This is an optimization exercise on Yosys and OpenROAD, whose aim is small area, a short achievable clock period and few clock cycles, not a production implementation.
Not every run is shown, and edits may drop behaviour that the tests do not exercise.
No run shown here included a check of the RTL's function; only the layout flow was run.

--- flow/design.v: outline only ---
// module std_fp_smult_pipe: 3704 lines
// module mul_fa: 4 lines
// module mul_ha: 4 lines
// module mul_xor2: 3 lines
// module mul_and2: 3 lines
// module mul_enc: 4 lines
// module mul_x: 3 lines
// module mul_s: 3 lines
// module mul_sn: 3 lines
module std_fp_smult_pipe #(
    parameter WIDTH = 32,
    parameter INT_WIDTH = 16,
    parameter FRAC_WIDTH = 16
) (
    input  [WIDTH-1:0]              left,
    input  [WIDTH-1:0]              right,
    input  logic                    reset,
    input  logic                    go,
    input  logic                    clk,
    output logic [WIDTH-1:0]        out,
    output logic                    done
);
  // ...
==> flow/flow/run.sh <==
#!/bin/bash
# Layout flow: the standard ORFS flow (standard.sh, unchanged synthesis),
# with extra ORFS variables from flow/extra.env (port buffer cell choice and
# timing-repair options). Each tool's full output is in orfs/logs/...; the
# make output is in standard.log.
set -euo pipefail
here=$(pwd)
set -a
source "$here/flow/extra.env"
set +a
bash "$here/standard.sh" > "$here/standard.log" 2>&1
==> flow/flow/extra.env <==
BUFFER_PORTS_ARGS="-buffer_cell sky130_fd_sc_hd__buf_2"
==> flow/standard.sh <==
#!/bin/bash
# synth_recipe.tcl (not shown) runs the flow's synth.tcl, then flattens the netlist and writes it again
# the make line also repeats each setting of config.mk as NAME=value (left out here)
make -C /OpenROAD-flow-scripts/flow DESIGN_CONFIG=/design/flow/config.mk WORK_HOME=/design/flow/orfs CLKGATE_MAP_FILE= SYNTH_SCRIPT=/design/flow/synth_recipe.tcl "${@:-finish}"
==> flow/config.mk <==
export PLATFORM = sky130hd
export DESIGN_NAME = std_fp_smult_pipe
export DESIGN_NICKNAME = std_fp_smult_pipe
export VERILOG_FILES = /design/flow/design.v
export SDC_FILE = /design/flow/constraint.sdc
export NUM_CORES = 4
export LEC_CHECK = 0
export CAP_MARGIN = 20
export CORE_MARGIN = 2
export CORE_UTILIZATION = 40
export SETUP_SLACK_MARGIN = 2.5
export SLEW_MARGIN = 20
export SYNTH_HIERARCHICAL = 1
==> flow/constraint.sdc <==
create_clock -name core_clock -period 7.5 [get_ports {clk}]
set_input_delay 1.5000 -clock core_clock [delete_from_list [all_inputs] [get_ports {clk}]]
set_output_delay 1.5000 -clock core_clock [all_outputs]
set_load 0.01 [all_outputs]
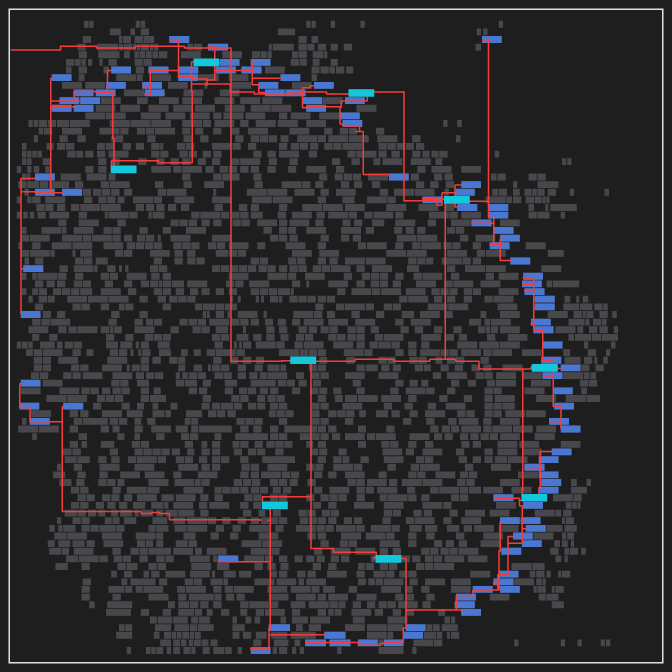
Fig. 1. Clock distribution (run 1).
- flip-flops: blue (count 98)
- clock drivers: cyan (count 9)
- clock wires: red (length 1840 um)
- flops lie: spread over the die

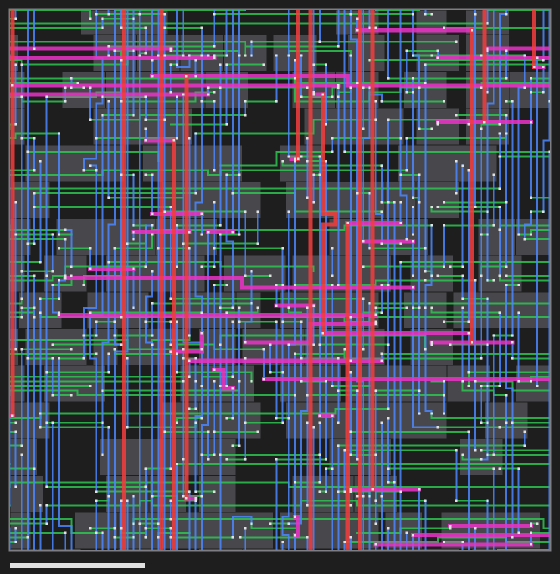
Fig. 2. Layout detail (run 1).
Bar = 10 um. Region (38, 38) to (78, 78) um. Cells in gray, sequential cells in the stronger gray; small squares are vias.
- metal 4: red
- metal 1: green
- metal 3: magenta
- metal 2: blue
- cells with their middle in the window: 86
- most frequent: xor2_1 (18), a22o_1 (17), fa_1 (17)
- sequential cells in the window: 0

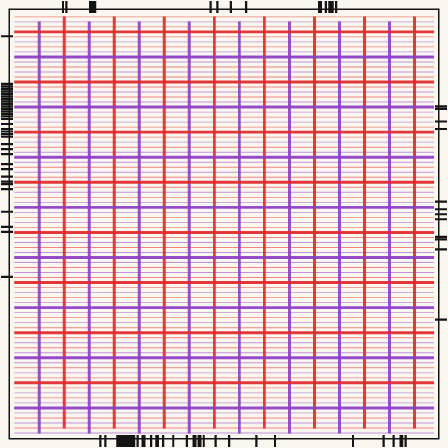
Fig. 3. Floorplan with the power grid (run 1).
Pins as bars on the die edge.
- VSS: purple
- VDD: red
- met5 straps: 16
- rows: 83

==> run notes, run 1 <==
met1 WL=29.1 mm; Slew Viols, Final=0; count of unique library cells instantiated by Yosys=44; critical path depth in cells=12; Post-synth EDFFs=0; initial antenna violation count=0; Met3 Wirelength=5.40 mm; # fillers=4818; Vias=16200; number of H-tree levels=3; Required @ worst endpoint=6000 ps; Clock buffer cells=11; leading cell types in the layout, fill and taps excluded=xor2_1 (494), a22o_1 (456), fa_1 (378); CTS Sinks=98; XOR/XNOR share of the synthesized area=22.0%; crit end category=primary output; clk slew on worst S/H paths=70 ps; top-count cell post-synth=xor2_1; mux contribution to synthesized area=0%; TritonCTS clock tree=done; footprint of the multi-input gates=roughly 0.019 mm^2; worst setup path class=reg -> out; worst hold margin=1250 ps; Post-DRT Antenna Nets=0; Signal buf overhead=5.91%; met1 Use GR=34.5%; CP arrival=3520 ps; Setup-failing EPs final=0; comb_multi_in=1634; Top class by area=multi-input gates; Hold Crit Depth=2; Worst path slowest cell=fa_1; initial core utilization=between 40% and 50%; GP Congestion=0.955; first-pass GRT wire length=around 110 mm; Overflow after GRT=0; cell taking the most area after synthesis=fa_1; Die Y=232 um; Cell Count, Final, Fillers Out=2647; Setup Buffers After CTS=11; crit-path cells=fa_1 -> xor2_1 -> nand3_1 -> nor2_2 -> a221oi_4 -> o211ai_4 -> a31oi_4 -> buf_6 -> buf_6 -> o21ai_2 -> xor2_1 -> buf_2; met2 Usage GRT=43.7%; Mapped Area=0.0208 mm^2; max-cap viol count=0; top cells by area, synth=fa_1 (36%), xor2_1 (21%), a22o_1 (19%); number of global-route vias before repair=17500; Max Buffers Root-to-Sink=2; cells after synthesis=between 1500 and 2000; I/O Buffers=99; setup TNS=0 ps; syn avg cell area=11.6 um^2; Area growth syn-to-layout=13.1%; n_taps=680; chip width=232 um; Synth Flop Type=dfxtp_1; diode count=0; dpl cells=2596; outcome=finished clean; Util after Layout=between 40% and 50%; Warnings, synthesis=7; DRT Pass-1 Iters=6; Max FO, Critical Path=4; largest family of logic cells by synthesized area=adder cells; gr usage total=26.7%; FP Rows=just over 80; fin area=about 0.024 mm^2; HP Class=in -> reg; Reg area=0.00197 mm^2; fraction of area in multi-input gates=around four fifths; top post-synthesis cells by count=xor2_1 (503), a22o_1 (456), fa_1 (379); crit-path max cell delay=roughly 570 ps; Slew headroom=22.4%; WL final=70.8 mm; WL/cell=~27 um; Core Region=approximately 0.051 mm^2; Top Family by Delay on Critical Path=compound AO/OA/AOI/OAI gates; post-synthesis async set-or-reset flop share=0%; Signal inverters=39; hold buffers post-CTS=0; Detail Route met2 WL=33.3 mm; dpl hpwl=54.3 mm; Synth Area in Compound Gates=22.2%; min Tclk post-route=5020 ps; DR vias/cell=6.14; Synth Area in Simple Gates=3.37%; register area share after synthesis=under 10%; Signal buffers=181; post-synthesis register bit count=between 90 and 100; final worst slack=2480 ps; GR peak layer=met2; # DRC=0; Clock Tree Root=clkbuf_16; I/O pin cnt=100; Num CTS Buffers=9; Layout Nets=around 2500; Seq cells=98; layout cells sized above 1=14.2%; most common cell after layout, fill and taps aside=xor2_1; area of the die=0.0539 mm^2; Synth top area share=approximately 36%; final count of hold timing violations=0; DP Worst Slack=1600 ps; RSZ-0062 raised after global routing=true; Buf+Inv Stages, Crit Path=3; Max Clk Rate=0.199 GHz; uppermost layer routed=met4; largest net degree at the start of global routing=38; DP Area=around 0.022 mm^2; post-cts sizing count=58; Post-Synth Adder-Cell Area=~41%
Fig. 4: run 1, worst path highlighted
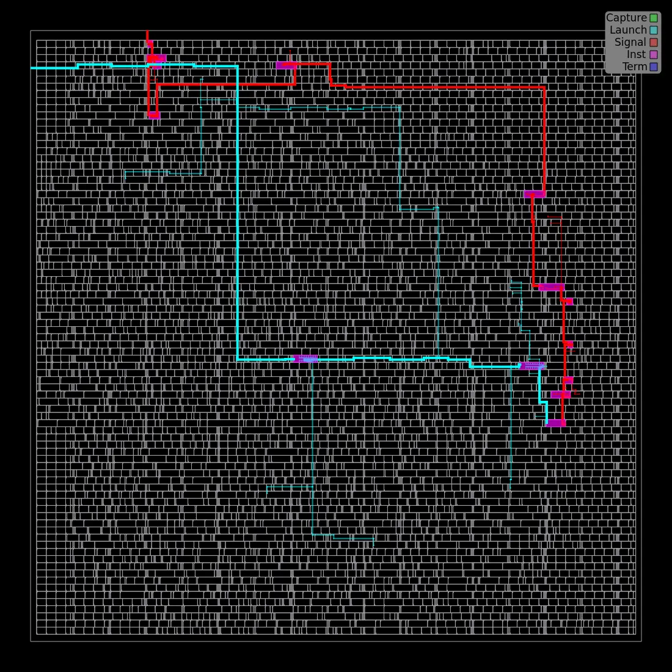

--- run 2 (diff from run 1) ---
==> flow/flow/extra.env (replaced) <==
BUFFER_PORTS_ARGS="-buffer_cell sky130_fd_sc_hd__buf_4"
--- a/flow/config.mk
+++ b/flow/config.mk
@@ -8,6 +8,6 @@
 export CAP_MARGIN = 20
 export CORE_MARGIN = 2
 export CORE_UTILIZATION = 40
-export SETUP_SLACK_MARGIN = 2.5
+export SETUP_SLACK_MARGIN = 2.75
 export SLEW_MARGIN = 20
 export SYNTH_HIERARCHICAL = 1
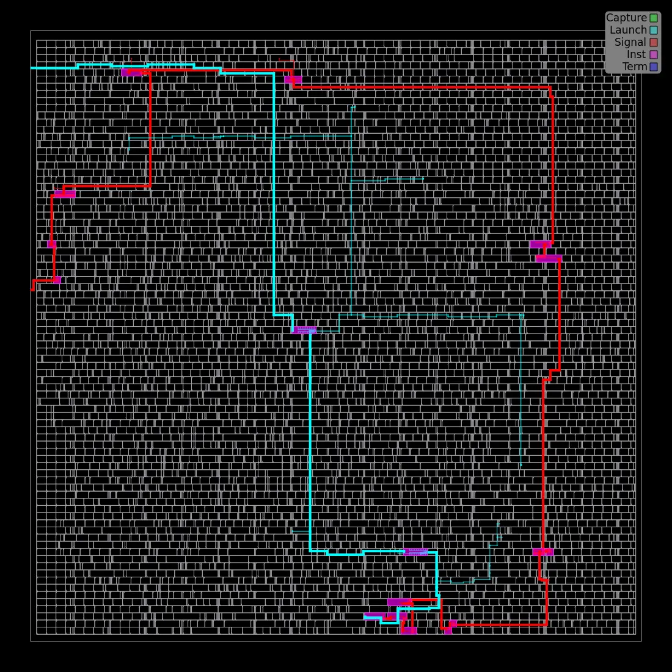
Fig. 5. Worst path highlighted (run 2).
Cell Count, Final, Fillers Out: 2649
Util after Layout: 47.0%
min Tclk post-route: 5060 ps

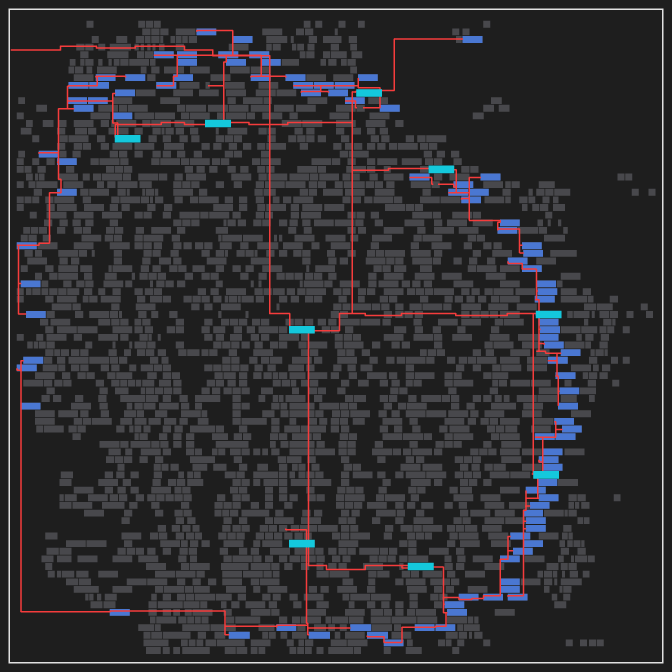
Fig. 6. Clock distribution (run 2).
- clock drivers: cyan (count 9)
- flip-flops: blue (count 98)
- clock wires: red (length 1770 um)
- flops lie: spread over the die
- routed clock nets: 10

==> run 2 against run 1 <==
Still clean on timing, DRC and antenna. Worst hold slack better by 2.8 ps. Via count shrank 0.46%. Sequential share of layout area is 0.20 points lower. Core utilization is 1.1 points higher. Fmax shrank 0.74%. Sequential cell count stayed put. Final area rose by 2.5%. Area after synthesis stayed put. Critical endpoint is now out[31].
==> run notes, run 2 <==
mux contribution to synthesized area=0%; clk slew on worst S/H paths=approximately 70 ps; Required @ worst endpoint=around 6000 ps; Vias=16200; largest net degree at the start of global routing=42; crit end category=primary output; post-cts sizing count=66; footprint of the multi-input gates=approximately 0.019 mm^2; I/O pin cnt=100; Hold Crit Depth=2; CP Launch Type=register; Seq area share=8.15%; post-synthesis async set-or-reset flop share=0%; initial core utilization=40.5%; Signal buffers=182; Detail Route met2 WL=32.7 mm; Core Region=0.0514 mm^2; DP Worst Slack=1640 ps; area of the die=0.0539 mm^2; WL/cell=about 26 um; comb_multi_in=~1600; I/O Buffers=99; top-count cell post-synth=xor2_1; CP arrival=3560 ps; dpl hpwl=about 51 mm; top post-synthesis cells by count=xor2_1 (503), a22o_1 (456), fa_1 (379); met1 Use GR=34.1%; DR vias/cell=6.10; # fillers=~4700; count of unique library cells instantiated by Yosys=44; Slew headroom=48.1%; fraction of area in multi-input gates=79.0%; number of global-route vias before repair=17200; Max Clk Rate=0.198 GHz; met2 Usage GRT=42.4%; Post-DRT Antenna Nets=0; Setup-failing EPs final=0; Buf+Inv Stages, Crit Path=3; gr usage total=26.1%; TritonCTS clock tree=done; Mapped Area=approximately 0.021 mm^2; RSZ-0062 raised after global routing=true; XOR/XNOR share of the synthesized area=about 22%; Synth top area share=36.4%; Signal buf overhead=7.60%; # DRC=0; critical path depth in cells=14; top cells by area, synth=fa_1 (36%), xor2_1 (21%), a22o_1 (19%); initial antenna violation count=1; Synth Area in Simple Gates=under 10%; final count of hold timing violations=0; layout cells sized above 1=14.9%; number of H-tree levels=3; worst setup path class=reg -> out; diode count=0; initial DRC count=1581; WL final=70.1 mm; Overflow after GRT=0; leading cell types in the layout, fill and taps excluded=xor2_1 (496), a22o_1 (456), fa_1 (378); setup TNS=0 ps; Die Y=232 um; Area growth syn-to-layout=15.9%; Slew Viols, Final=0; Setup Buffers After CTS=23; met1 WL=28.9 mm; syn avg cell area=11.6 um^2; Met3 Wirelength=5.82 mm; most common cell after layout, fill and taps aside=xor2_1; largest family of logic cells by synthesized area=adder cells; first-pass GRT wire length=roughly 110 mm; Warnings, synthesis=7; max-cap viol count=0; Clock Tree Root=clkbuf_16; FP Rows=83; Top Family by Delay on Critical Path=compound AO/OA/AOI/OAI gates; fin area=0.0241 mm^2; fin crit share=a little under 70%; Layout Nets=2490; Synth Area in Compound Gates=22.2%; register area share after synthesis=9.42%; Post-synth EDFFs=0; n_taps=680; Signal inverters=39; DRT Pass-1 Iters=5; hold buffers post-CTS=0; Num CTS Buffers=9; DP Area=0.0225 mm^2; Max Buffers Root-to-Sink=2; Top class by area=multi-input gates; GP Congestion=between 0.8 and 0.9; final worst slack=2440 ps; chip width=232 um; CTS Sinks=98; post-synthesis register bit count=98; dpl cells=2574; Clock buffer cells=11; Max FO, Critical Path=3; cells after synthesis=1800; Synth Flop Type=dfxtp_1; Post-Synth Adder-Cell Area=between 40% and 50%; Slew @ Worst Pin=775 ps; Reg area=a little under 0.002 mm^2; crit-path cells=fa_1 -> xor2_2 -> ha_4 -> o211ai_1 -> buf_4 -> a211oi_2 -> buf_4 -> o2111ai_4 -> o211ai_4 -> nand3_4 -> o211ai_4 -> a31oi_4 -> xnor2_1 -> buf_4; Worst path slowest cell=fa_1; uppermost layer routed=met4; Seq cells=98; GR peak layer=met2; outcome=finished clean; crit-path max cell delay=590 ps; cell taking the most area after synthesis=fa_1; worst hold margin=1260 ps; HP Class=in -> reg
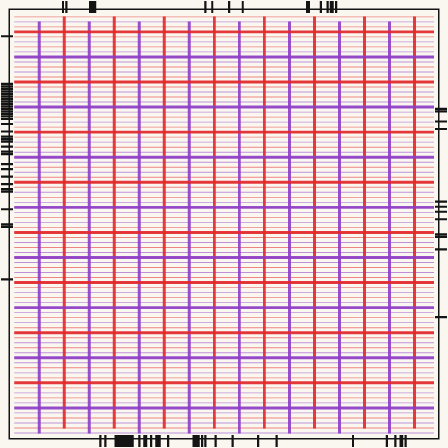
Fig. 7. Floorplan with the power grid (run 2).
Pins as bars on the die edge.
- VDD: red
- VSS: purple
- met1 rails: 84
- rows: 83
- met4 straps: 16
- signal pins: 100
- met5 straps: 16

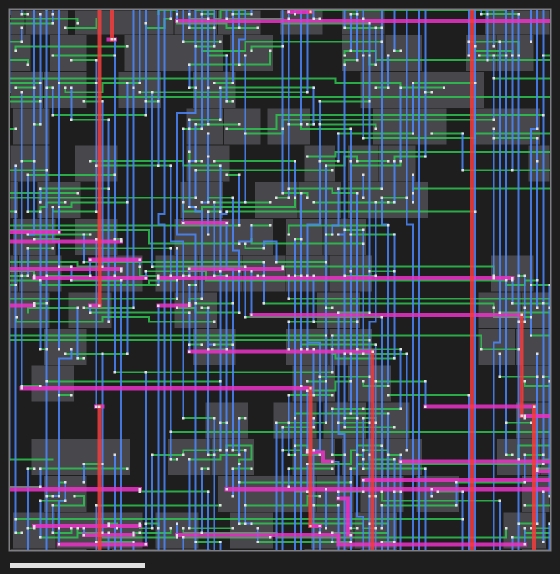
Fig. 8. Layout detail (run 2).
Bar = 10 um. Region (38, 38) to (78, 78) um. Cells in gray, sequential cells in the stronger gray; small squares are vias.

Fig. 9: run 2, placed standard cells
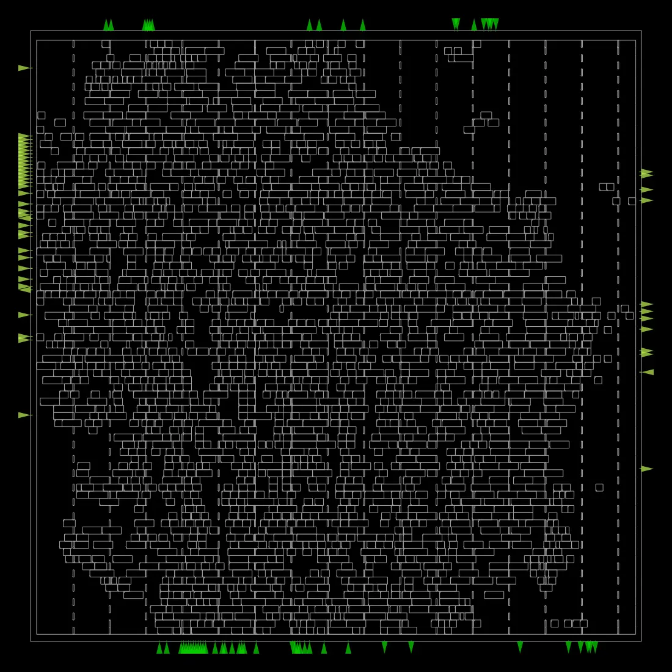

--- run 3 (diff from run 2) ---
--- a/flow/design.v
+++ b/flow/design.v
@@ -3510,162 +3510,260 @@
   wire fG0c = fg0 | (fp0 & rc);
   wire fG0_1 = fg1 | (fp1 & fG0c);
   wire fP0_1 = fp1 & fp0;
+  wire fG0_2 = fg2 | (fp2 & fg1);
+  wire fP0_2 = fp2 & fp1;
   wire fG0_3 = fg3 | (fp3 & fg2);
   wire fP0_3 = fp3 & fp2;
+  wire fG0_4 = fg4 | (fp4 & fg3);
+  wire fP0_4 = fp4 & fp3;
   wire fG0_5 = fg5 | (fp5 & fg4);
   wire fP0_5 = fp5 & fp4;
+  wire fG0_6 = fg6 | (fp6 & fg5);
+  wire fP0_6 = fp6 & fp5;
   wire fG0_7 = fg7 | (fp7 & fg6);
   wire fP0_7 = fp7 & fp6;
+  wire fG0_8 = fg8 | (fp8 & fg7);
+  wire fP0_8 = fp8 & fp7;
   wire fG0_9 = fg9 | (fp9 & fg8);
   wire fP0_9 = fp9 & fp8;
+  wire fG0_10 = fg10 | (fp10 & fg9);
+  wire fP0_10 = fp10 & fp9;
   wire fG0_11 = fg11 | (fp11 & fg10);
   wire fP0_11 = fp11 & fp10;
+  wire fG0_12 = fg12 | (fp12 & fg11);
+  wire fP0_12 = fp12 & fp11;
   wire fG0_13 = fg13 | (fp13 & fg12);
   wire fP0_13 = fp13 & fp12;
+  wire fG0_14 = fg14 | (fp14 & fg13);
+  wire fP0_14 = fp14 & fp13;
   wire fG0_15 = fg15 | (fp15 & fg14);
   wire fP0_15 = fp15 & fp14;
+  wire fG0_16 = fg16 | (fp16 & fg15);
+  wire fP0_16 = fp16 & fp15;
   wire fG0_17 = fg17 | (fp17 & fg16);
   wire fP0_17 = fp17 & fp16;
+  wire fG0_18 = fg18 | (fp18 & fg17);
+  wire fP0_18 = fp18 & fp17;
   wire fG0_19 = fg19 | (fp19 & fg18);
   wire fP0_19 = fp19 & fp18;
+  wire fG0_20 = fg20 | (fp20 & fg19);
+  wire fP0_20 = fp20 & fp19;
   wire fG0_21 = fg21 | (fp21 & fg20);
   wire fP0_21 = fp21 & fp20;
+  wire fG0_22 = fg22 | (fp22 & fg21);
+  wire fP0_22 = fp22 & fp21;
   wire fG0_23 = fg23 | (fp23 & fg22);
   wire fP0_23 = fp23 & fp22;
+  wire fG0_24 = fg24 | (fp24 & fg23);
+  wire fP0_24 = fp24 & fp23;
   wire fG0_25 = fg25 | (fp25 & fg24);
   wire fP0_25 = fp25 & fp24;
+  wire fG0_26 = fg26 | (fp26 & fg25);
+  wire fP0_26 = fp26 & fp25;
   wire fG0_27 = fg27 | (fp27 & fg26);
   wire fP0_27 = fp27 & fp26;
+  wire fG0_28 = fg28 | (fp28 & fg27);
+  wire fP0_28 = fp28 & fp27;
   wire fG0_29 = fg29 | (fp29 & fg28);
   wire fP0_29 = fp29 & fp28;
+  wire fG0_30 = fg30 | (fp30 & fg29);
+  wire fP0_30 = fp30 & fp29;
   wire fG0_31 = fg31 | (fp31 & fg30);
   wire fP0_31 = fp31 & fp30;
-  wire fG1_2 = fg2 | (fp2 & fG0_1);
-  wire fP1_2 = fp2 & fP0_1;
+  wire fG1_2 = fG0_2 | (fP0_2 & fG0c);
+  wire fP1_2 = fP0_2 & fp0;
   wire fG1_3 = fG0_3 | (fP0_3 & fG0_1);
   wire fP1_3 = fP0_3 & fP0_1;
-  wire fG1_6 = fg6 | (fp6 & fG0_5);
-  wire fP1_6 = fp6 & fP0_5;
+  wire fG1_4 = fG0_4 | (fP0_4 & fG0_2);
+  wire fP1_4 = fP0_4 & fP0_2;
+  wire fG1_5 = fG0_5 | (fP0_5 & fG0_3);
+  wire fP1_5 = fP0_5 & fP0_3;
+  wire fG1_6 = fG0_6 | (fP0_6 & fG0_4);
+  wire fP1_6 = fP0_6 & fP0_4;
   wire fG1_7 = fG0_7 | (fP0_7 & fG0_5);
   wire fP1_7 = fP0_7 & fP0_5;
-  wire fG1_10 = fg10 | (fp10 & fG0_9);
-  wire fP1_10 = fp10 & fP0_9;
+  wire fG1_8 = fG0_8 | (fP0_8 & fG0_6);
+  wire fP1_8 = fP0_8 & fP0_6;
+  wire fG1_9 = fG0_9 | (fP0_9 & fG0_7);
+  wire fP1_9 = fP0_9 & fP0_7;
+  wire fG1_10 = fG0_10 | (fP0_10 & fG0_8);
+  wire fP1_10 = fP0_10 & fP0_8;
   wire fG1_11 = fG0_11 | (fP0_11 & fG0_9);
   wire fP1_11 = fP0_11 & fP0_9;
-  wire fG1_14 = fg14 | (fp14 & fG0_13);
-  wire fP1_14 = fp14 & fP0_13;
+  wire fG1_12 = fG0_12 | (fP0_12 & fG0_10);
+  wire fP1_12 = fP0_12 & fP0_10;
+  wire fG1_13 = fG0_13 | (fP0_13 & fG0_11);
+  wire fP1_13 = fP0_13 & fP0_11;
+  wire fG1_14 = fG0_14 | (fP0_14 & fG0_12);
+  wire fP1_14 = fP0_14 & fP0_12;
   wire fG1_15 = fG0_15 | (fP0_15 & fG0_13);
   wire fP1_15 = fP0_15 & fP0_13;
-  wire fG1_18 = fg18 | (fp18 & fG0_17);
-  wire fP1_18 = fp18 & fP0_17;
+  wire fG1_16 = fG0_16 | (fP0_16 & fG0_14);
+  wire fP1_16 = fP0_16 & fP0_14;
+  wire fG1_17 = fG0_17 | (fP0_17 & fG0_15);
+  wire fP1_17 = fP0_17 & fP0_15;
+  wire fG1_18 = fG0_18 | (fP0_18 & fG0_16);
+  wire fP1_18 = fP0_18 & fP0_16;
   wire fG1_19 = fG0_19 | (fP0_19 & fG0_17);
   wire fP1_19 = fP0_19 & fP0_17;
-  wire fG1_22 = fg22 | (fp22 & fG0_21);
-  wire fP1_22 = fp22 & fP0_21;
+  wire fG1_20 = fG0_20 | (fP0_20 & fG0_18);
+  wire fP1_20 = fP0_20 & fP0_18;
+  wire fG1_21 = fG0_21 | (fP0_21 & fG0_19);
+  wire fP1_21 = fP0_21 & fP0_19;
+  wire fG1_22 = fG0_22 | (fP0_22 & fG0_20);
+  wire fP1_22 = fP0_22 & fP0_20;
   wire fG1_23 = fG0_23 | (fP0_23 & fG0_21);
   wire fP1_23 = fP0_23 & fP0_21;
-  wire fG1_26 = fg26 | (fp26 & fG0_25);
-  wire fP1_26 = fp26 & fP0_25;
+  wire fG1_24 = fG0_24 | (fP0_24 & fG0_22);
+  wire fP1_24 = fP0_24 & fP0_22;
+  wire fG1_25 = fG0_25 | (fP0_25 & fG0_23);
+  wire fP1_25 = fP0_25 & fP0_23;
+  wire fG1_26 = fG0_26 | (fP0_26 & fG0_24);
+  wire fP1_26 = fP0_26 & fP0_24;
   wire fG1_27 = fG0_27 | (fP0_27 & fG0_25);
   wire fP1_27 = fP0_27 & fP0_25;
-  wire fG1_30 = fg30 | (fp30 & fG0_29);
-  wire fP1_30 = fp30 & fP0_29;
+  wire fG1_28 = fG0_28 | (fP0_28 & fG0_26);
+  wire fP1_28 = fP0_28 & fP0_26;
+  wire fG1_29 = fG0_29 | (fP0_29 & fG0_27);
+  wire fP1_29 = fP0_29 & fP0_27;
+  wire fG1_30 = fG0_30 | (fP0_30 & fG0_28);
+  wire fP1_30 = fP0_30 & fP0_28;
   wire fG1_31 = fG0_31 | (fP0_31 & fG0_29);
   wire fP1_31 = fP0_31 & fP0_29;
-  wire fG2_4 = fg4 | (fp4 & fG1_3);
-  wire fP2_4 = fp4 & fP1_3;
-  wire fG2_5 = fG0_5 | (fP0_5 & fG1_3);
-  wire fP2_5 = fP0_5 & fP1_3;
-  wire fG2_6 = fG1_6 | (fP1_6 & fG1_3);
-  wire fP2_6 = fP1_6 & fP1_3;
+  wire fG2_4 = fG1_4 | (fP1_4 & fG0c);
+  wire fP2_4 = fP1_4 & fp0;
+  wire fG2_5 = fG1_5 | (fP1_5 & fG0_1);
+  wire fP2_5 = fP1_5 & fP0_1;
+  wire fG2_6 = fG1_6 | (fP1_6 & fG1_2);
+  wire fP2_6 = fP1_6 & fP1_2;
   wire fG2_7 = fG1_7 | (fP1_7 & fG1_3);
   wire fP2_7 = fP1_7 & fP1_3;
-  wire fG2_12 = fg12 | (fp12 & fG1_11);
-  wire fP2_12 = fp12 & fP1_11;
-  wire fG2_13 = fG0_13 | (fP0_13 & fG1_11);
-  wire fP2_13 = fP0_13 & fP1_11;
-  wire fG2_14 = fG1_14 | (fP1_14 & fG1_11);
-  wire fP2_14 = fP1_14 & fP1_11;
+  wire fG2_8 = fG1_8 | (fP1_8 & fG1_4);
+  wire fP2_8 = fP1_8 & fP1_4;
+  wire fG2_9 = fG1_9 | (fP1_9 & fG1_5);
+  wire fP2_9 = fP1_9 & fP1_5;
+  wire fG2_10 = fG1_10 | (fP1_10 & fG1_6);
+  wire fP2_10 = fP1_10 & fP1_6;
+  wire fG2_11 = fG1_11 | (fP1_11 & fG1_7);
+  wire fP2_11 = fP1_11 & fP1_7;
+  wire fG2_12 = fG1_12 | (fP1_12 & fG1_8);
+  wire fP2_12 = fP1_12 & fP1_8;
+  wire fG2_13 = fG1_13 | (fP1_13 & fG1_9);
+  wire fP2_13 = fP1_13 & fP1_9;
+  wire fG2_14 = fG1_14 | (fP1_14 & fG1_10);
+  wire fP2_14 = fP1_14 & fP1_10;
   wire fG2_15 = fG1_15 | (fP1_15 & fG1_11);
   wire fP2_15 = fP1_15 & fP1_11;
-  wire fG2_20 = fg20 | (fp20 & fG1_19);
-  wire fP2_20 = fp20 & fP1_19;
-  wire fG2_21 = fG0_21 | (fP0_21 & fG1_19);
-  wire fP2_21 = fP0_21 & fP1_19;
-  wire fG2_22 = fG1_22 | (fP1_22 & fG1_19);
-  wire fP2_22 = fP1_22 & fP1_19;
+  wire fG2_16 = fG1_16 | (fP1_16 & fG1_12);
+  wire fP2_16 = fP1_16 & fP1_12;
+  wire fG2_17 = fG1_17 | (fP1_17 & fG1_13);
+  wire fP2_17 = fP1_17 & fP1_13;
+  wire fG2_18 = fG1_18 | (fP1_18 & fG1_14);
+  wire fP2_18 = fP1_18 & fP1_14;
+  wire fG2_19 = fG1_19 | (fP1_19 & fG1_15);
+  wire fP2_19 = fP1_19 & fP1_15;
+  wire fG2_20 = fG1_20 | (fP1_20 & fG1_16);
+  wire fP2_20 = fP1_20 & fP1_16;
+  wire fG2_21 = fG1_21 | (fP1_21 & fG1_17);
+  wire fP2_21 = fP1_21 & fP1_17;
+  wire fG2_22 = fG1_22 | (fP1_22 & fG1_18);
+  wire fP2_22 = fP1_22 & fP1_18;
   wire fG2_23 = fG1_23 | (fP1_23 & fG1_19);
   wire fP2_23 = fP1_23 & fP1_19;
-  wire fG2_28 = fg28 | (fp28 & fG1_27);
-  wire fP2_28 = fp28 & fP1_27;
-  wire fG2_29 = fG0_29 | (fP0_29 & fG1_27);
-  wire fP2_29 = fP0_29 & fP1_27;
-  wire fG2_30 = fG1_30 | (fP1_30 & fG1_27);
-  wire fP2_30 = fP1_30 & fP1_27;
+  wire fG2_24 = fG1_24 | (fP1_24 & fG1_20);
+  wire fP2_24 = fP1_24 & fP1_20;
+  wire fG2_25 = fG1_25 | (fP1_25 & fG1_21);
+  wire fP2_25 = fP1_25 & fP1_21;
+  wire fG2_26 = fG1_26 | (fP1_26 & fG1_22);
+  wire fP2_26 = fP1_26 & fP1_22;
+  wire fG2_27 = fG1_27 | (fP1_27 & fG1_23);
+  wire fP2_27 = fP1_27 & fP1_23;
+  wire fG2_28 = fG1_28 | (fP1_28 & fG1_24);
+  wire fP2_28 = fP1_28 & fP1_24;
+  wire fG2_29 = fG1_29 | (fP1_29 & fG1_25);
+  wire fP2_29 = fP1_29 & fP1_25;
+  wire fG2_30 = fG1_30 | (fP1_30 & fG1_26);
+  wire fP2_30 = fP1_30 & fP1_26;
   wire fG2_31 = fG1_31 | (fP1_31 & fG1_27);
   wire fP2_31 = fP1_31 & fP1_27;
-  wire fG3_8 = fg8 | (fp8 & fG2_7);
-  wire fP3_8 = fp8 & fP2_7;
-  wire fG3_9 = fG0_9 | (fP0_9 & fG2_7);
-  wire fP3_9 = fP0_9 & fP2_7;
-  wire fG3_10 = fG1_10 | (fP1_10 & fG2_7);
-  wire fP3_10 = fP1_10 & fP2_7;
-  wire fG3_11 = fG1_11 | (fP1_11 & fG2_7);
-  wire fP3_11 = fP1_11 & fP2_7;
-  wire fG3_12 = fG2_12 | (fP2_12 & fG2_7);
-  wire fP3_12 = fP2_12 & fP2_7;
-  wire fG3_13 = fG2_13 | (fP2_13 & fG2_7);
-  wire fP3_13 = fP2_13 & fP2_7;
-  wire fG3_14 = fG2_14 | (fP2_14 & fG2_7);
-  wire fP3_14 = fP2_14 & fP2_7;
+  wire fG3_8 = fG2_8 | (fP2_8 & fG0c);
+  wire fP3_8 = fP2_8 & fp0;
+  wire fG3_9 = fG2_9 | (fP2_9 & fG0_1);
+  wire fP3_9 = fP2_9 & fP0_1;
+  wire fG3_10 = fG2_10 | (fP2_10 & fG1_2);
+  wire fP3_10 = fP2_10 & fP1_2;
+  wire fG3_11 = fG2_11 | (fP2_11 & fG1_3);
+  wire fP3_11 = fP2_11 & fP1_3;
+  wire fG3_12 = fG2_12 | (fP2_12 & fG2_4);
+  wire fP3_12 = fP2_12 & fP2_4;
+  wire fG3_13 = fG2_13 | (fP2_13 & fG2_5);
+  wire fP3_13 = fP2_13 & fP2_5;
+  wire fG3_14 = fG2_14 | (fP2_14 & fG2_6);
+  wire fP3_14 = fP2_14 & fP2_6;
   wire fG3_15 = fG2_15 | (fP2_15 & fG2_7);
   wire fP3_15 = fP2_15 & fP2_7;
-  wire fG3_24 = fg24 | (fp24 & fG2_23);
-  wire fP3_24 = fp24 & fP2_23;
-  wire fG3_25 = fG0_25 | (fP0_25 & fG2_23);
-  wire fP3_25 = fP0_25 & fP2_23;
-  wire fG3_26 = fG1_26 | (fP1_26 & fG2_23);
-  wire fP3_26 = fP1_26 & fP2_23;
-  wire fG3_27 = fG1_27 | (fP1_27 & fG2_23);
-  wire fP3_27 = fP1_27 & fP2_23;
-  wire fG3_28 = fG2_28 | (fP2_28 & fG2_23);
-  wire fP3_28 = fP2_28 & fP2_23;
-  wire fG3_29 = fG2_29 | (fP2_29 & fG2_23);
-  wire fP3_29 = fP2_29 & fP2_23;
-  wire fG3_30 = fG2_30 | (fP2_30 & fG2_23);
-  wire fP3_30 = fP2_30 & fP2_23;
+  wire fG3_16 = fG2_16 | (fP2_16 & fG2_8);
+  wire fP3_16 = fP2_16 & fP2_8;
+  wire fG3_17 = fG2_17 | (fP2_17 & fG2_9);
+  wire fP3_17 = fP2_17 & fP2_9;
+  wire fG3_18 = fG2_18 | (fP2_18 & fG2_10);
+  wire fP3_18 = fP2_18 & fP2_10;
+  wire fG3_19 = fG2_19 | (fP2_19 & fG2_11);
+  wire fP3_19 = fP2_19 & fP2_11;
+  wire fG3_20 = fG2_20 | (fP2_20 & fG2_12);
+  wire fP3_20 = fP2_20 & fP2_12;
+  wire fG3_21 = fG2_21 | (fP2_21 & fG2_13);
+  wire fP3_21 = fP2_21 & fP2_13;
+  wire fG3_22 = fG2_22 | (fP2_22 & fG2_14);
+  wire fP3_22 = fP2_22 & fP2_14;
+  wire fG3_23 = fG2_23 | (fP2_23 & fG2_15);
+  wire fP3_23 = fP2_23 & fP2_15;
+  wire fG3_24 = fG2_24 | (fP2_24 & fG2_16);
+  wire fP3_24 = fP2_24 & fP2_16;
+  wire fG3_25 = fG2_25 | (fP2_25 & fG2_17);
+  wire fP3_25 = fP2_25 & fP2_17;
+  wire fG3_26 = fG2_26 | (fP2_26 & fG2_18);
+  wire fP3_26 = fP2_26 & fP2_18;
+  wire fG3_27 = fG2_27 | (fP2_27 & fG2_19);
+  wire fP3_27 = fP2_27 & fP2_19;
+  wire fG3_28 = fG2_28 | (fP2_28 & fG2_20);
+  wire fP3_28 = fP2_28 & fP2_20;
+  wire fG3_29 = fG2_29 | (fP2_29 & fG2_21);
+  wire fP3_29 = fP2_29 & fP2_21;
+  wire fG3_30 = fG2_30 | (fP2_30 & fG2_22);
+  wire fP3_30 = fP2_30 & fP2_22;
   wire fG3_31 = fG2_31 | (fP2_31 & fG2_23);
   wire fP3_31 = fP2_31 & fP2_23;
-  wire fG4_16 = fg16 | (fp16 & fG3_15);
-  wire fP4_16 = fp16 & fP3_15;
-  wire fG4_17 = fG0_17 | (fP0_17 & fG3_15);
-  wire fP4_17 = fP0_17 & fP3_15;
-  wire fG4_18 = fG1_18 | (fP1_18 & fG3_15);
-  wire fP4_18 = fP1_18 & fP3_15;
-  wire fG4_19 = fG1_19 | (fP1_19 & fG3_15);
-  wire fP4_19 = fP1_19 & fP3_15;
-  wire fG4_20 = fG2_20 | (fP2_20 & fG3_15);
-  wire fP4_20 = fP2_20 & fP3_15;
-  wire fG4_21 = fG2_21 | (fP2_21 & fG3_15);
-  wire fP4_21 = fP2_21 & fP3_15;
-  wire fG4_22 = fG2_22 | (fP2_22 & fG3_15);
-  wire fP4_22 = fP2_22 & fP3_15;
-  wire fG4_23 = fG2_23 | (fP2_23 & fG3_15);
-  wire fP4_23 = fP2_23 & fP3_15;
-  wire fG4_24 = fG3_24 | (fP3_24 & fG3_15);
-  wire fP4_24 = fP3_24 & fP3_15;
-  wire fG4_25 = fG3_25 | (fP3_25 & fG3_15);
-  wire fP4_25 = fP3_25 & fP3_15;
-  wire fG4_26 = fG3_26 | (fP3_26 & fG3_15);
-  wire fP4_26 = fP3_26 & fP3_15;
-  wire fG4_27 = fG3_27 | (fP3_27 & fG3_15);
-  wire fP4_27 = fP3_27 & fP3_15;
-  wire fG4_28 = fG3_28 | (fP3_28 & fG3_15);
-  wire fP4_28 = fP3_28 & fP3_15;
-  wire fG4_29 = fG3_29 | (fP3_29 & fG3_15);
-  wire fP4_29 = fP3_29 & fP3_15;
-  wire fG4_30 = fG3_30 | (fP3_30 & fG3_15);
-  wire fP4_30 = fP3_30 & fP3_15;
+  wire fG4_16 = fG3_16 | (fP3_16 & fG0c);
+  wire fP4_16 = fP3_16 & fp0;
+  wire fG4_17 = fG3_17 | (fP3_17 & fG0_1);
+  wire fP4_17 = fP3_17 & fP0_1;
+  wire fG4_18 = fG3_18 | (fP3_18 & fG1_2);
+  wire fP4_18 = fP3_18 & fP1_2;
+  wire fG4_19 = fG3_19 | (fP3_19 & fG1_3);
+  wire fP4_19 = fP3_19 & fP1_3;
+  wire fG4_20 = fG3_20 | (fP3_20 & fG2_4);
+  wire fP4_20 = fP3_20 & fP2_4;
+  wire fG4_21 = fG3_21 | (fP3_21 & fG2_5);
+  wire fP4_21 = fP3_21 & fP2_5;
+  wire fG4_22 = fG3_22 | (fP3_22 & fG2_6);
+  wire fP4_22 = fP3_22 & fP2_6;
+  wire fG4_23 = fG3_23 | (fP3_23 & fG2_7);
+  wire fP4_23 = fP3_23 & fP2_7;
+  wire fG4_24 = fG3_24 | (fP3_24 & fG3_8);
+  wire fP4_24 = fP3_24 & fP3_8;
+  wire fG4_25 = fG3_25 | (fP3_25 & fG3_9);
+  wire fP4_25 = fP3_25 & fP3_9;
+  wire fG4_26 = fG3_26 | (fP3_26 & fG3_10);
+  wire fP4_26 = fP3_26 & fP3_10;
+  wire fG4_27 = fG3_27 | (fP3_27 & fG3_11);
+  wire fP4_27 = fP3_27 & fP3_11;
+  wire fG4_28 = fG3_28 | (fP3_28 & fG3_12);
+  wire fP4_28 = fP3_28 & fP3_12;
+  wire fG4_29 = fG3_29 | (fP3_29 & fG3_13);
+  wire fP4_29 = fP3_29 & fP3_13;
+  wire fG4_30 = fG3_30 | (fP3_30 & fG3_14);
+  wire fP4_30 = fP3_30 & fP3_14;
   wire fG4_31 = fG3_31 | (fP3_31 & fG3_15);
   wire fP4_31 = fP3_31 & fP3_15;
   wire fs0 = fp0 ^ rc;
@@ -3716,6 +3814,17 @@
 module mul_and2 (input a, input b, output y);
   assign y = a & b;
 endmodule
+module mul_enc3 (input b2, input b1, input b0, output one, output onen, output t);
+  assign one = b1 ^ b0;
+  assign onen = ~(b1 ^ b0);
+  assign t = b2 ^ b1;
+endmodule
+module mul_s3 (input a, input b, input p, input pn, input t, output y);
+  assign y = (a & p) | (b & pn & t);
+endmodule
+module mul_s3n (input a, input b, input p, input pn, input t, output y);
+  assign y = ~((a & p) | (b & pn & t));
+endmodule
 module mul_enc (input b2, input b1, input b0, output one, output two);
   assign one = b1 ^ b0;
   assign two = (b2 & ~b1 & ~b0) | (~b2 & b1 & b0);
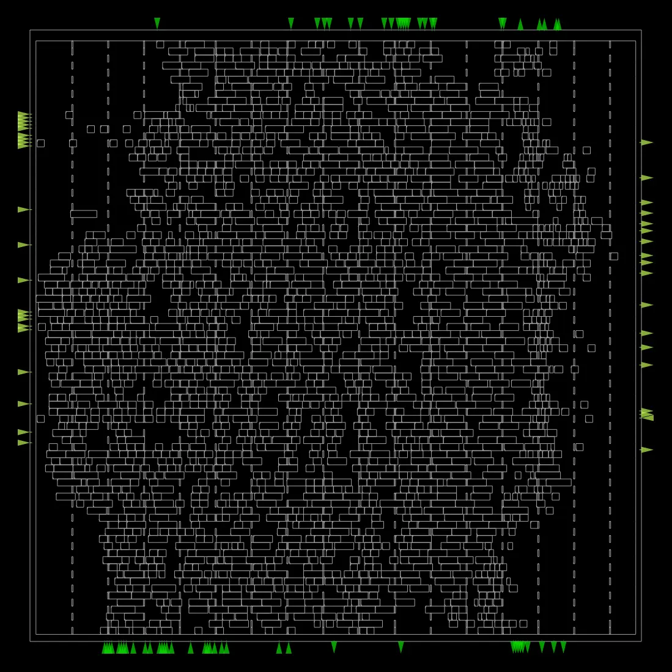
Fig. 10. Placed standard cells (run 3).
FP Rows: 84
Seq cells: 98
Cell Count, Final, Fillers Out: 2776
Util after Layout: 47.4%

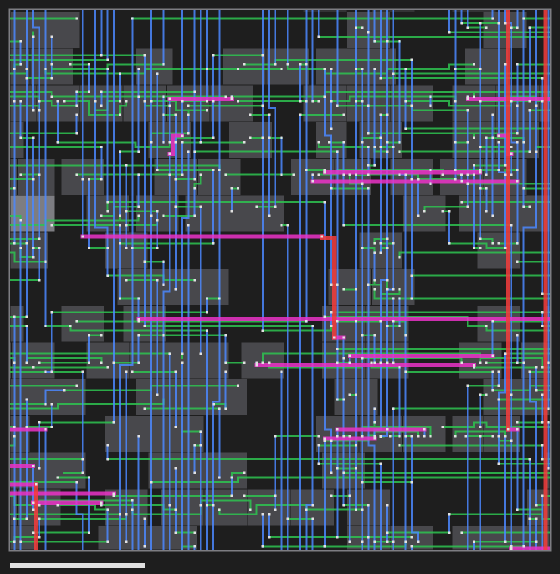
Fig. 11. Layout detail (run 3).
Bar = 10 um. Region (39, 39) to (79, 79) um. Cells in gray, sequential cells in the stronger gray; small squares are vias.
- metal 2: blue
- metal 1: green
- metal 4: red
- metal 3: magenta
- sequential cells in the window: 0
- most frequent: a22o_1 (34), xor2_1 (31), fa_1 (8)
- cells with their middle in the window: 85

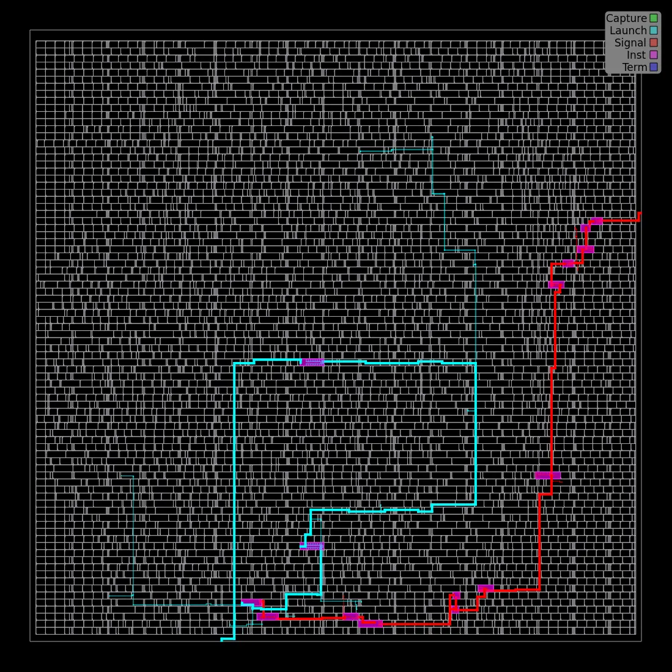
Fig. 12. Worst path highlighted (run 3).
min Tclk post-route: 4790 ps
setup TNS: 0 ps
final worst slack: 2710 ps

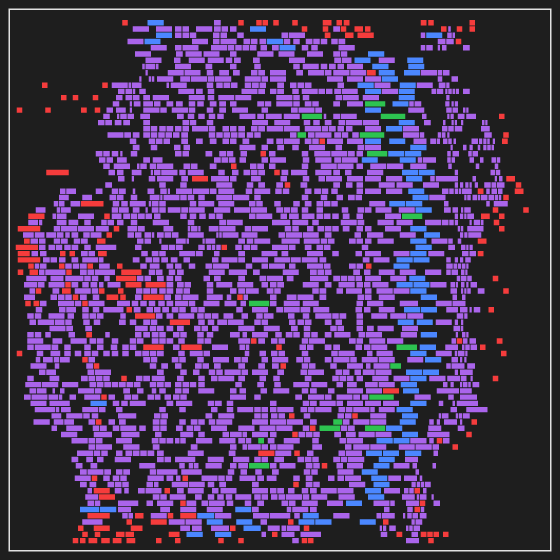
Fig. 13. Placed cells, one color a class (run 3).
- other buffers and delay cells: red (cells 179; share of their area 7.6%)
- clock drivers and dummy loads: green (cells 16; share of their area 1.5%)
- combinational and other logic: purple (cells 1795; share of their area 83%)
- flops: blue (cells 98; share of their area 8.2%)

==> run 3 against run 2 <==
Die area is 2.8% higher. Critical path depth is 2 lower. Area after synthesis is 2.8% higher. Worst hold slack better by 21 ps. Setup slack better by 270 ps. First-iteration DRC count is 9.8% higher. Non-clock buffer count is 3 lower. Count of clock-buffer cells in the layout is 1 lower. Fmax is 5.6% higher.
==> run notes, run 3 <==
Clock Tree Root=clkbuf_16; DP Area=0.0230 mm^2; XOR/XNOR share of the synthesized area=between 20% and 30%; Overflow after GRT=0; CP Launch Type=register; chip width=235 um; Max Buffers Root-to-Sink=2; GR peak layer=met2; GP Congestion=0.889; Synth Flop Type=dfxtp_1; Clock buffer cells=10; Met3 Wirelength=6.42 mm; Setup Buffers After CTS=40; # DRC=0; post-synthesis async set-or-reset flop share=0%; Seq area share=a little under 8%; top-count cell post-synth=xor2_1; TritonCTS clock tree=done; fin area=0.0250 mm^2; most common cell after layout, fill and taps aside=xor2_1; diode count=0; HP Class=in -> reg; largest family of logic cells by synthesized area=adder cells; M3 GR Usage=4.77%; n_taps=688; number of H-tree levels=3; Required @ worst endpoint=around 6000 ps; gr usage total=25.4%; uppermost layer routed=met4; worst setup path class=reg -> out; DRT Pass-1 Iters=6; leading cell types in the layout, fill and taps excluded=xor2_1 (489), a22o_1 (456), fa_1 (368); CP arrival=between 3000 and 4000 ps; final count of hold timing violations=0; Synth top area share=35.4%; Die Y=235 um; clk slew on worst S/H paths=90 ps; met1 WL=31.1 mm; post-synthesis register bit count=between 90 and 100; met1 Use GR=34.5%; Buf+Inv Stages, Crit Path=3; initial antenna violation count=0; Mapped Area=0.0214 mm^2; Vias=17300; largest net degree at the start of global routing=42; dpl hpwl=54.6 mm; Area growth syn-to-layout=16.7%; Max Clk Rate=between 0.2 and 0.25 GHz; Hold Crit Depth=2; Post-synth EDFFs=0; crit end category=primary output; Slew @ Worst Pin=845 ps; fraction of area in multi-input gates=roughly 79%; syn avg cell area=11.1 um^2; Max FO, Critical Path=4; crit-path cells=fa_2 -> xor2_2 -> ha_4 -> o211ai_1 -> buf_4 -> a21oi_4 -> o2111ai_4 -> a21oi_4 -> buf_6 -> nand3_4 -> a221o_1 -> buf_6; Core Region=0.0528 mm^2; Signal buffers=179; worst hold margin=1280 ps; count of unique library cells instantiated by Yosys=51; number of global-route vias before repair=around 18000; hold buffers post-CTS=0; Top class by area=multi-input gates; max-cap viol count=0; Top Family by Delay on Critical Path=compound AO/OA/AOI/OAI gates; Signal inverters=38; RSZ-0062 raised after global routing=true; Warnings, synthesis=7; Synth Area in Compound Gates=between 20% and 30%; # fillers=4864; WL final=73.8 mm; top cells by area, synth=fa_1 (35%), xor2_1 (21%), a22o_1 (19%); layout cells sized above 1=14.7%; clock network share of area=1.44%; footprint of the multi-input gates=0.0198 mm^2; cell taking the most area after synthesis=fa_1; comb_multi_in=between 1500 and 2000; outcome=finished clean; mux contribution to synthesized area=0.0935%; top post-synthesis cells by count=xor2_1 (506), a22o_1 (456), fa_1 (379); WL/cell=26.6 um; Synth Area in Simple Gates=4.59%; Signal buf overhead=under 10%; Layout Nets=about 2600; DP Worst Slack=1530 ps; CTS Sinks=98; Worst path slowest cell=fa_2; Post-DRT Antenna Nets=0; Detail Route met2 WL=about 34 mm; area of the die=around 0.055 mm^2; cells after synthesis=1924; first-pass GRT wire length=108 mm; Post-Synth Adder-Cell Area=39.9%; critical path depth in cells=12; Slew headroom=a little over two fifths; dpl cells=2684; crit-path max cell delay=610 ps; fin crit share=63.9%; Slew Viols, Final=0; I/O pin cnt=100; post-cts sizing count=91; DR vias/cell=6.21; Reg area=0.00197 mm^2; Setup-failing EPs final=0; register area share after synthesis=9.16%; initial core utilization=40.6%; met2 Usage GRT=41.3%; initial DRC count=about 1700; I/O Buffers=99; Num CTS Buffers=9
Fig. 14: run 3, clock distribution
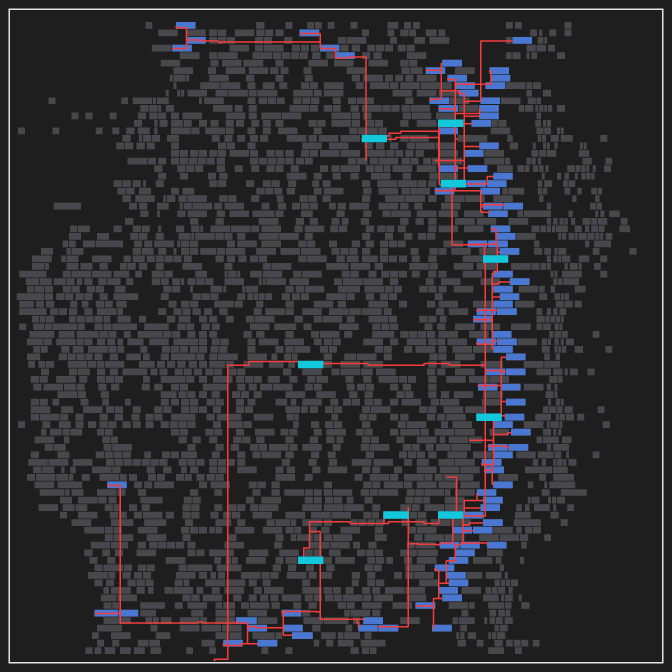

--- run 4: outline of the changes from run 3 ---
flow/design.v: 3840 -> 3742 lines; modules unchanged: 11
  std_fp_smult_pipe: edited, 3802 -> 3704 lines
==> flow/flow/extra.env (replaced) <==
BUFFER_PORTS_ARGS="-buffer_cell sky130_fd_sc_hd__buf_2"
--- a/flow/config.mk
+++ b/flow/config.mk
@@ -9,5 +9,5 @@
 export CORE_MARGIN = 2
 export CORE_UTILIZATION = 40
-export SETUP_SLACK_MARGIN = 2.75
+export SETUP_SLACK_MARGIN = 2.5
 export SLEW_MARGIN = 20
 export SYNTH_HIERARCHICAL = 1
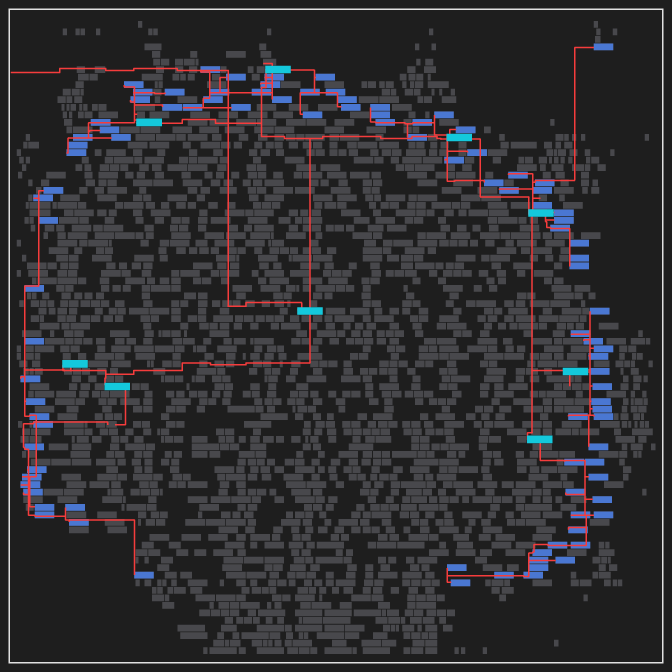
Fig. 15. Clock distribution (run 4).
- clock wires: red (length 1720 um)
- flip-flops: blue (count 98)
- clock drivers: cyan (count 9)
- flops lie: spread over the die

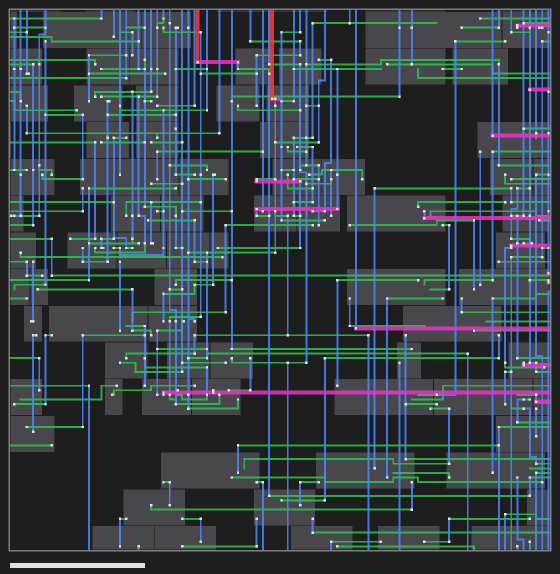
Fig. 16. Layout detail (run 4).
Bar = 10 um. Region (39, 39) to (79, 79) um. Cells in gray, sequential cells in the stronger gray; small squares are vias.
- metal 4: red
- metal 2: blue
- metal 3: magenta
- metal 1: green
- most frequent: a32o_1 (18), xor2_1 (17), fa_1 (15)
- cells with their middle in the window: 66
- sequential cells in the window: 0

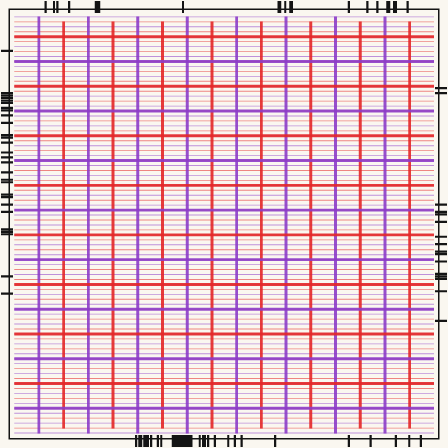
Fig. 17. Floorplan with the power grid (run 4).
Pins as bars on the die edge.
Die Y: 235 um
chip width: 235 um

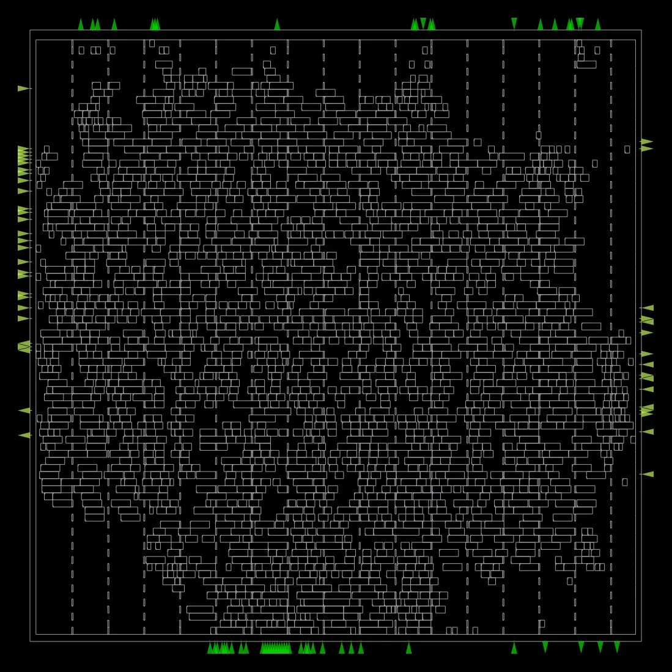
Fig. 18. Placed standard cells (run 4).
# fillers: 4886
Cell Count, Final, Fillers Out: 2657
Util after Layout: 46.5%
Seq area share: 8.01%

==> run 4 against run 3 <==
Still clean. Synthesized cell count shrank 6.9%. Critical path depth grew 3. Count of clock-buffer cells in the layout is the same.
==> run notes, run 4 <==
outcome=finished clean; Setup-failing EPs final=0; hold buffers post-CTS=0; XOR/XNOR share of the synthesized area=23.4%; Warnings, synthesis=7; I/O pin cnt=100; # DRC=0; Max Clk Rate=between 0.15 and 0.2 GHz; Signal buf overhead=between 6 and 7%; WL final=76.6 mm; gr usage total=between 20 and 30%; register area share after synthesis=9.19%; Layout Nets=2475; Synth Area in Compound Gates=24.3%; Clock buffer cells=10; worst setup path class=reg -> out; crit end category=primary output; initial core utilization=40.5%; Signal inverters=39; dpl hpwl=57.4 mm; layout cells sized above 1=14.4%; diode count=0; Signal buffers=about 190; Clock Tree Root=clkbuf_16; critical path's most frequent cell=ha_1; final count of hold timing violations=0; Vias=about 18000; largest family of logic cells by synthesized area=adder cells; Worst path slowest cell=dfxtp_1; leading cell types in the layout, fill and taps excluded=xor2_1 (507), a32o_1 (453), fa_1 (379); n_taps=688; met2 Usage GRT=44.8%; GR peak layer=met2; largest net degree at the start of global routing=39; I/O Buffers=99; clk slew on worst S/H paths=80 ps; initial antenna violation count=0; crit-path max cell delay=320 ps; DP Area=0.0234 mm^2; crit-path cells=ha_1 -> xor2_1 -> ha_1 -> or2_2 -> ha_1 -> o211ai_1 -> buf_4 -> a211oi_4 -> o2111ai_2 -> o211ai_4 -> a31oi_4 -> nor2b_2 -> a31o_1 -> xor2_1 -> buf_2; top cells by area, synth=fa_1 (36%), xor2_1 (22%), a32o_1 (21%); HP Class=in -> reg; clock network share of area=1.20%; CP Launch Type=register; most common cell after layout, fill and taps aside=xor2_1; Post-Synth Adder-Cell Area=39.4%; Synth Flop Type=dfxtp_1; GP Congestion=0.899; first-pass GRT wire length=116 mm; min Tclk post-route=5050 ps; top-count cell post-synth=xor2_1; Area growth syn-to-layout=14.8%; Slew @ Worst Pin=around 1100 ps; Top class by area=multi-input gates; final worst slack=~2400 ps; Core Region=0.0527 mm^2; CTS Sinks=98; fin area=0.0245 mm^2; Reg area=0.00196 mm^2; cell taking the most area after synthesis=fa_1; fin crit share=67.4%; uppermost layer routed=met4; syn avg cell area=11.9 um^2; top post-synthesis cells by count=xor2_1 (535), a32o_1 (456), fa_1 (379); RSZ-0062 raised after global routing=true; worst hold margin=about 1200 ps; Num CTS Buffers=9; CP arrival=3550 ps; WL/cell=28.8 um; number of global-route vias before repair=18500; critical path depth in cells=15; Hold Crit Depth=2; Buf+Inv Stages, Crit Path=2; met1 WL=approximately 31 mm; cells after synthesis=1791; Top Family by Delay on Critical Path=compound AO/OA/AOI/OAI gates; post-synthesis register bit count=roughly 100; Slew Viols, Final=0; count of unique library cells instantiated by Yosys=45; Max Buffers Root-to-Sink=2; mux contribution to synthesized area=0%; Met3 Wirelength=approximately 6.8 mm; number of H-tree levels=3; Slew headroom=27.6%; post-cts sizing count=between 40 and 50; DR vias/cell=6.66; area of the die=0.0552 mm^2; TritonCTS clock tree=done; setup TNS=0 ps; DRT Pass-1 Iters=7; Post-synth EDFFs=0; Detail Route met2 WL=around 36 mm; Overflow after GRT=0; Seq cells=98; M3 GR Usage=5.52%; met1 Use GR=between 30% and 40%; Mapped Area=0.0213 mm^2; post-synthesis async set-or-reset flop share=0%; initial DRC count=2326; Synth Area in Simple Gates=1.93%; Required @ worst endpoint=6000 ps; FP Rows=84; max-cap viol count=0; Max FO, Critical Path=3; Synth top area share=a little over a third
Fig. 19: run 4, placed cells, one color a class
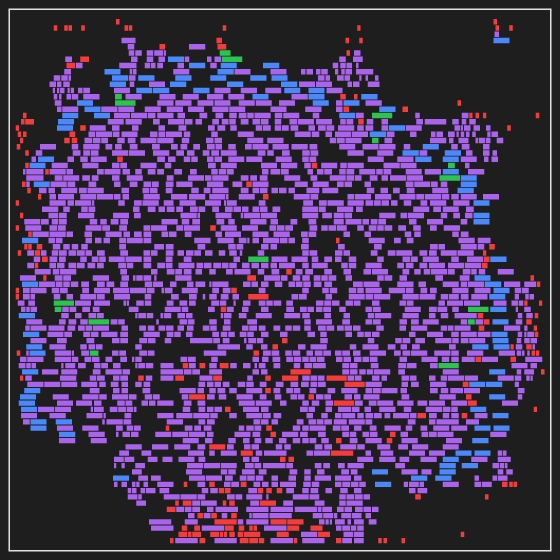

==> run 5: too many edits to list; what changed since run 4 <==
flow/design.v: 3742 -> 3774 lines; modules unchanged: 11
  std_fp_smult_pipe: edited, 3704 -> 3736 lines
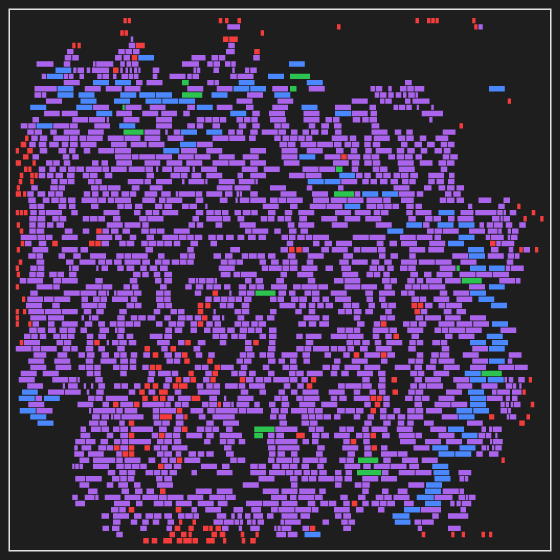
Fig. 20. Placed cells, one color a class (run 5).
- other buffers and delay cells: red (cells 185; share of their area 5.2%)
- flops: blue (cells 98; share of their area 8.3%)
- clock drivers and dummy loads: green (cells 16; share of their area 1.3%)
- combinational and other logic: purple (cells 1712; share of their area 85%)

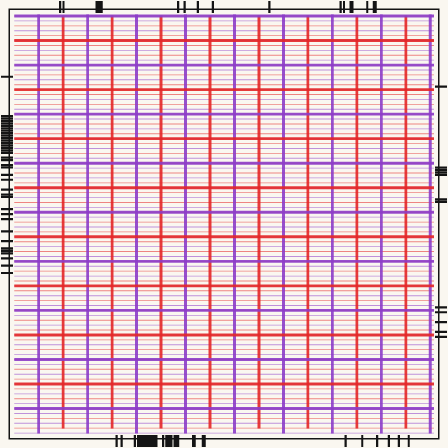
Fig. 21. Floorplan with the power grid (run 5).
Pins as bars on the die edge.
- VSS: purple
- VDD: red
- met1 rails: 86
- rows: 85
- met4 straps: 17
- met5 straps: 17

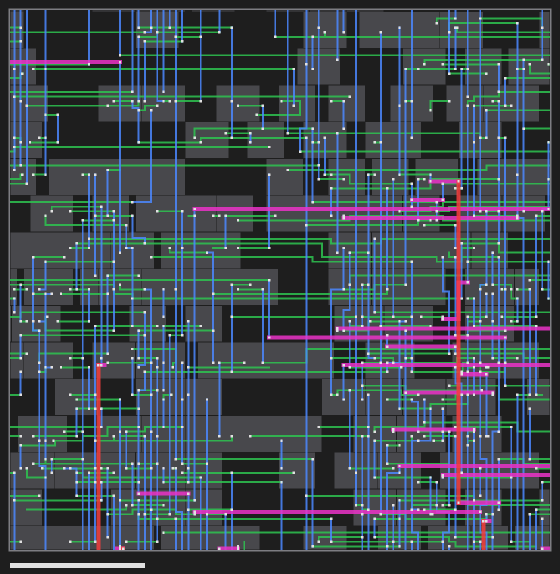
Fig. 22. Layout detail (run 5).
Bar = 10 um. Region (39, 39) to (79, 79) um. Cells in gray, sequential cells in the stronger gray; small squares are vias.
- metal 4: red
- metal 3: magenta
- metal 1: green
- metal 2: blue
- most frequent: xor2_1 (33), a32o_1 (21), buf_4 (21)
- sequential cells in the window: 0
- cells with their middle in the window: 102

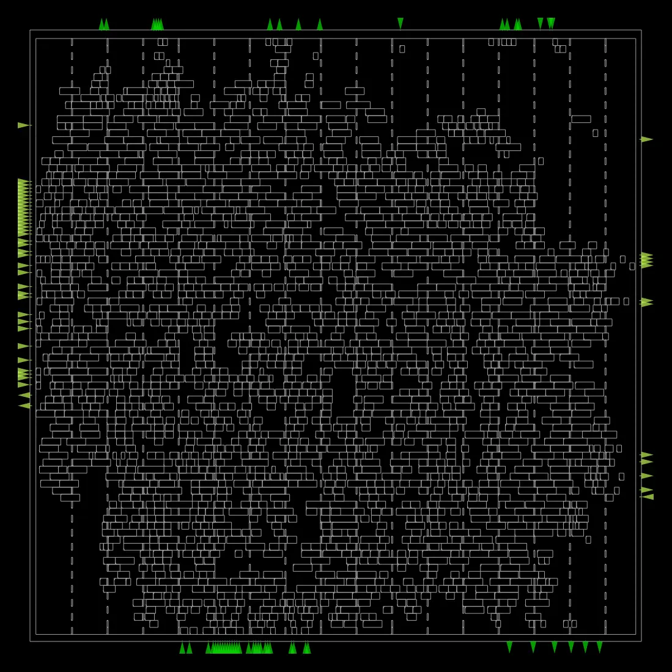
Fig. 23. Placed standard cells (run 5).
Util after Layout: 45.7%
FP Rows: 85

==> run 5 against run 4 <==
Final cell count rose by 1.9%. First-iteration DRC count shrank 6.9%. Highest routed layer unchanged. Worst hold slack better by 13 ps. Routed wire length down 1.1%. Critical path type is now in -> reg.
==> run notes, run 5 <==
outcome=finished clean; count of unique library cells instantiated by Yosys=45; first-pass GRT wire length=about 110 mm; Post-Synth Adder-Cell Area=38.6%; # fillers=around 5000; cells after synthesis=1839; Hold Crit Depth=2; Top Family by Delay on Critical Path=adder cells; Met3 Wirelength=6.22 mm; leading cell types in the layout, fill and taps excluded=xor2_1 (532), a32o_1 (456), fa_1 (378); Overflow after GRT=0; Slew Viols, Final=0; dpl cells=2668; Detail Route met2 WL=between 30 and 40 mm; crit end category=register; largest net degree at the start of global routing=34; DP Area=0.0235 mm^2; # DRC=0; area of the die=0.0563 mm^2; Mapped Area=0.0218 mm^2; GP Congestion=0.927; clock network share of area=1.23%; gr usage total=27.2%; met1 Use GR=37.5%; Top class by area=multi-input gates; Synth Area in Compound Gates=23.8%; Layout Nets=2517; XOR/XNOR share of the synthesized area=around a quarter; clk slew on worst S/H paths=roughly 90 ps; post-cts sizing count=a little under 80; Synth Area in Simple Gates=1.89%; final count of hold timing violations=0; Signal inverters=39; GR peak layer=met2; Synth top area share=34.9%; min Tclk post-route=5070 ps; Slew headroom=26.5%; Seq area share=7.98%; uppermost layer routed=met4; Setup-failing EPs final=0; crit-path cells=buf_2 -> xor2_1 -> a32o_1 -> fa_1 -> fa_1 -> fa_1 -> ha_1 -> ha_1 -> ha_1 -> and3_1 -> nand3_1 -> o21a_1 -> o21ai_0; Num CTS Buffers=9; footprint of the multi-input gates=0.0201 mm^2; I/O Buffers=99; I/O pin cnt=100; max-cap viol count=0; top cells by area, synth=fa_1 (35%), xor2_1 (23%), a32o_1 (21%); Die Y=237 um; Clock Tree Root=clkbuf_16; hold buffers post-CTS=0; Area growth syn-to-layout=13.1%; Required @ worst endpoint=7830 ps; Post-synth EDFFs=0; Post-DRT Antenna Nets=0; DR vias/cell=6.51; worst setup path class=in -> reg; critical path depth in cells=13; Reg area=0.00196 mm^2; syn avg cell area=11.8 um^2; worst hold margin=1260 ps; Max Buffers Root-to-Sink=2; Slew @ Worst Pin=roughly 1100 ps; WL final=75.8 mm; post-synthesis async set-or-reset flop share=0%; Clock buffer cells=10; n_taps=696; register area share after synthesis=9.02%; Worst path slowest cell=buf_2; Signal buffers=185; fraction of area in multi-input gates=81.6%; largest family of logic cells by synthesized area=adder cells; chip width=237 um; crit-path max cell delay=between 600 and 700 ps; met2 Usage GRT=between 40% and 50%; layout cells sized above 1=14.1%; CP Launch Type=input port; Seq cells=98; met1 WL=between 30 and 40 mm; top post-synthesis cells by count=xor2_1 (567), a32o_1 (456), fa_1 (379); Warnings, synthesis=7; diode count=0; CP arrival=5410 ps; initial core utilization=between 40% and 50%; Core Region=0.0538 mm^2; Synth Flop Type=dfxtp_1; fin crit share=between 60% and 70%; fin area=0.0246 mm^2; DRT Pass-1 Iters=8; final worst slack=2430 ps; WL/cell=28.0 um; mux contribution to synthesized area=0%; comb_multi_in=between 1500 and 2000; number of global-route vias before repair=18100; top-count cell post-synth=xor2_1; CTS Sinks=98; post-synthesis register bit count=98; dpl hpwl=59.9 mm; M3 GR Usage=between 4 and 5%; cell taking the most area after synthesis=fa_1; most common cell after layout, fill and taps aside=xor2_1; Max FO, Critical Path=16; Vias=~18000; HP Class=in -> reg; Signal buf overhead=5.05%; setup TNS=0 ps; Setup Buffers After CTS=6; Cell Count, Final, Fillers Out=approximately 2700; DP Worst Slack=1610 ps; initial DRC count=2165; Max Clk Rate=0.197 GHz; TritonCTS clock tree=done; RSZ-0062 raised after global routing=true; initial antenna violation count=0; Buf+Inv Stages, Crit Path=1; number of H-tree levels=3
Fig. 24: run 5, clock distribution
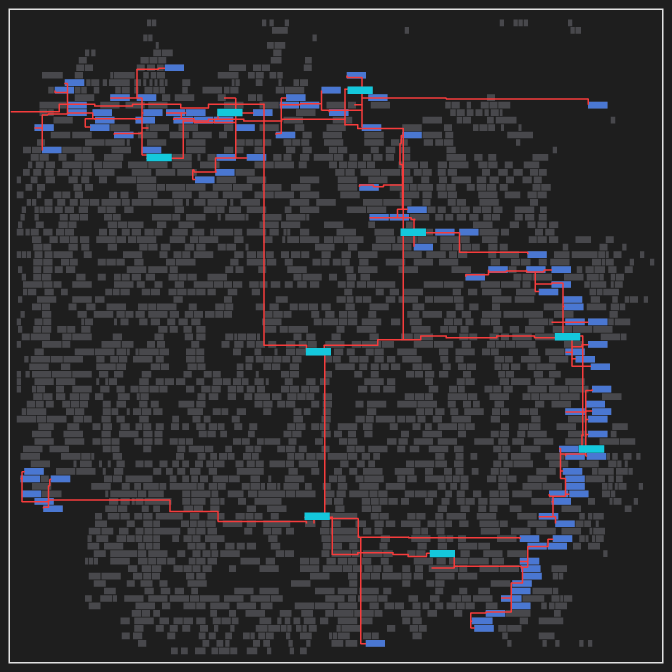

==> run 6: too many edits to list; what changed since run 5 <==
flow/design.v: 3774 -> 3467 lines; modules unchanged: 6
  std_fp_smult_pipe: edited, 3736 -> 3446 lines
  removed: mul_xor2, mul_and2, mul_enc3, mul_s3, mul_s3n
==> flow/run.sh (new file) <==
#!/bin/bash
# synth_recipe.tcl (not shown) runs the flow's synth.tcl, then flattens the netlist and writes it again
# the make line also repeats each setting of config.mk as NAME=value (left out here)
make -C /OpenROAD-flow-scripts/flow DESIGN_CONFIG=/design/flow/config.mk WORK_HOME=/design/flow/orfs CLKGATE_MAP_FILE= SYNTH_SCRIPT=/design/flow/synth_recipe.tcl finish
--- a/flow/config.mk
+++ b/flow/config.mk
@@ -9,5 +9,5 @@
 export CORE_MARGIN = 2
 export CORE_UTILIZATION = 40
-export SETUP_SLACK_MARGIN = 2.5
+export SETUP_SLACK_MARGIN = 2.0
 export SLEW_MARGIN = 20
 export SYNTH_HIERARCHICAL = 1
removed: flow/flow/run.sh
removed: flow/flow/extra.env
removed: flow/standard.sh
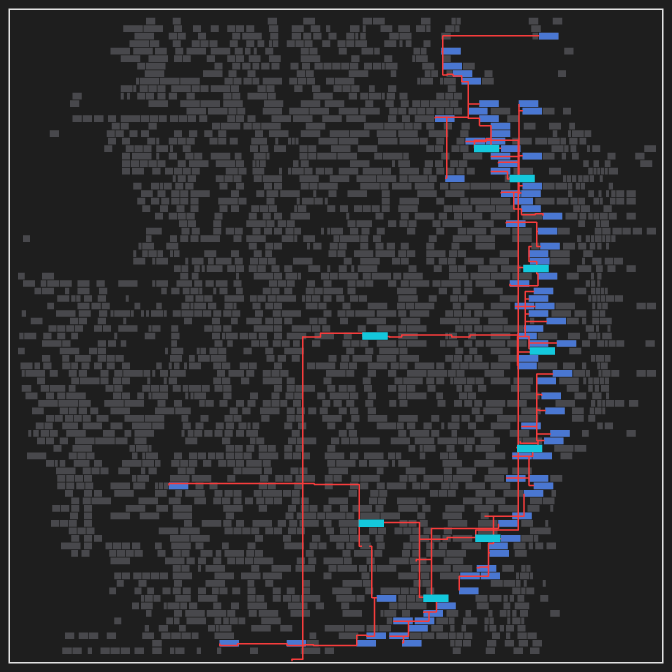
Fig. 25. Clock distribution (run 6).

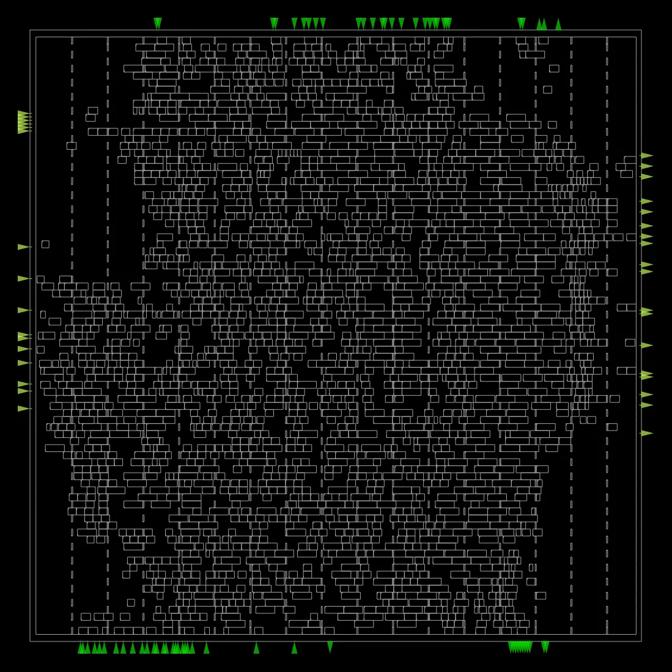
Fig. 26. Placed standard cells (run 6).
Seq area share: 6.67%
Cell Count, Final, Fillers Out: 2806
Core Region: 0.0537 mm^2
n_taps: 696

==> run 6 against run 5 <==
Still clean on timing, DRC and antenna. Global-route usage is 2.1 points lower. Non-clock buffer count is 40 lower. Highest routed layer unchanged. Die area is 0.52% lower. Setup slack worse by 570 ps. Final cell count is 3.7% higher. First-iteration DRC count is 22% lower. Worst hold slack better by 400 ps. Critical path depth is 5 lower. Fmax is 10% lower.
==> run notes, run 6 <==
outcome=finished clean; Setup-failing EPs final=0; Met3 Wirelength=4.54 mm; min Tclk post-route=~5600 ps; met1 Use GR=36.6%; crit end category=register; Area growth syn-to-layout=12.4%; I/O Buffers=between 90 and 100; XOR/XNOR share of the synthesized area=22.0%; fin area=0.0243 mm^2; Clock Tree Root=clkbuf_16; Detail Route met2 WL=31.8 mm; CP arrival=5870 ps; number of global-route vias before repair=17200; fraction of area in multi-input gates=between 80% and 90%; Slew headroom=24.0%; uppermost layer routed=met4; Reg area=0.00162 mm^2; Synth top area share=34.9%; WL final=70.3 mm; Max FO, Critical Path=11; Required @ worst endpoint=approximately 7700 ps; cells after synthesis=1944; Max Clk Rate=0.177 GHz; TritonCTS clock tree=done; Signal inverters=37; setup TNS=0 ps; layout cells sized above 1=7.77%; M3 GR Usage=2.70%; top cells by area, synth=fa_1 (35%), xor2_1 (21%), a22o_1 (18%); Post-synth EDFFs=0; mux contribution to synthesized area=0.0925%; clock network share of area=between 1 and 1.5%; WL/cell=25.0 um; Hold Crit Depth=2; CTS Sinks=81; Warnings, synthesis=7; Post-DRT Antenna Nets=0; Layout Nets=2643; Die Y=237 um; FP Rows=85; GR peak layer=met2; DP Worst Slack=1320 ps; Top class by area=multi-input gates; largest family of logic cells by synthesized area=adder cells; Overflow after GRT=0; cell taking the most area after synthesis=fa_1; Seq cells=slightly above 80; number of H-tree levels=3; Slew @ Worst Pin=1140 ps; diode count=0; final count of hold timing violations=0; initial DRC count=1699; Slew Viols, Final=0; worst hold margin=1660 ps; first-pass GRT wire length=around 110 mm; Max Buffers Root-to-Sink=2; post-synthesis async set-or-reset flop share=0%; Setup Buffers After CTS=0; I/O pin cnt=100; Util after Layout=between 40 and 50%; HP Class=in -> reg; top-count cell post-synth=xor2_1; chip width=237 um; Buf+Inv Stages, Crit Path=1; Synth Area in Simple Gates=roughly 4%; leading cell types in the layout, fill and taps excluded=xor2_1 (504), a22o_1 (456), fa_1 (377); dpl cells=about 2800; register area share after synthesis=7.49%; RSZ-0062 raised after global routing=true; Clock buffer cells=9; comb_multi_in=1831; Synth Flop Type=dfxtp_1; area of the die=0.0560 mm^2; syn avg cell area=between 10 and 15 um^2; crit-path max cell delay=860 ps; DR vias/cell=approximately 6.0; Worst path slowest cell=xor2_1; gr usage total=25.0%; clk slew on worst S/H paths=70 ps; post-synthesis register bit count=81; final worst slack=approximately 1900 ps; Synth Area in Compound Gates=25.5%; Vias=16900; crit-path cells=clkdlybuf4s50_1 -> xor2_1 -> a22o_1 -> fa_1 -> fa_1 -> fa_1 -> fa_1 -> fa_1; # fillers=4997; fin crit share=75.2%; Signal buf overhead=5.36%; initial antenna violation count=0; GP Congestion=around 0.93; met1 WL=32.5 mm; Top Family by Delay on Critical Path=adder cells; count of unique library cells instantiated by Yosys=51; Signal buffers=145; footprint of the multi-input gates=around 0.020 mm^2; most common cell after layout, fill and taps aside=xor2_1; top post-synthesis cells by count=xor2_1 (523), a22o_1 (456), fa_1 (377); Num CTS Buffers=9; DRT Pass-1 Iters=5; critical path's most frequent cell=fa_1; worst setup path class=in -> reg; critical path depth in cells=8; max-cap viol count=0; Post-Synth Adder-Cell Area=40.3%; # DRC=0; DP Area=roughly 0.024 mm^2; post-cts sizing count=15; largest net degree at the start of global routing=41; initial core utilization=40.3%; CP Launch Type=input port; Mapped Area=0.0216 mm^2; met2 Usage GRT=between 30% and 40%; dpl hpwl=58.8 mm; hold buffers post-CTS=0
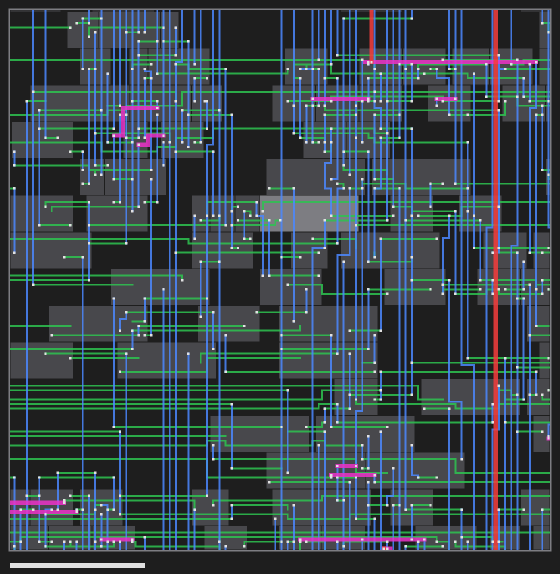
Fig. 27. Layout detail (run 6).
Bar = 10 um. Region (39, 39) to (79, 79) um. Cells in gray, sequential cells in the stronger gray; small squares are vias.
- metal 1: green
- metal 2: blue
- metal 3: magenta
- metal 4: red
- most frequent: fa_1 (18), a22o_1 (14), xor2_1 (13)
- cells with their middle in the window: 73
- sequential cells in the window: 1

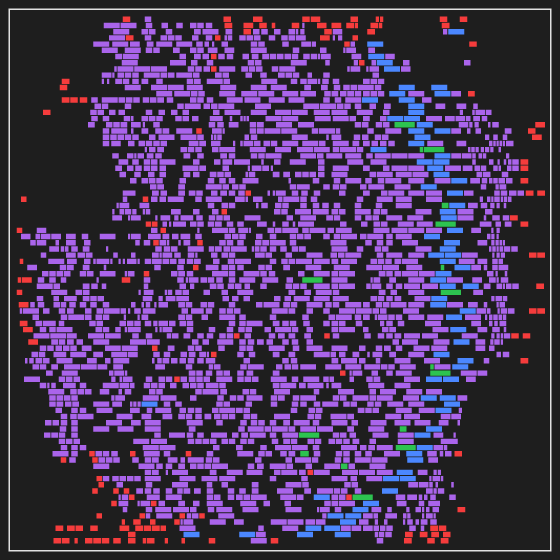
Fig. 28. Placed cells, one color a class (run 6).
- other buffers and delay cells: red (cells 145; share of their area 5.6%)
- combinational and other logic: purple (cells 1868; share of their area 86%)
- flops: blue (cells 81; share of their area 6.9%)
- clock drivers and dummy loads: green (cells 16; share of their area 1.2%)

Fig. 29: run 6, floorplan with the power grid
Pins as bars on the die edge.
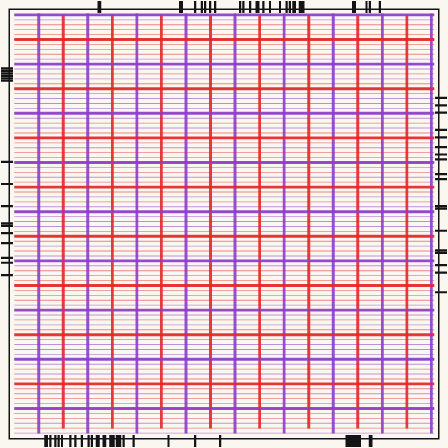

--- run 7: outline of the changes from run 6 ---
flow/design.v: 3467 -> 3708 lines; modules unchanged: 6
  std_fp_smult_pipe: edited, 3446 -> 3670 lines
  mul_xor2: new, 3 lines
  mul_and2: new, 3 lines
  mul_enc3: new, 5 lines
  mul_s3: new, 3 lines
  mul_s3n: new, 3 lines
==> module mul_enc3 as of run 7 <==
module mul_enc3 (input b2, input b1, input b0, output one, output onen, output t);
  assign one = b1 ^ b0;
  assign onen = ~(b1 ^ b0);
  assign t = b2 ^ b1;
endmodule
==> module mul_and2 as of run 7 <==
module mul_and2 (input a, input b, output y);
  assign y = a & b;
endmodule
==> module mul_xor2 as of run 7 <==
module mul_xor2 (input a, input b, output y);
  assign y = a ^ b;
endmodule
==> module mul_s3n as of run 7 <==
module mul_s3n (input a, input b, input p, input pn, input t, output y);
  assign y = ~((a & p) | (b & pn & t));
endmodule
==> module mul_s3 as of run 7 <==
module mul_s3 (input a, input b, input p, input pn, input t, output y);
  assign y = (a & p) | (b & pn & t);
endmodule
==> flow/flow/run.sh (new file) <==
#!/bin/bash
# Layout flow: the standard ORFS flow (standard.sh, unchanged synthesis),
# with extra ORFS variables from flow/extra.env (port buffer cell choice and
# timing-repair options). Each tool's full output is in orfs/logs/...; the
# make output is in standard.log.
set -euo pipefail
here=$(pwd)
set -a
source "$here/flow/extra.env"
set +a
bash "$here/standard.sh" > "$here/standard.log" 2>&1
==> flow/flow/extra.env (new file) <==
BUFFER_PORTS_ARGS="-buffer_cell sky130_fd_sc_hd__buf_2"
==> flow/standard.sh (new file) <==
#!/bin/bash
# synth_recipe.tcl (not shown) runs the flow's synth.tcl, then flattens the netlist and writes it again
# the make line also repeats each setting of config.mk as NAME=value (left out here)
make -C /OpenROAD-flow-scripts/flow DESIGN_CONFIG=/design/flow/config.mk WORK_HOME=/design/flow/orfs CLKGATE_MAP_FILE= SYNTH_SCRIPT=/design/flow/synth_recipe.tcl "${@:-finish}"
--- a/flow/config.mk
+++ b/flow/config.mk
@@ -9,5 +9,5 @@
 export CORE_MARGIN = 2
 export CORE_UTILIZATION = 40
-export SETUP_SLACK_MARGIN = 2.0
+export SETUP_SLACK_MARGIN = 2.5
 export SLEW_MARGIN = 20
 export SYNTH_HIERARCHICAL = 1
removed: flow/run.sh
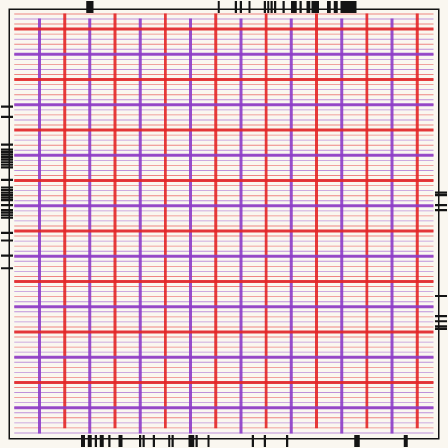
Fig. 30. Floorplan with the power grid (run 7).
Pins as bars on the die edge.
Core Region: 0.0510 mm^2
chip width: 231 um

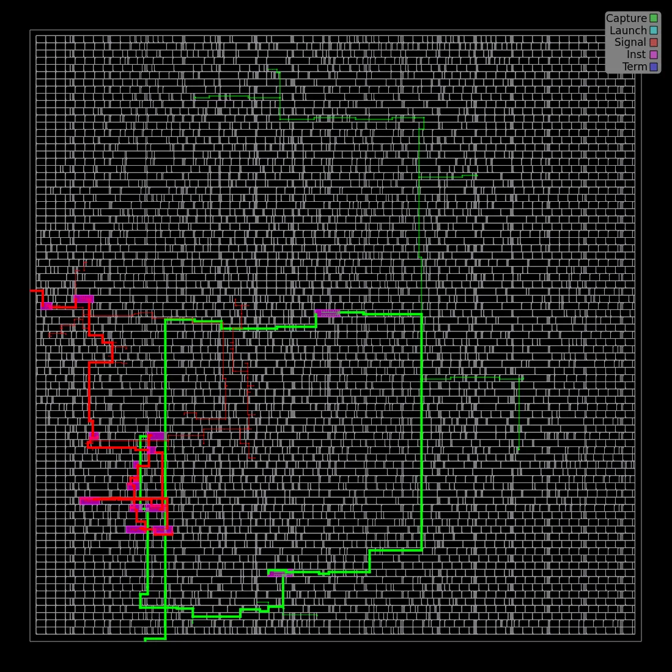
Fig. 31. Worst path highlighted (run 7).
final worst slack: 2510 ps
Util after Layout: 46.6%

==> run 7 against run 6 <==
Non-clock buffer count grew 53. Final area shrank 2.2%. Final cell count shrank 5.0%. Critical path depth grew 4. Count of clock-buffer cells in the layout grew 3. Still clean. Largest cell class unchanged.
==> run notes, run 7 <==
outcome=finished clean; Setup Buffers After CTS=45; Buf+Inv Stages, Crit Path=2; DR vias/cell=about 6.4; Slew Viols, Final=0; top cells by area, synth=fa_1 (37%), xor2_1 (22%), a22o_1 (19%); diode count=0; gr usage total=29.5%; Max FO, Critical Path=31; Max Buffers Root-to-Sink=2; crit end category=register; top post-synthesis cells by count=xor2_1 (519), a22o_1 (456), fa_1 (376); Top Family by Delay on Critical Path=adder cells; Signal inverters=41; largest net degree at the start of global routing=42; initial core utilization=~40%; HP Class=in -> reg; post-synthesis async set-or-reset flop share=0%; layout cells sized above 1=between 10% and 20%; Slew headroom=24.8%; Num CTS Buffers=9; Mapped Area=0.0205 mm^2; syn avg cell area=11.5 um^2; Vias=about 17000; Top class by area=multi-input gates; initial antenna violation count=1; Overflow after GRT=0; dpl hpwl=52.7 mm; mux contribution to synthesized area=0%; Synth Area in Compound Gates=23.6%; min Tclk post-route=4990 ps; WL/cell=about 30 um; dpl cells=2583; cell taking the most area after synthesis=fa_1; largest family of logic cells by synthesized area=adder cells; final count of hold timing violations=0; Synth Area in Simple Gates=2.70%; RSZ-0062 raised after global routing=true; DP Worst Slack=1370 ps; XOR/XNOR share of the synthesized area=between 20% and 30%; Detail Route met2 WL=around 34 mm; Seq cells=81; DP Area=0.0222 mm^2; register area share after synthesis=under 10%; crit-path max cell delay=540 ps; clock network share of area=around 1.1%; critical path's most frequent cell=fa_1; initial DRC count=roughly 2100; Layout Nets=roughly 2500; CP Launch Type=input port; Area growth syn-to-layout=15.8%; most common cell after layout, fill and taps aside=xor2_1; cells after synthesis=1791; crit-path cells=buf_6 -> buf_12 -> xor2_1 -> a22o_1 -> fa_1 -> fa_1 -> fa_1 -> fa_1 -> ha_1 -> ha_1 -> a21oi_1 -> o21ai_1; met1 WL=31.5 mm; GR peak layer=met2; worst setup path class=in -> reg; max-cap viol count=0; Clock Tree Root=clkbuf_16; Synth top area share=36.6%; CTS Sinks=81; footprint of the multi-input gates=0.0193 mm^2; number of global-route vias before repair=17900; top-count cell post-synth=xor2_1; Max Clk Rate=around 0.2 GHz; setup TNS=0 ps; leading cell types in the layout, fill and taps excluded=xor2_1 (499), a22o_1 (456), fa_1 (375); I/O Buffers=99; Signal buffers=198; Signal buf overhead=under 10%; uppermost layer routed=met5; WL final=between 70 and 80 mm; Slew @ Worst Pin=1130 ps; fin area=0.0238 mm^2; comb_multi_in=1654; clk slew on worst S/H paths=70 ps; fraction of area in multi-input gates=between 80 and 90%; TritonCTS clock tree=done; Post-DRT Antenna Nets=0; Warnings, synthesis=7; # DRC=0; n_taps=680; met1 Use GR=around two fifths; fin crit share=66.5%; hold buffers post-CTS=0; worst hold margin=1270 ps; area of the die=0.0532 mm^2; Reg area=between 0.0015 and 0.002 mm^2; post-cts sizing count=61; met2 Usage GRT=44.9%; Hold Crit Depth=2; DRT Pass-1 Iters=5; Post-Synth Adder-Cell Area=40.9%; I/O pin cnt=100
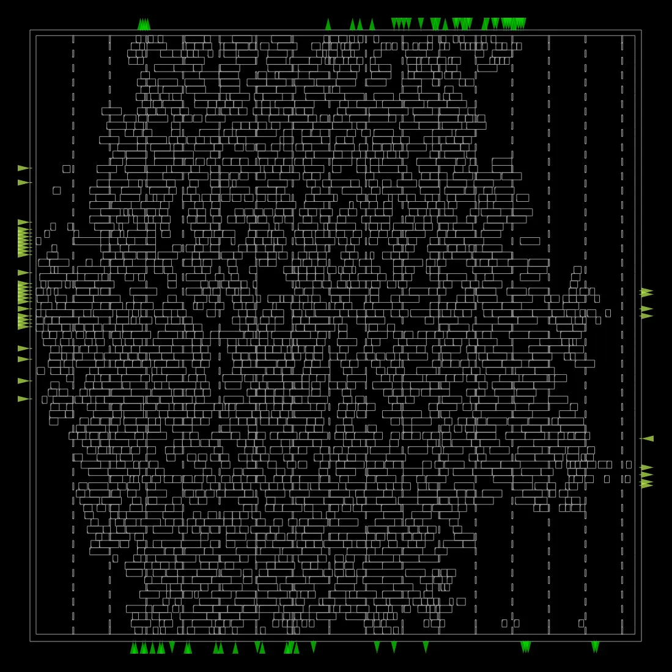
Fig. 32. Placed standard cells (run 7).
# fillers: 4658
Seq area share: 6.82%
Cell Count, Final, Fillers Out: 2667
FP Rows: 83

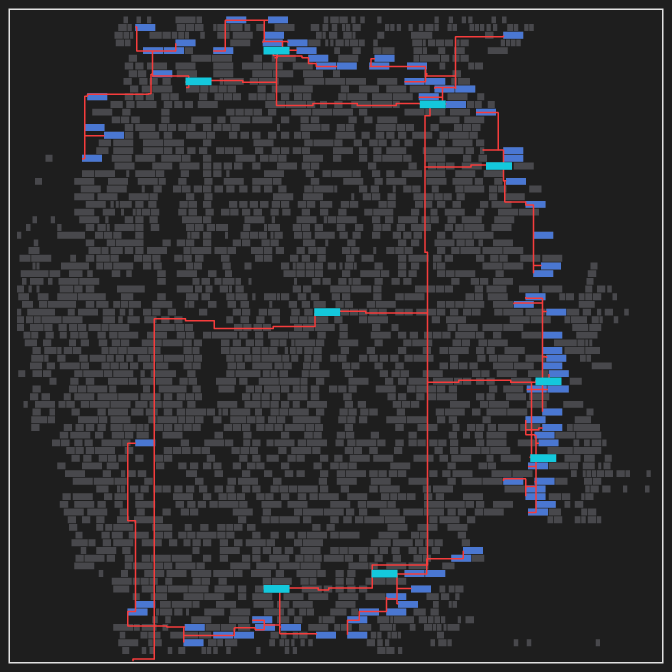
Fig. 33. Clock distribution (run 7).

Fig. 34: run 7, placed cells, one color a class
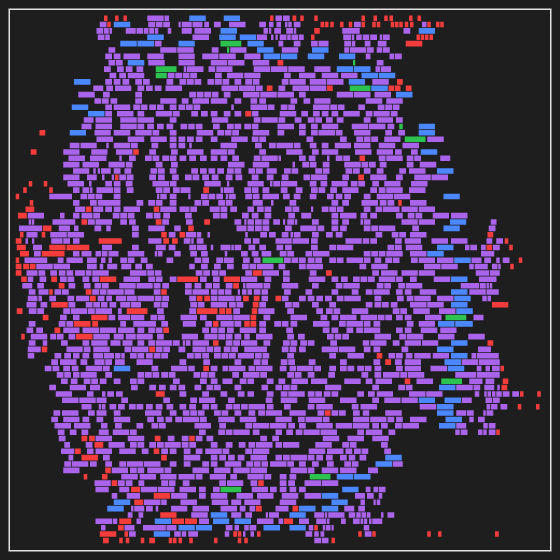

--- run 8 (diff from run 7) ---
==> flow/flow/extra.env (replaced) <==
BUFFER_PORTS_ARGS="-buffer_cell sky130_fd_sc_hd__buf_4"
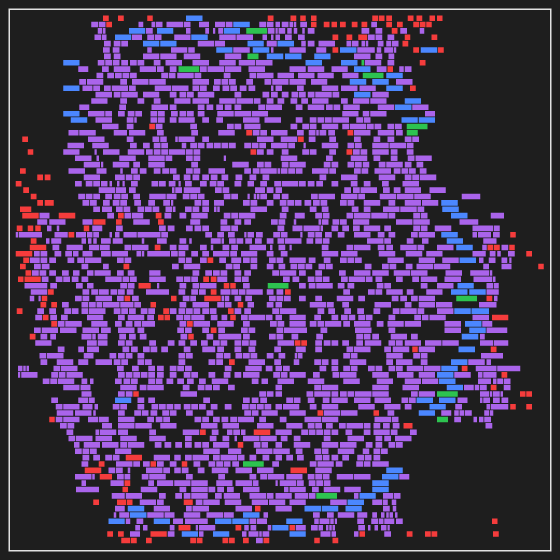
Fig. 35. Placed cells, one color a class (run 8).
- clock drivers and dummy loads: green (cells 13; share of their area 1.2%)
- combinational and other logic: purple (cells 1689; share of their area 85%)
- flops: blue (cells 81; share of their area 7.1%)
- other buffers and delay cells: red (cells 172; share of their area 6.6%)

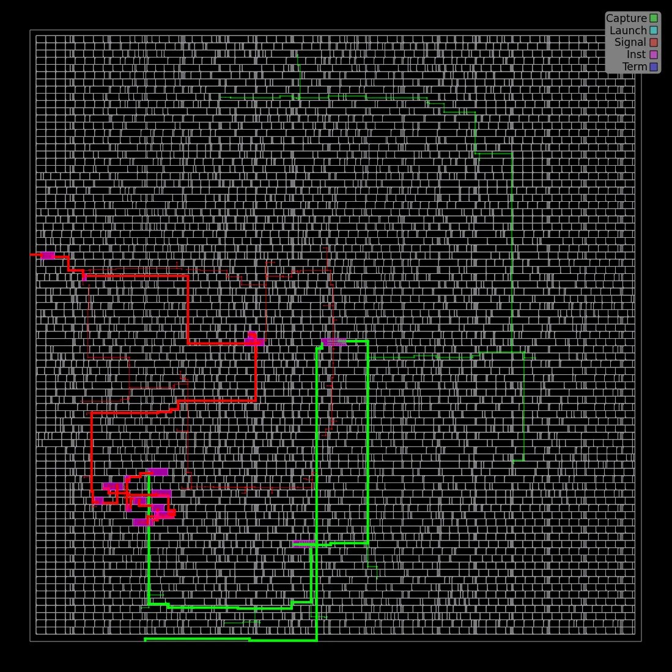
Fig. 36. Worst path highlighted (run 8).
min Tclk post-route: 5060 ps
Util after Layout: 46.2%
Cell Count, Final, Fillers Out: 2635
final worst slack: 2440 ps

==> run 8 against run 7 <==
Sequential cell count unchanged. Final cell count down 1.2%. Die area unchanged. Area after synthesis unchanged. Non-clock buffer count down 26.
==> run notes, run 8 <==
outcome=finished clean; Met3 Wirelength=6.10 mm; Setup Buffers After CTS=38; XOR/XNOR share of the synthesized area=23.0%; uppermost layer routed=met4; DR vias/cell=between 6 and 7; crit end category=register; dpl hpwl=51.2 mm; crit-path max cell delay=520 ps; Synth Area in Simple Gates=about 2.7%; met1 WL=30.1 mm; # fillers=~4700; initial antenna violation count=0; max-cap viol count=0; I/O pin cnt=100; final count of hold timing violations=0; I/O Buffers=99; Slew @ Worst Pin=roughly 960 ps; FP Rows=just over 80; first-pass GRT wire length=107 mm; Clock Tree Root=clkbuf_16; critical path's most frequent cell=fa_1; Clock buffer cells=13; largest net degree at the start of global routing=44; chip width=approximately 230 um; fraction of area in multi-input gates=81.3%; TritonCTS clock tree=done; CP arrival=between 5000 and 6000 ps; Max FO, Critical Path=42; top-count cell post-synth=xor2_1; cells after synthesis=around 1800; Vias=16300; Seq area share=6.88%; CP Launch Type=input port; GP Congestion=0.905; Layout Nets=roughly 2500; DP Area=0.0224 mm^2; fin area=approximately 0.024 mm^2; met2 Usage GRT=42.6%; number of global-route vias before repair=16900; crit-path cells=clkbuf_8 -> nand2_1 -> o22ai_4 -> buf_4 -> a22o_1 -> fa_1 -> fa_1 -> fa_1 -> fa_1 -> ha_1 -> ha_1 -> a21oi_1 -> o21ai_1; setup TNS=0 ps; # DRC=0; Slew Viols, Final=0; Post-synth EDFFs=0; Die Y=231 um; critical path depth in cells=13; GR peak layer=met2; Hold Crit Depth=2; DP Worst Slack=between 1500 and 2000 ps; Synth Flop Type=dfxtp_1; post-synthesis async set-or-reset flop share=0%; number of H-tree levels=3; clk slew on worst S/H paths=~70 ps; Synth top area share=between 30% and 40%; Top class by area=multi-input gates; Num CTS Buffers=9; top cells by area, synth=fa_1 (37%), xor2_1 (22%), a22o_1 (19%); Signal inverters=41
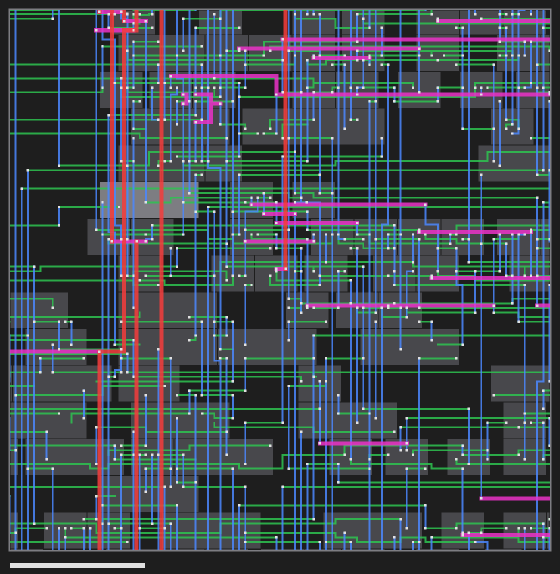
Fig. 37. Layout detail (run 8).
Bar = 10 um. Region (38, 38) to (78, 78) um. Cells in gray, sequential cells in the stronger gray; small squares are vias.

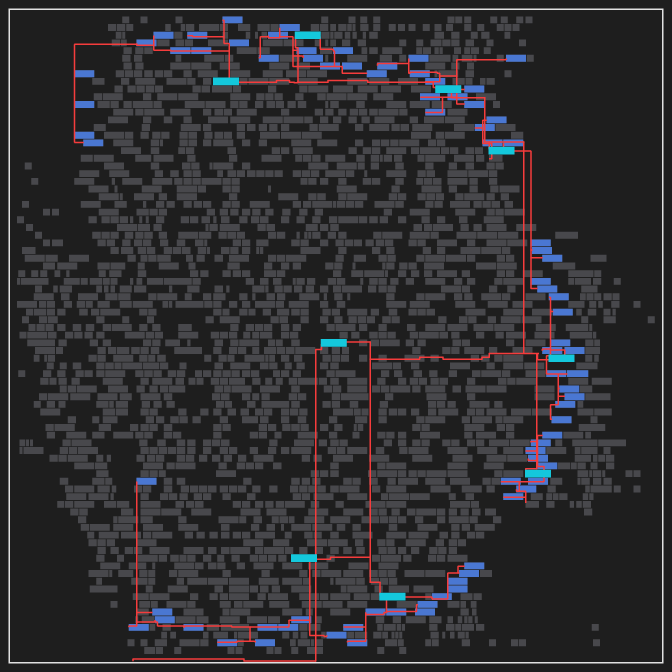
Fig. 38. Clock distribution (run 8).
- clock drivers: cyan (count 9)
- flip-flops: blue (count 81)
- clock wires: red (length 1480 um)
- routed clock nets: 10
- flops lie: spread over the die

Fig. 39: run 8, placed standard cells
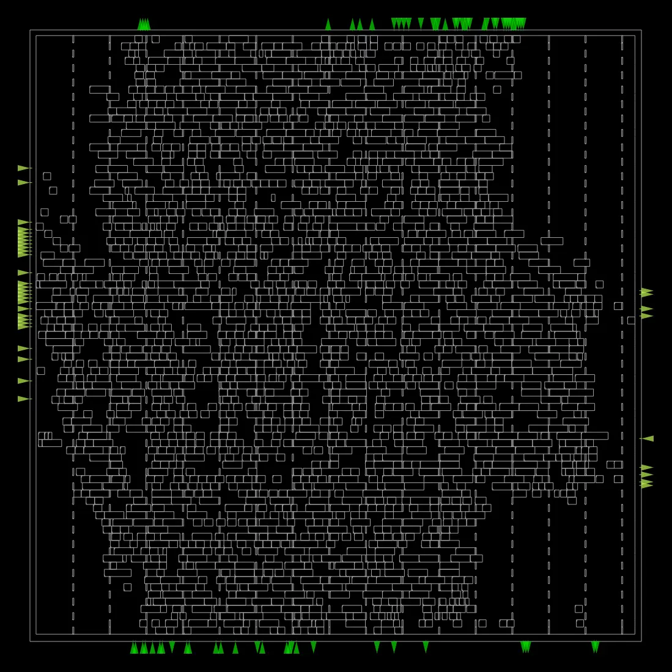

--- run 9 (diff from run 8) ---
--- a/flow/design.v
+++ b/flow/design.v
@@ -3255,8 +3255,135 @@
   mul_ha us779 (.a(c762), .b(s777), .s(s779), .co(c780));
   wire [15:0] la = {c98, c84, s81, c60, c50, c40, s37, c24, c18, s15, c8, s5, c2, pp1_0, pp0_1, negz[0]};
   wire [15:0] lb = {s111, s97, s83, s71, s59, s49, s39, s31, s23, s17, s11, s7, s3, s1, 1'b0, pp0_0};
-  wire [16:0] lsum = {1'b0, la} + {1'b0, lb};
-  wire lcarry = lsum[16];
+  wire lp0, lg0;
+  mul_xor2 ulp0 (.a(negz[0]), .b(pp0_0), .y(lp0));
+  mul_and2 ulg0 (.a(negz[0]), .b(pp0_0), .y(lg0));
+  wire lp1, lg1;
+  mul_xor2 ulp1 (.a(pp0_1), .b(1'b0), .y(lp1));
+  mul_and2 ulg1 (.a(pp0_1), .b(1'b0), .y(lg1));
+  wire lp2, lg2;
+  mul_xor2 ulp2 (.a(pp1_0), .b(s1), .y(lp2));
+  mul_and2 ulg2 (.a(pp1_0), .b(s1), .y(lg2));
+  wire lp3, lg3;
+  mul_xor2 ulp3 (.a(c2), .b(s3), .y(lp3));
+  mul_and2 ulg3 (.a(c2), .b(s3), .y(lg3));
+  wire lp4, lg4;
+  mul_xor2 ulp4 (.a(s5), .b(s7), .y(lp4));
+  mul_and2 ulg4 (.a(s5), .b(s7), .y(lg4));
+  wire lp5, lg5;
+  mul_xor2 ulp5 (.a(c8), .b(s11), .y(lp5));
+  mul_and2 ulg5 (.a(c8), .b(s11), .y(lg5));
+  wire lp6, lg6;
+  mul_xor2 ulp6 (.a(s15), .b(s17), .y(lp6));
+  mul_and2 ulg6 (.a(s15), .b(s17), .y(lg6));
+  wire lp7, lg7;
+  mul_xor2 ulp7 (.a(c18), .b(s23), .y(lp7));
+  mul_and2 ulg7 (.a(c18), .b(s23), .y(lg7));
+  wire lp8, lg8;
+  mul_xor2 ulp8 (.a(c24), .b(s31), .y(lp8));
+  mul_and2 ulg8 (.a(c24), .b(s31), .y(lg8));
+  wire lp9, lg9;
+  mul_xor2 ulp9 (.a(s37), .b(s39), .y(lp9));
+  mul_and2 ulg9 (.a(s37), .b(s39), .y(lg9));
+  wire lp10, lg10;
+  mul_xor2 ulp10 (.a(c40), .b(s49), .y(lp10));
+  mul_and2 ulg10 (.a(c40), .b(s49), .y(lg10));
+  wire lp11, lg11;
+  mul_xor2 ulp11 (.a(c50), .b(s59), .y(lp11));
+  mul_and2 ulg11 (.a(c50), .b(s59), .y(lg11));
+  wire lp12, lg12;
+  mul_xor2 ulp12 (.a(c60), .b(s71), .y(lp12));
+  mul_and2 ulg12 (.a(c60), .b(s71), .y(lg12));
+  wire lp13, lg13;
+  mul_xor2 ulp13 (.a(s81), .b(s83), .y(lp13));
+  mul_and2 ulg13 (.a(s81), .b(s83), .y(lg13));
+  wire lp14, lg14;
+  mul_xor2 ulp14 (.a(c84), .b(s97), .y(lp14));
+  mul_and2 ulg14 (.a(c84), .b(s97), .y(lg14));
+  wire lp15, lg15;
+  mul_xor2 ulp15 (.a(c98), .b(s111), .y(lp15));
+  mul_and2 ulg15 (.a(c98), .b(s111), .y(lg15));
+  wire lG0_1 = lg1 | (lp1 & lg0);
+  wire lP0_1 = lp1 & lp0;
+  wire lG0_3 = lg3 | (lp3 & lg2);
+  wire lP0_3 = lp3 & lp2;
+  wire lG0_5 = lg5 | (lp5 & lg4);
+  wire lP0_5 = lp5 & lp4;
+  wire lG0_7 = lg7 | (lp7 & lg6);
+  wire lP0_7 = lp7 & lp6;
+  wire lG0_9 = lg9 | (lp9 & lg8);
+  wire lP0_9 = lp9 & lp8;
+  wire lG0_11 = lg11 | (lp11 & lg10);
+  wire lP0_11 = lp11 & lp10;
+  wire lG0_13 = lg13 | (lp13 & lg12);
+  wire lP0_13 = lp13 & lp12;
+  wire lG0_15 = lg15 | (lp15 & lg14);
+  wire lP0_15 = lp15 & lp14;
+  wire lG1_2 = lg2 | (lp2 & lG0_1);
+  wire lP1_2 = lp2 & lP0_1;
+  wire lG1_3 = lG0_3 | (lP0_3 & lG0_1);
+  wire lP1_3 = lP0_3 & lP0_1;
+  wire lG1_6 = lg6 | (lp6 & lG0_5);
+  wire lP1_6 = lp6 & lP0_5;
+  wire lG1_7 = lG0_7 | (lP0_7 & lG0_5);
+  wire lP1_7 = lP0_7 & lP0_5;
+  wire lG1_10 = lg10 | (lp10 & lG0_9);
+  wire lP1_10 = lp10 & lP0_9;
+  wire lG1_11 = lG0_11 | (lP0_11 & lG0_9);
+  wire lP1_11 = lP0_11 & lP0_9;
+  wire lG1_14 = lg14 | (lp14 & lG0_13);
+  wire lP1_14 = lp14 & lP0_13;
+  wire lG1_15 = lG0_15 | (lP0_15 & lG0_13);
+  wire lP1_15 = lP0_15 & lP0_13;
+  wire lG2_4 = lg4 | (lp4 & lG1_3);
+  wire lP2_4 = lp4 & lP1_3;
+  wire lG2_5 = lG0_5 | (lP0_5 & lG1_3);
+  wire lP2_5 = lP0_5 & lP1_3;
+  wire lG2_6 = lG1_6 | (lP1_6 & lG1_3);
+  wire lP2_6 = lP1_6 & lP1_3;
+  wire lG2_7 = lG1_7 | (lP1_7 & lG1_3);
+  wire lP2_7 = lP1_7 & lP1_3;
+  wire lG2_12 = lg12 | (lp12 & lG1_11);
+  wire lP2_12 = lp12 & lP1_11;
+  wire lG2_13 = lG0_13 | (lP0_13 & lG1_11);
+  wire lP2_13 = lP0_13 & lP1_11;
+  wire lG2_14 = lG1_14 | (lP1_14 & lG1_11);
+  wire lP2_14 = lP1_14 & lP1_11;
+  wire lG2_15 = lG1_15 | (lP1_15 & lG1_11);
+  wire lP2_15 = lP1_15 & lP1_11;
+  wire lG3_8 = lg8 | (lp8 & lG2_7);
+  wire lP3_8 = lp8 & lP2_7;
+  wire lG3_9 = lG0_9 | (lP0_9 & lG2_7);
+  wire lP3_9 = lP0_9 & lP2_7;
+  wire lG3_10 = lG1_10 | (lP1_10 & lG2_7);
+  wire lP3_10 = lP1_10 & lP2_7;
+  wire lG3_11 = lG1_11 | (lP1_11 & lG2_7);
+  wire lP3_11 = lP1_11 & lP2_7;
+  wire lG3_12 = lG2_12 | (lP2_12 & lG2_7);
+  wire lP3_12 = lP2_12 & lP2_7;
+  wire lG3_13 = lG2_13 | (lP2_13 & lG2_7);
+  wire lP3_13 = lP2_13 & lP2_7;
+  wire lG3_14 = lG2_14 | (lP2_14 & lG2_7);
+  wire lP3_14 = lP2_14 & lP2_7;
+  wire lG3_15 = lG2_15 | (lP2_15 & lG2_7);
+  wire lP3_15 = lP2_15 & lP2_7;
+  wire ls0 = lp0 ^ 1'b0;
+  wire ls1 = lp1 ^ lg0;
+  wire ls2 = lp2 ^ lG0_1;
+  wire ls3 = lp3 ^ lG1_2;
+  wire ls4 = lp4 ^ lG1_3;
+  wire ls5 = lp5 ^ lG2_4;
+  wire ls6 = lp6 ^ lG2_5;
+  wire ls7 = lp7 ^ lG2_6;
+  wire ls8 = lp8 ^ lG2_7;
+  wire ls9 = lp9 ^ lG3_8;
+  wire ls10 = lp10 ^ lG3_9;
+  wire ls11 = lp11 ^ lG3_10;
+  wire ls12 = lp12 ^ lG3_11;
+  wire ls13 = lp13 ^ lG3_12;
+  wire ls14 = lp14 ^ lG3_13;
+  wire ls15 = lp15 ^ lG3_14;
+  wire lcarry = lG3_15;
   always_ff @(posedge clk) begin
     r16_0 <= c112;
     r16_1 <= s127;
==> flow/flow/extra.env (replaced) <==
BUFFER_PORTS_ARGS="-buffer_cell sky130_fd_sc_hd__buf_2"
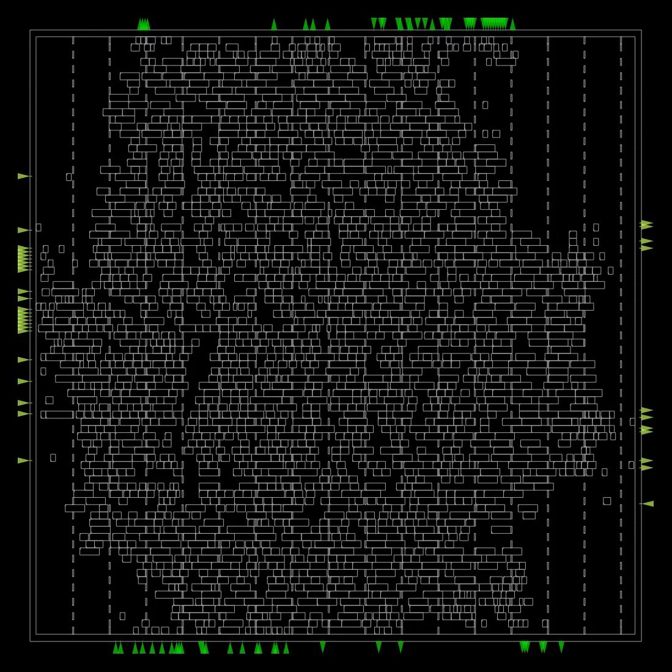
Fig. 40. Placed standard cells (run 9).
Core Region: 0.0511 mm^2
# fillers: 4725
Seq area share: 6.72%
Util after Layout: 47.3%

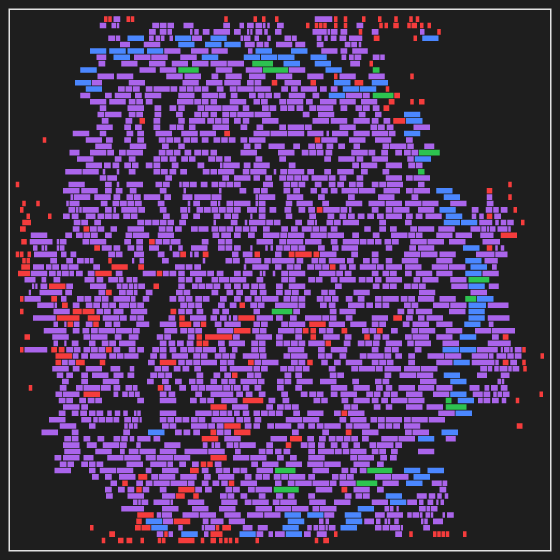
Fig. 41. Placed cells, one color a class (run 9).
fin area: 0.0242 mm^2

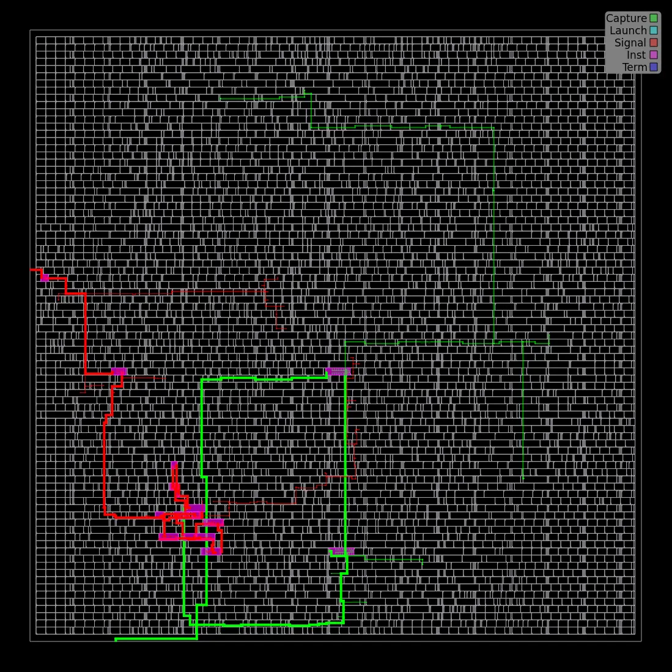
Fig. 42. Worst path highlighted (run 9).
final worst slack: 2530 ps
min Tclk post-route: 4970 ps
Cell Count, Final, Fillers Out: 2698

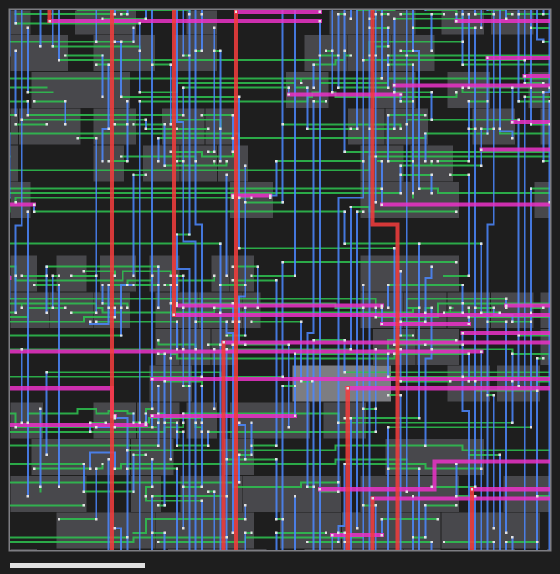
Fig. 43. Layout detail (run 9).
Bar = 10 um. Region (38, 38) to (78, 78) um. Cells in gray, sequential cells in the stronger gray; small squares are vias.
- metal 4: red
- metal 3: magenta
- metal 2: blue
- metal 1: green
- cells with their middle in the window: 78
- most frequent: xor2_1 (21), a22o_1 (17), fa_1 (13)
- sequential cells in the window: 1

==> run 9 against run 8 <==
Core utilization up 1.0 points. Final area up 2.4%. Critical endpoint unchanged. Highest routed layer is now met5. Final cell count increased by 2.4%. Non-clock buffer count is 31 higher.
==> run notes, run 9 <==
outcome=finished clean; Top Family by Delay on Critical Path=adder cells; Area growth syn-to-layout=17.2%; clock network share of area=between 1 and 1.5%; cell taking the most area after synthesis=fa_1; clk slew on worst S/H paths=70 ps; footprint of the multi-input gates=0.0194 mm^2; GR peak layer=met2; Die Y=231 um; Warnings, synthesis=7; first-pass GRT wire length=about 120 mm; Signal buf overhead=under 10%; Post-DRT Antenna Nets=0; critical path's most frequent cell=fa_1; chip width=between 200 and 250 um; Required @ worst endpoint=7790 ps; Detail Route met2 WL=34.6 mm; Overflow after GRT=0; Synth Flop Type=dfxtp_1; number of global-route vias before repair=17600; Slew @ Worst Pin=1010 ps; mux contribution to synthesized area=0%; Clock buffer cells=10; Seq cells=81; layout cells sized above 1=15.6%; area of the die=approximately 0.053 mm^2; Max Buffers Root-to-Sink=2; crit-path cells=buf_4 -> buf_8 -> xor2_1 -> a22o_1 -> fa_1 -> fa_1 -> fa_1 -> fa_1 -> ha_1 -> xor2_2 -> nand4_1 -> nor2_1 -> a21oi_1 -> nand2_1; Max FO, Critical Path=28; hold buffers post-CTS=0; post-cts sizing count=57; GP Congestion=approximately 0.9; comb_multi_in=1677; Slew Viols, Final=0; initial DRC count=1828; count of unique library cells instantiated by Yosys=43; post-synthesis register bit count=81; I/O Buffers=a little under 100; worst hold margin=around 1300 ps; post-synthesis async set-or-reset flop share=0%; top-count cell post-synth=xor2_1; leading cell types in the layout, fill and taps excluded=xor2_1 (514), a22o_1 (455), fa_1 (375); Layout Nets=2511; crit end category=register; number of H-tree levels=3; Buf+Inv Stages, Crit Path=2; WL final=78.0 mm; Signal buffers=~200; Synth top area share=36.5%; Slew headroom=~33%; syn avg cell area=11.4 um^2; WL/cell=28.9 um; DP Area=approximately 0.022 mm^2; Reg area=0.00162 mm^2; initial antenna violation count=1; Post-synth EDFFs=0; final count of hold timing violations=0; met1 WL=30.6 mm; initial core utilization=40.4%; register area share after synthesis=under 10%; crit-path max cell delay=520 ps; Clock Tree Root=clkbuf_16; uppermost layer routed=met5; worst setup path class=in -> reg; RSZ-0062 raised after global routing=true; gr usage total=29.2%; top cells by area, synth=fa_1 (37%), xor2_1 (23%), a22o_1 (19%); met2 Usage GRT=around 45%; Post-Synth Adder-Cell Area=39.8%; Synth Area in Compound Gates=approximately a quarter; Num CTS Buffers=9; max-cap viol count=0; CP arrival=5260 ps; CTS Sinks=81; dpl cells=~2600; met1 Use GR=38.2%; n_taps=about 700; largest net degree at the start of global routing=40; critical path depth in cells=14; Hold Crit Depth=2; Setup Buffers After CTS=between 40 and 50; top post-synthesis cells by count=xor2_1 (534), a22o_1 (456), fa_1 (376); # DRC=0; DRT Pass-1 Iters=5; XOR/XNOR share of the synthesized area=23.5%; dpl hpwl=between 50 and 60 mm; most common cell after layout, fill and taps aside=xor2_1; setup TNS=0 ps; largest family of logic cells by synthesized area=adder cells; CP Launch Type=input port; Signal inverters=41; DR vias/cell=roughly 6.4; Met3 Wirelength=8.32 mm; fin crit share=66.3%; Worst path slowest cell=fa_1; Synth Area in Simple Gates=3.26%; Setup-failing EPs final=0; fraction of area in multi-input gates=roughly 81%; diode count=0; HP Class=in -> reg; Vias=17200; DP Worst Slack=1520 ps; TritonCTS clock tree=done; I/O pin cnt=100; FP Rows=83; M3 GR Usage=6.96%; cells after synthesis=1812; Mapped Area=around 0.021 mm^2; Top class by area=multi-input gates; Max Clk Rate=0.201 GHz
Fig. 44: run 9, floorplan with the power grid
Pins as bars on the die edge.
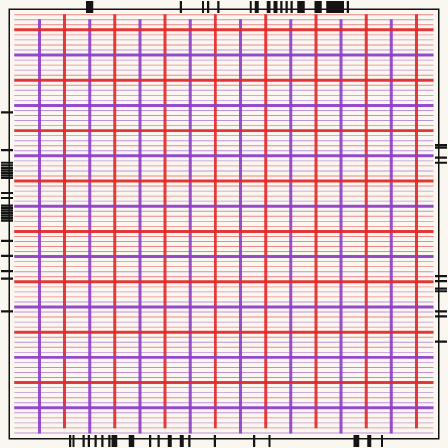

## Run 10: large edit since run 9, in outline
flow/design.v: 3835 -> 3729 lines; modules unchanged: 8
  std_fp_smult_pipe: edited, 3797 -> 3702 lines
  removed: mul_enc3, mul_s3, mul_s3n
==> flow/flow/extra.env (replaced) <==
BUFFER_PORTS_ARGS="-buffer_cell sky130_fd_sc_hd__buf_4"
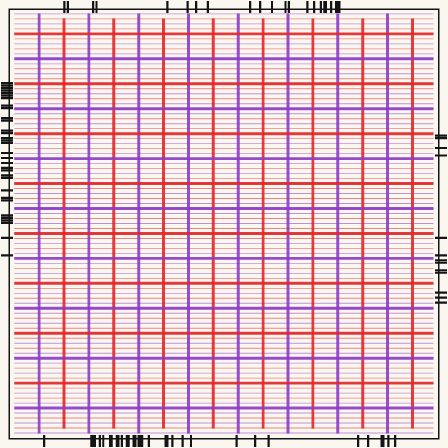
Fig. 45. Floorplan with the power grid (run 10).
Pins as bars on the die edge.
- VDD: red
- VSS: purple
- met1 rails: 85
- met5 straps: 16

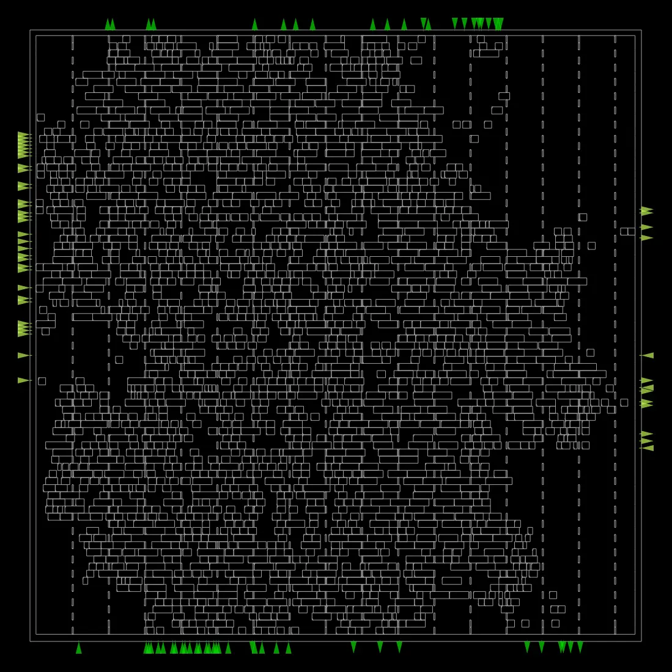
Fig. 46. Placed standard cells (run 10).
Cell Count, Final, Fillers Out: 2695
Util after Layout: 45.8%
n_taps: 688

==> run 10 against run 9 <==
Count of clock-buffer cells in the layout did not move. Area after synthesis rose by 2.1%. Final cell count fell by 0.11%. Fmax rose by 0.53%. Setup slack improved by 26 ps. Final area fell by 0.93%. Die area rose by 2.0%. Synthesized cell count rose by 2.4%. Sequential share of layout area rose by 0.063 points. Largest cell class unchanged.
==> run notes, run 10 <==
Synth Area in Compound Gates=24.0%; worst setup path class=in -> reg; Vias=16500; met1 WL=29.4 mm; # fillers=just under 5000; I/O Buffers=99; Slew headroom=41.1%; top-count cell post-synth=xor2_1; Setup Buffers After CTS=17; Slew Viols, Final=0; first-pass GRT wire length=104 mm; DRT Pass-1 Iters=5; Clock buffer cells=10; Post-Synth Adder-Cell Area=39.9%; max-cap viol count=0; Seq cells=81; Layout Nets=2514; register area share after synthesis=7.71%; Slew @ Worst Pin=880 ps; WL/cell=25.4 um; cells after synthesis=1855; Worst path slowest cell=o22ai_2; Seq area share=6.78%; crit-path max cell delay=approximately 620 ps; comb_multi_in=1708; Synth Area in Simple Gates=3.40%; FP Rows=84; largest family of logic cells by synthesized area=adder cells; Clock Tree Root=clkbuf_16; GP Congestion=about 0.9; crit-path cells=buf_8 -> nand2b_1 -> o22ai_2 -> a22o_1 -> fa_1 -> fa_1 -> fa_1 -> fa_1 -> fa_1; largest net degree at the start of global routing=47; area of the die=0.0544 mm^2; clock network share of area=under 10%; # DRC=0; Signal inverters=just over 40; Synth Flop Type=dfxtp_1; Overflow after GRT=0; DR vias/cell=6.11; top post-synthesis cells by count=xor2_1 (535), a22o_1 (456), fa_1 (376); TritonCTS clock tree=done; final count of hold timing violations=0; CP arrival=5210 ps; initial DRC count=1650; XOR/XNOR share of the synthesized area=23.1%; Buf+Inv Stages, Crit Path=1; syn avg cell area=around 11 um^2; HP Class=in -> reg; RSZ-0062 raised after global routing=true; Reg area=between 0.0015 and 0.002 mm^2; initial core utilization=about two fifths; Signal buf overhead=5.90%; Top class by area=multi-input gates; Mapped Area=0.0210 mm^2; outcome=finished clean; gr usage total=between 20% and 30%; GR peak layer=met2; Detail Route met2 WL=between 30 and 40 mm; most common cell after layout, fill and taps aside=xor2_1; dpl hpwl=53.4 mm; uppermost layer routed=met4; DP Area=0.0226 mm^2; final worst slack=~2600 ps; number of global-route vias before repair=17200; post-synthesis async set-or-reset flop share=0%; fin area=about 0.024 mm^2; Core Region=around 0.052 mm^2; Post-DRT Antenna Nets=0; fraction of area in multi-input gates=81.9%; Top Family by Delay on Critical Path=adder cells; Max Clk Rate=~0.2 GHz; DP Worst Slack=between 1000 and 1500 ps; leading cell types in the layout, fill and taps excluded=xor2_1 (518), a22o_1 (456), fa_1 (375); dpl cells=approximately 2600; top cells by area, synth=fa_1 (36%), xor2_1 (22%), a22o_1 (19%); Area growth syn-to-layout=13.7%; I/O pin cnt=100; critical path depth in cells=9; Max FO, Critical Path=26; number of H-tree levels=3; initial antenna violation count=0; Warnings, synthesis=7; layout cells sized above 1=13.4%; setup TNS=0 ps; Met3 Wirelength=5.59 mm; post-cts sizing count=55; M3 GR Usage=4.59%; mux contribution to synthesized area=0%; Signal buffers=161; critical path's most frequent cell=fa_1; min Tclk post-route=just under 5000 ps; Synth top area share=35.8%; Num CTS Buffers=9; post-synthesis register bit count=81; Required @ worst endpoint=7760 ps; count of unique library cells instantiated by Yosys=46; clk slew on worst S/H paths=~70 ps; fin crit share=65.9%; Max Buffers Root-to-Sink=2; hold buffers post-CTS=0; Setup-failing EPs final=0; cell taking the most area after synthesis=fa_1; chip width=233 um; Hold Crit Depth=2; met1 Use GR=a little over a third; Die Y=233 um; WL final=slightly below 70 mm; worst hold margin=1260 ps; CP Launch Type=input port; Post-synth EDFFs=0; footprint of the multi-input gates=0.0196 mm^2; crit end category=register; met2 Usage GRT=40.6%; CTS Sinks=81; diode count=0
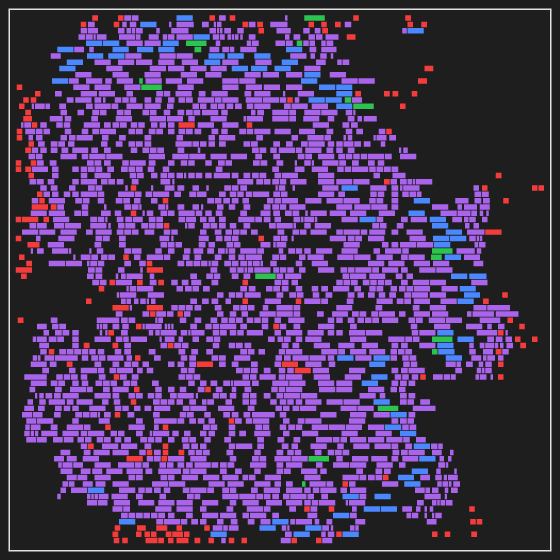
Fig. 47. Placed cells, one color a class (run 10).
- clock drivers and dummy loads: green (cells 16; share of their area 1.2%)
- flops: blue (cells 81; share of their area 7.0%)
- other buffers and delay cells: red (cells 161; share of their area 6.1%)
- combinational and other logic: purple (cells 1749; share of their area 86%)

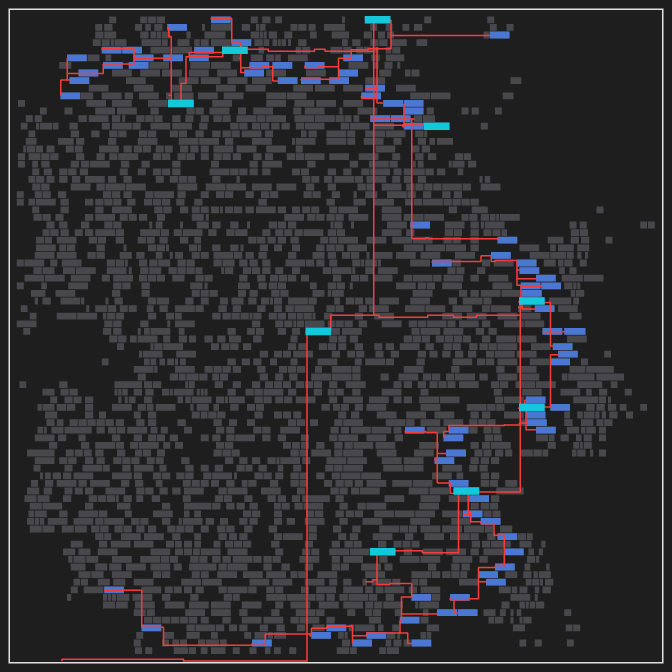
Fig. 48. Clock distribution (run 10).
- flip-flops: blue (count 81)
- clock drivers: cyan (count 9)
- clock wires: red (length 1630 um)
- flops lie: spread over the die

-- separate check: timing with driven ports --
The flow's constraints put no driver on any port. The routed layouts listed below were extracted and timed again, unchanged, in two steps. Step 1, drivers: a clkbuf_16 drives clk and a buf_2 each remaining input, both assumed. Step 2 moves the port delays by t, midway between the first and last clock arrival at a register: inputs arrive t later, outputs are due t later. That takes back most of the time a late clock gives input paths. a / b / c = ideal / step 1 / step 2; a / b = the first two.
run	t (ns)	slack for setup (ns)	latest minus earliest clock arrival (ns)
run 1	0.457	2.480 / 2.421 / 2.148	0.025 / 0.025
run 2	0.454	2.443 / 2.385 / 2.214	0.023 / 0.024
run 3	0.421	2.709 / 2.641 / 2.219	0.022 / 0.023
run 4	0.451	2.447 / 2.390 / 2.081	0.015 / 0.015
run 5	0.456	2.427 / 2.418 / 1.996	0.027 / 0.026
run 6	0.410	1.858 / 1.886 / 1.476	0.027 / 0.026
run 7	0.444	2.510 / 2.470 / 2.085	0.016 / 0.016
run 8	0.427	2.437 / 2.458 / 2.030	0.017 / 0.017
run 9	0.441	2.528 / 2.506 / 2.100	0.012 / 0.012
run 10	0.438	2.554 / 2.549 / 2.111	0.024 / 0.024
After both steps every run listed still meets setup and hold. For run 3, which loses most, drivers alone change the setup slack by -0.068 ns; drivers and shift together by -0.490 ns.
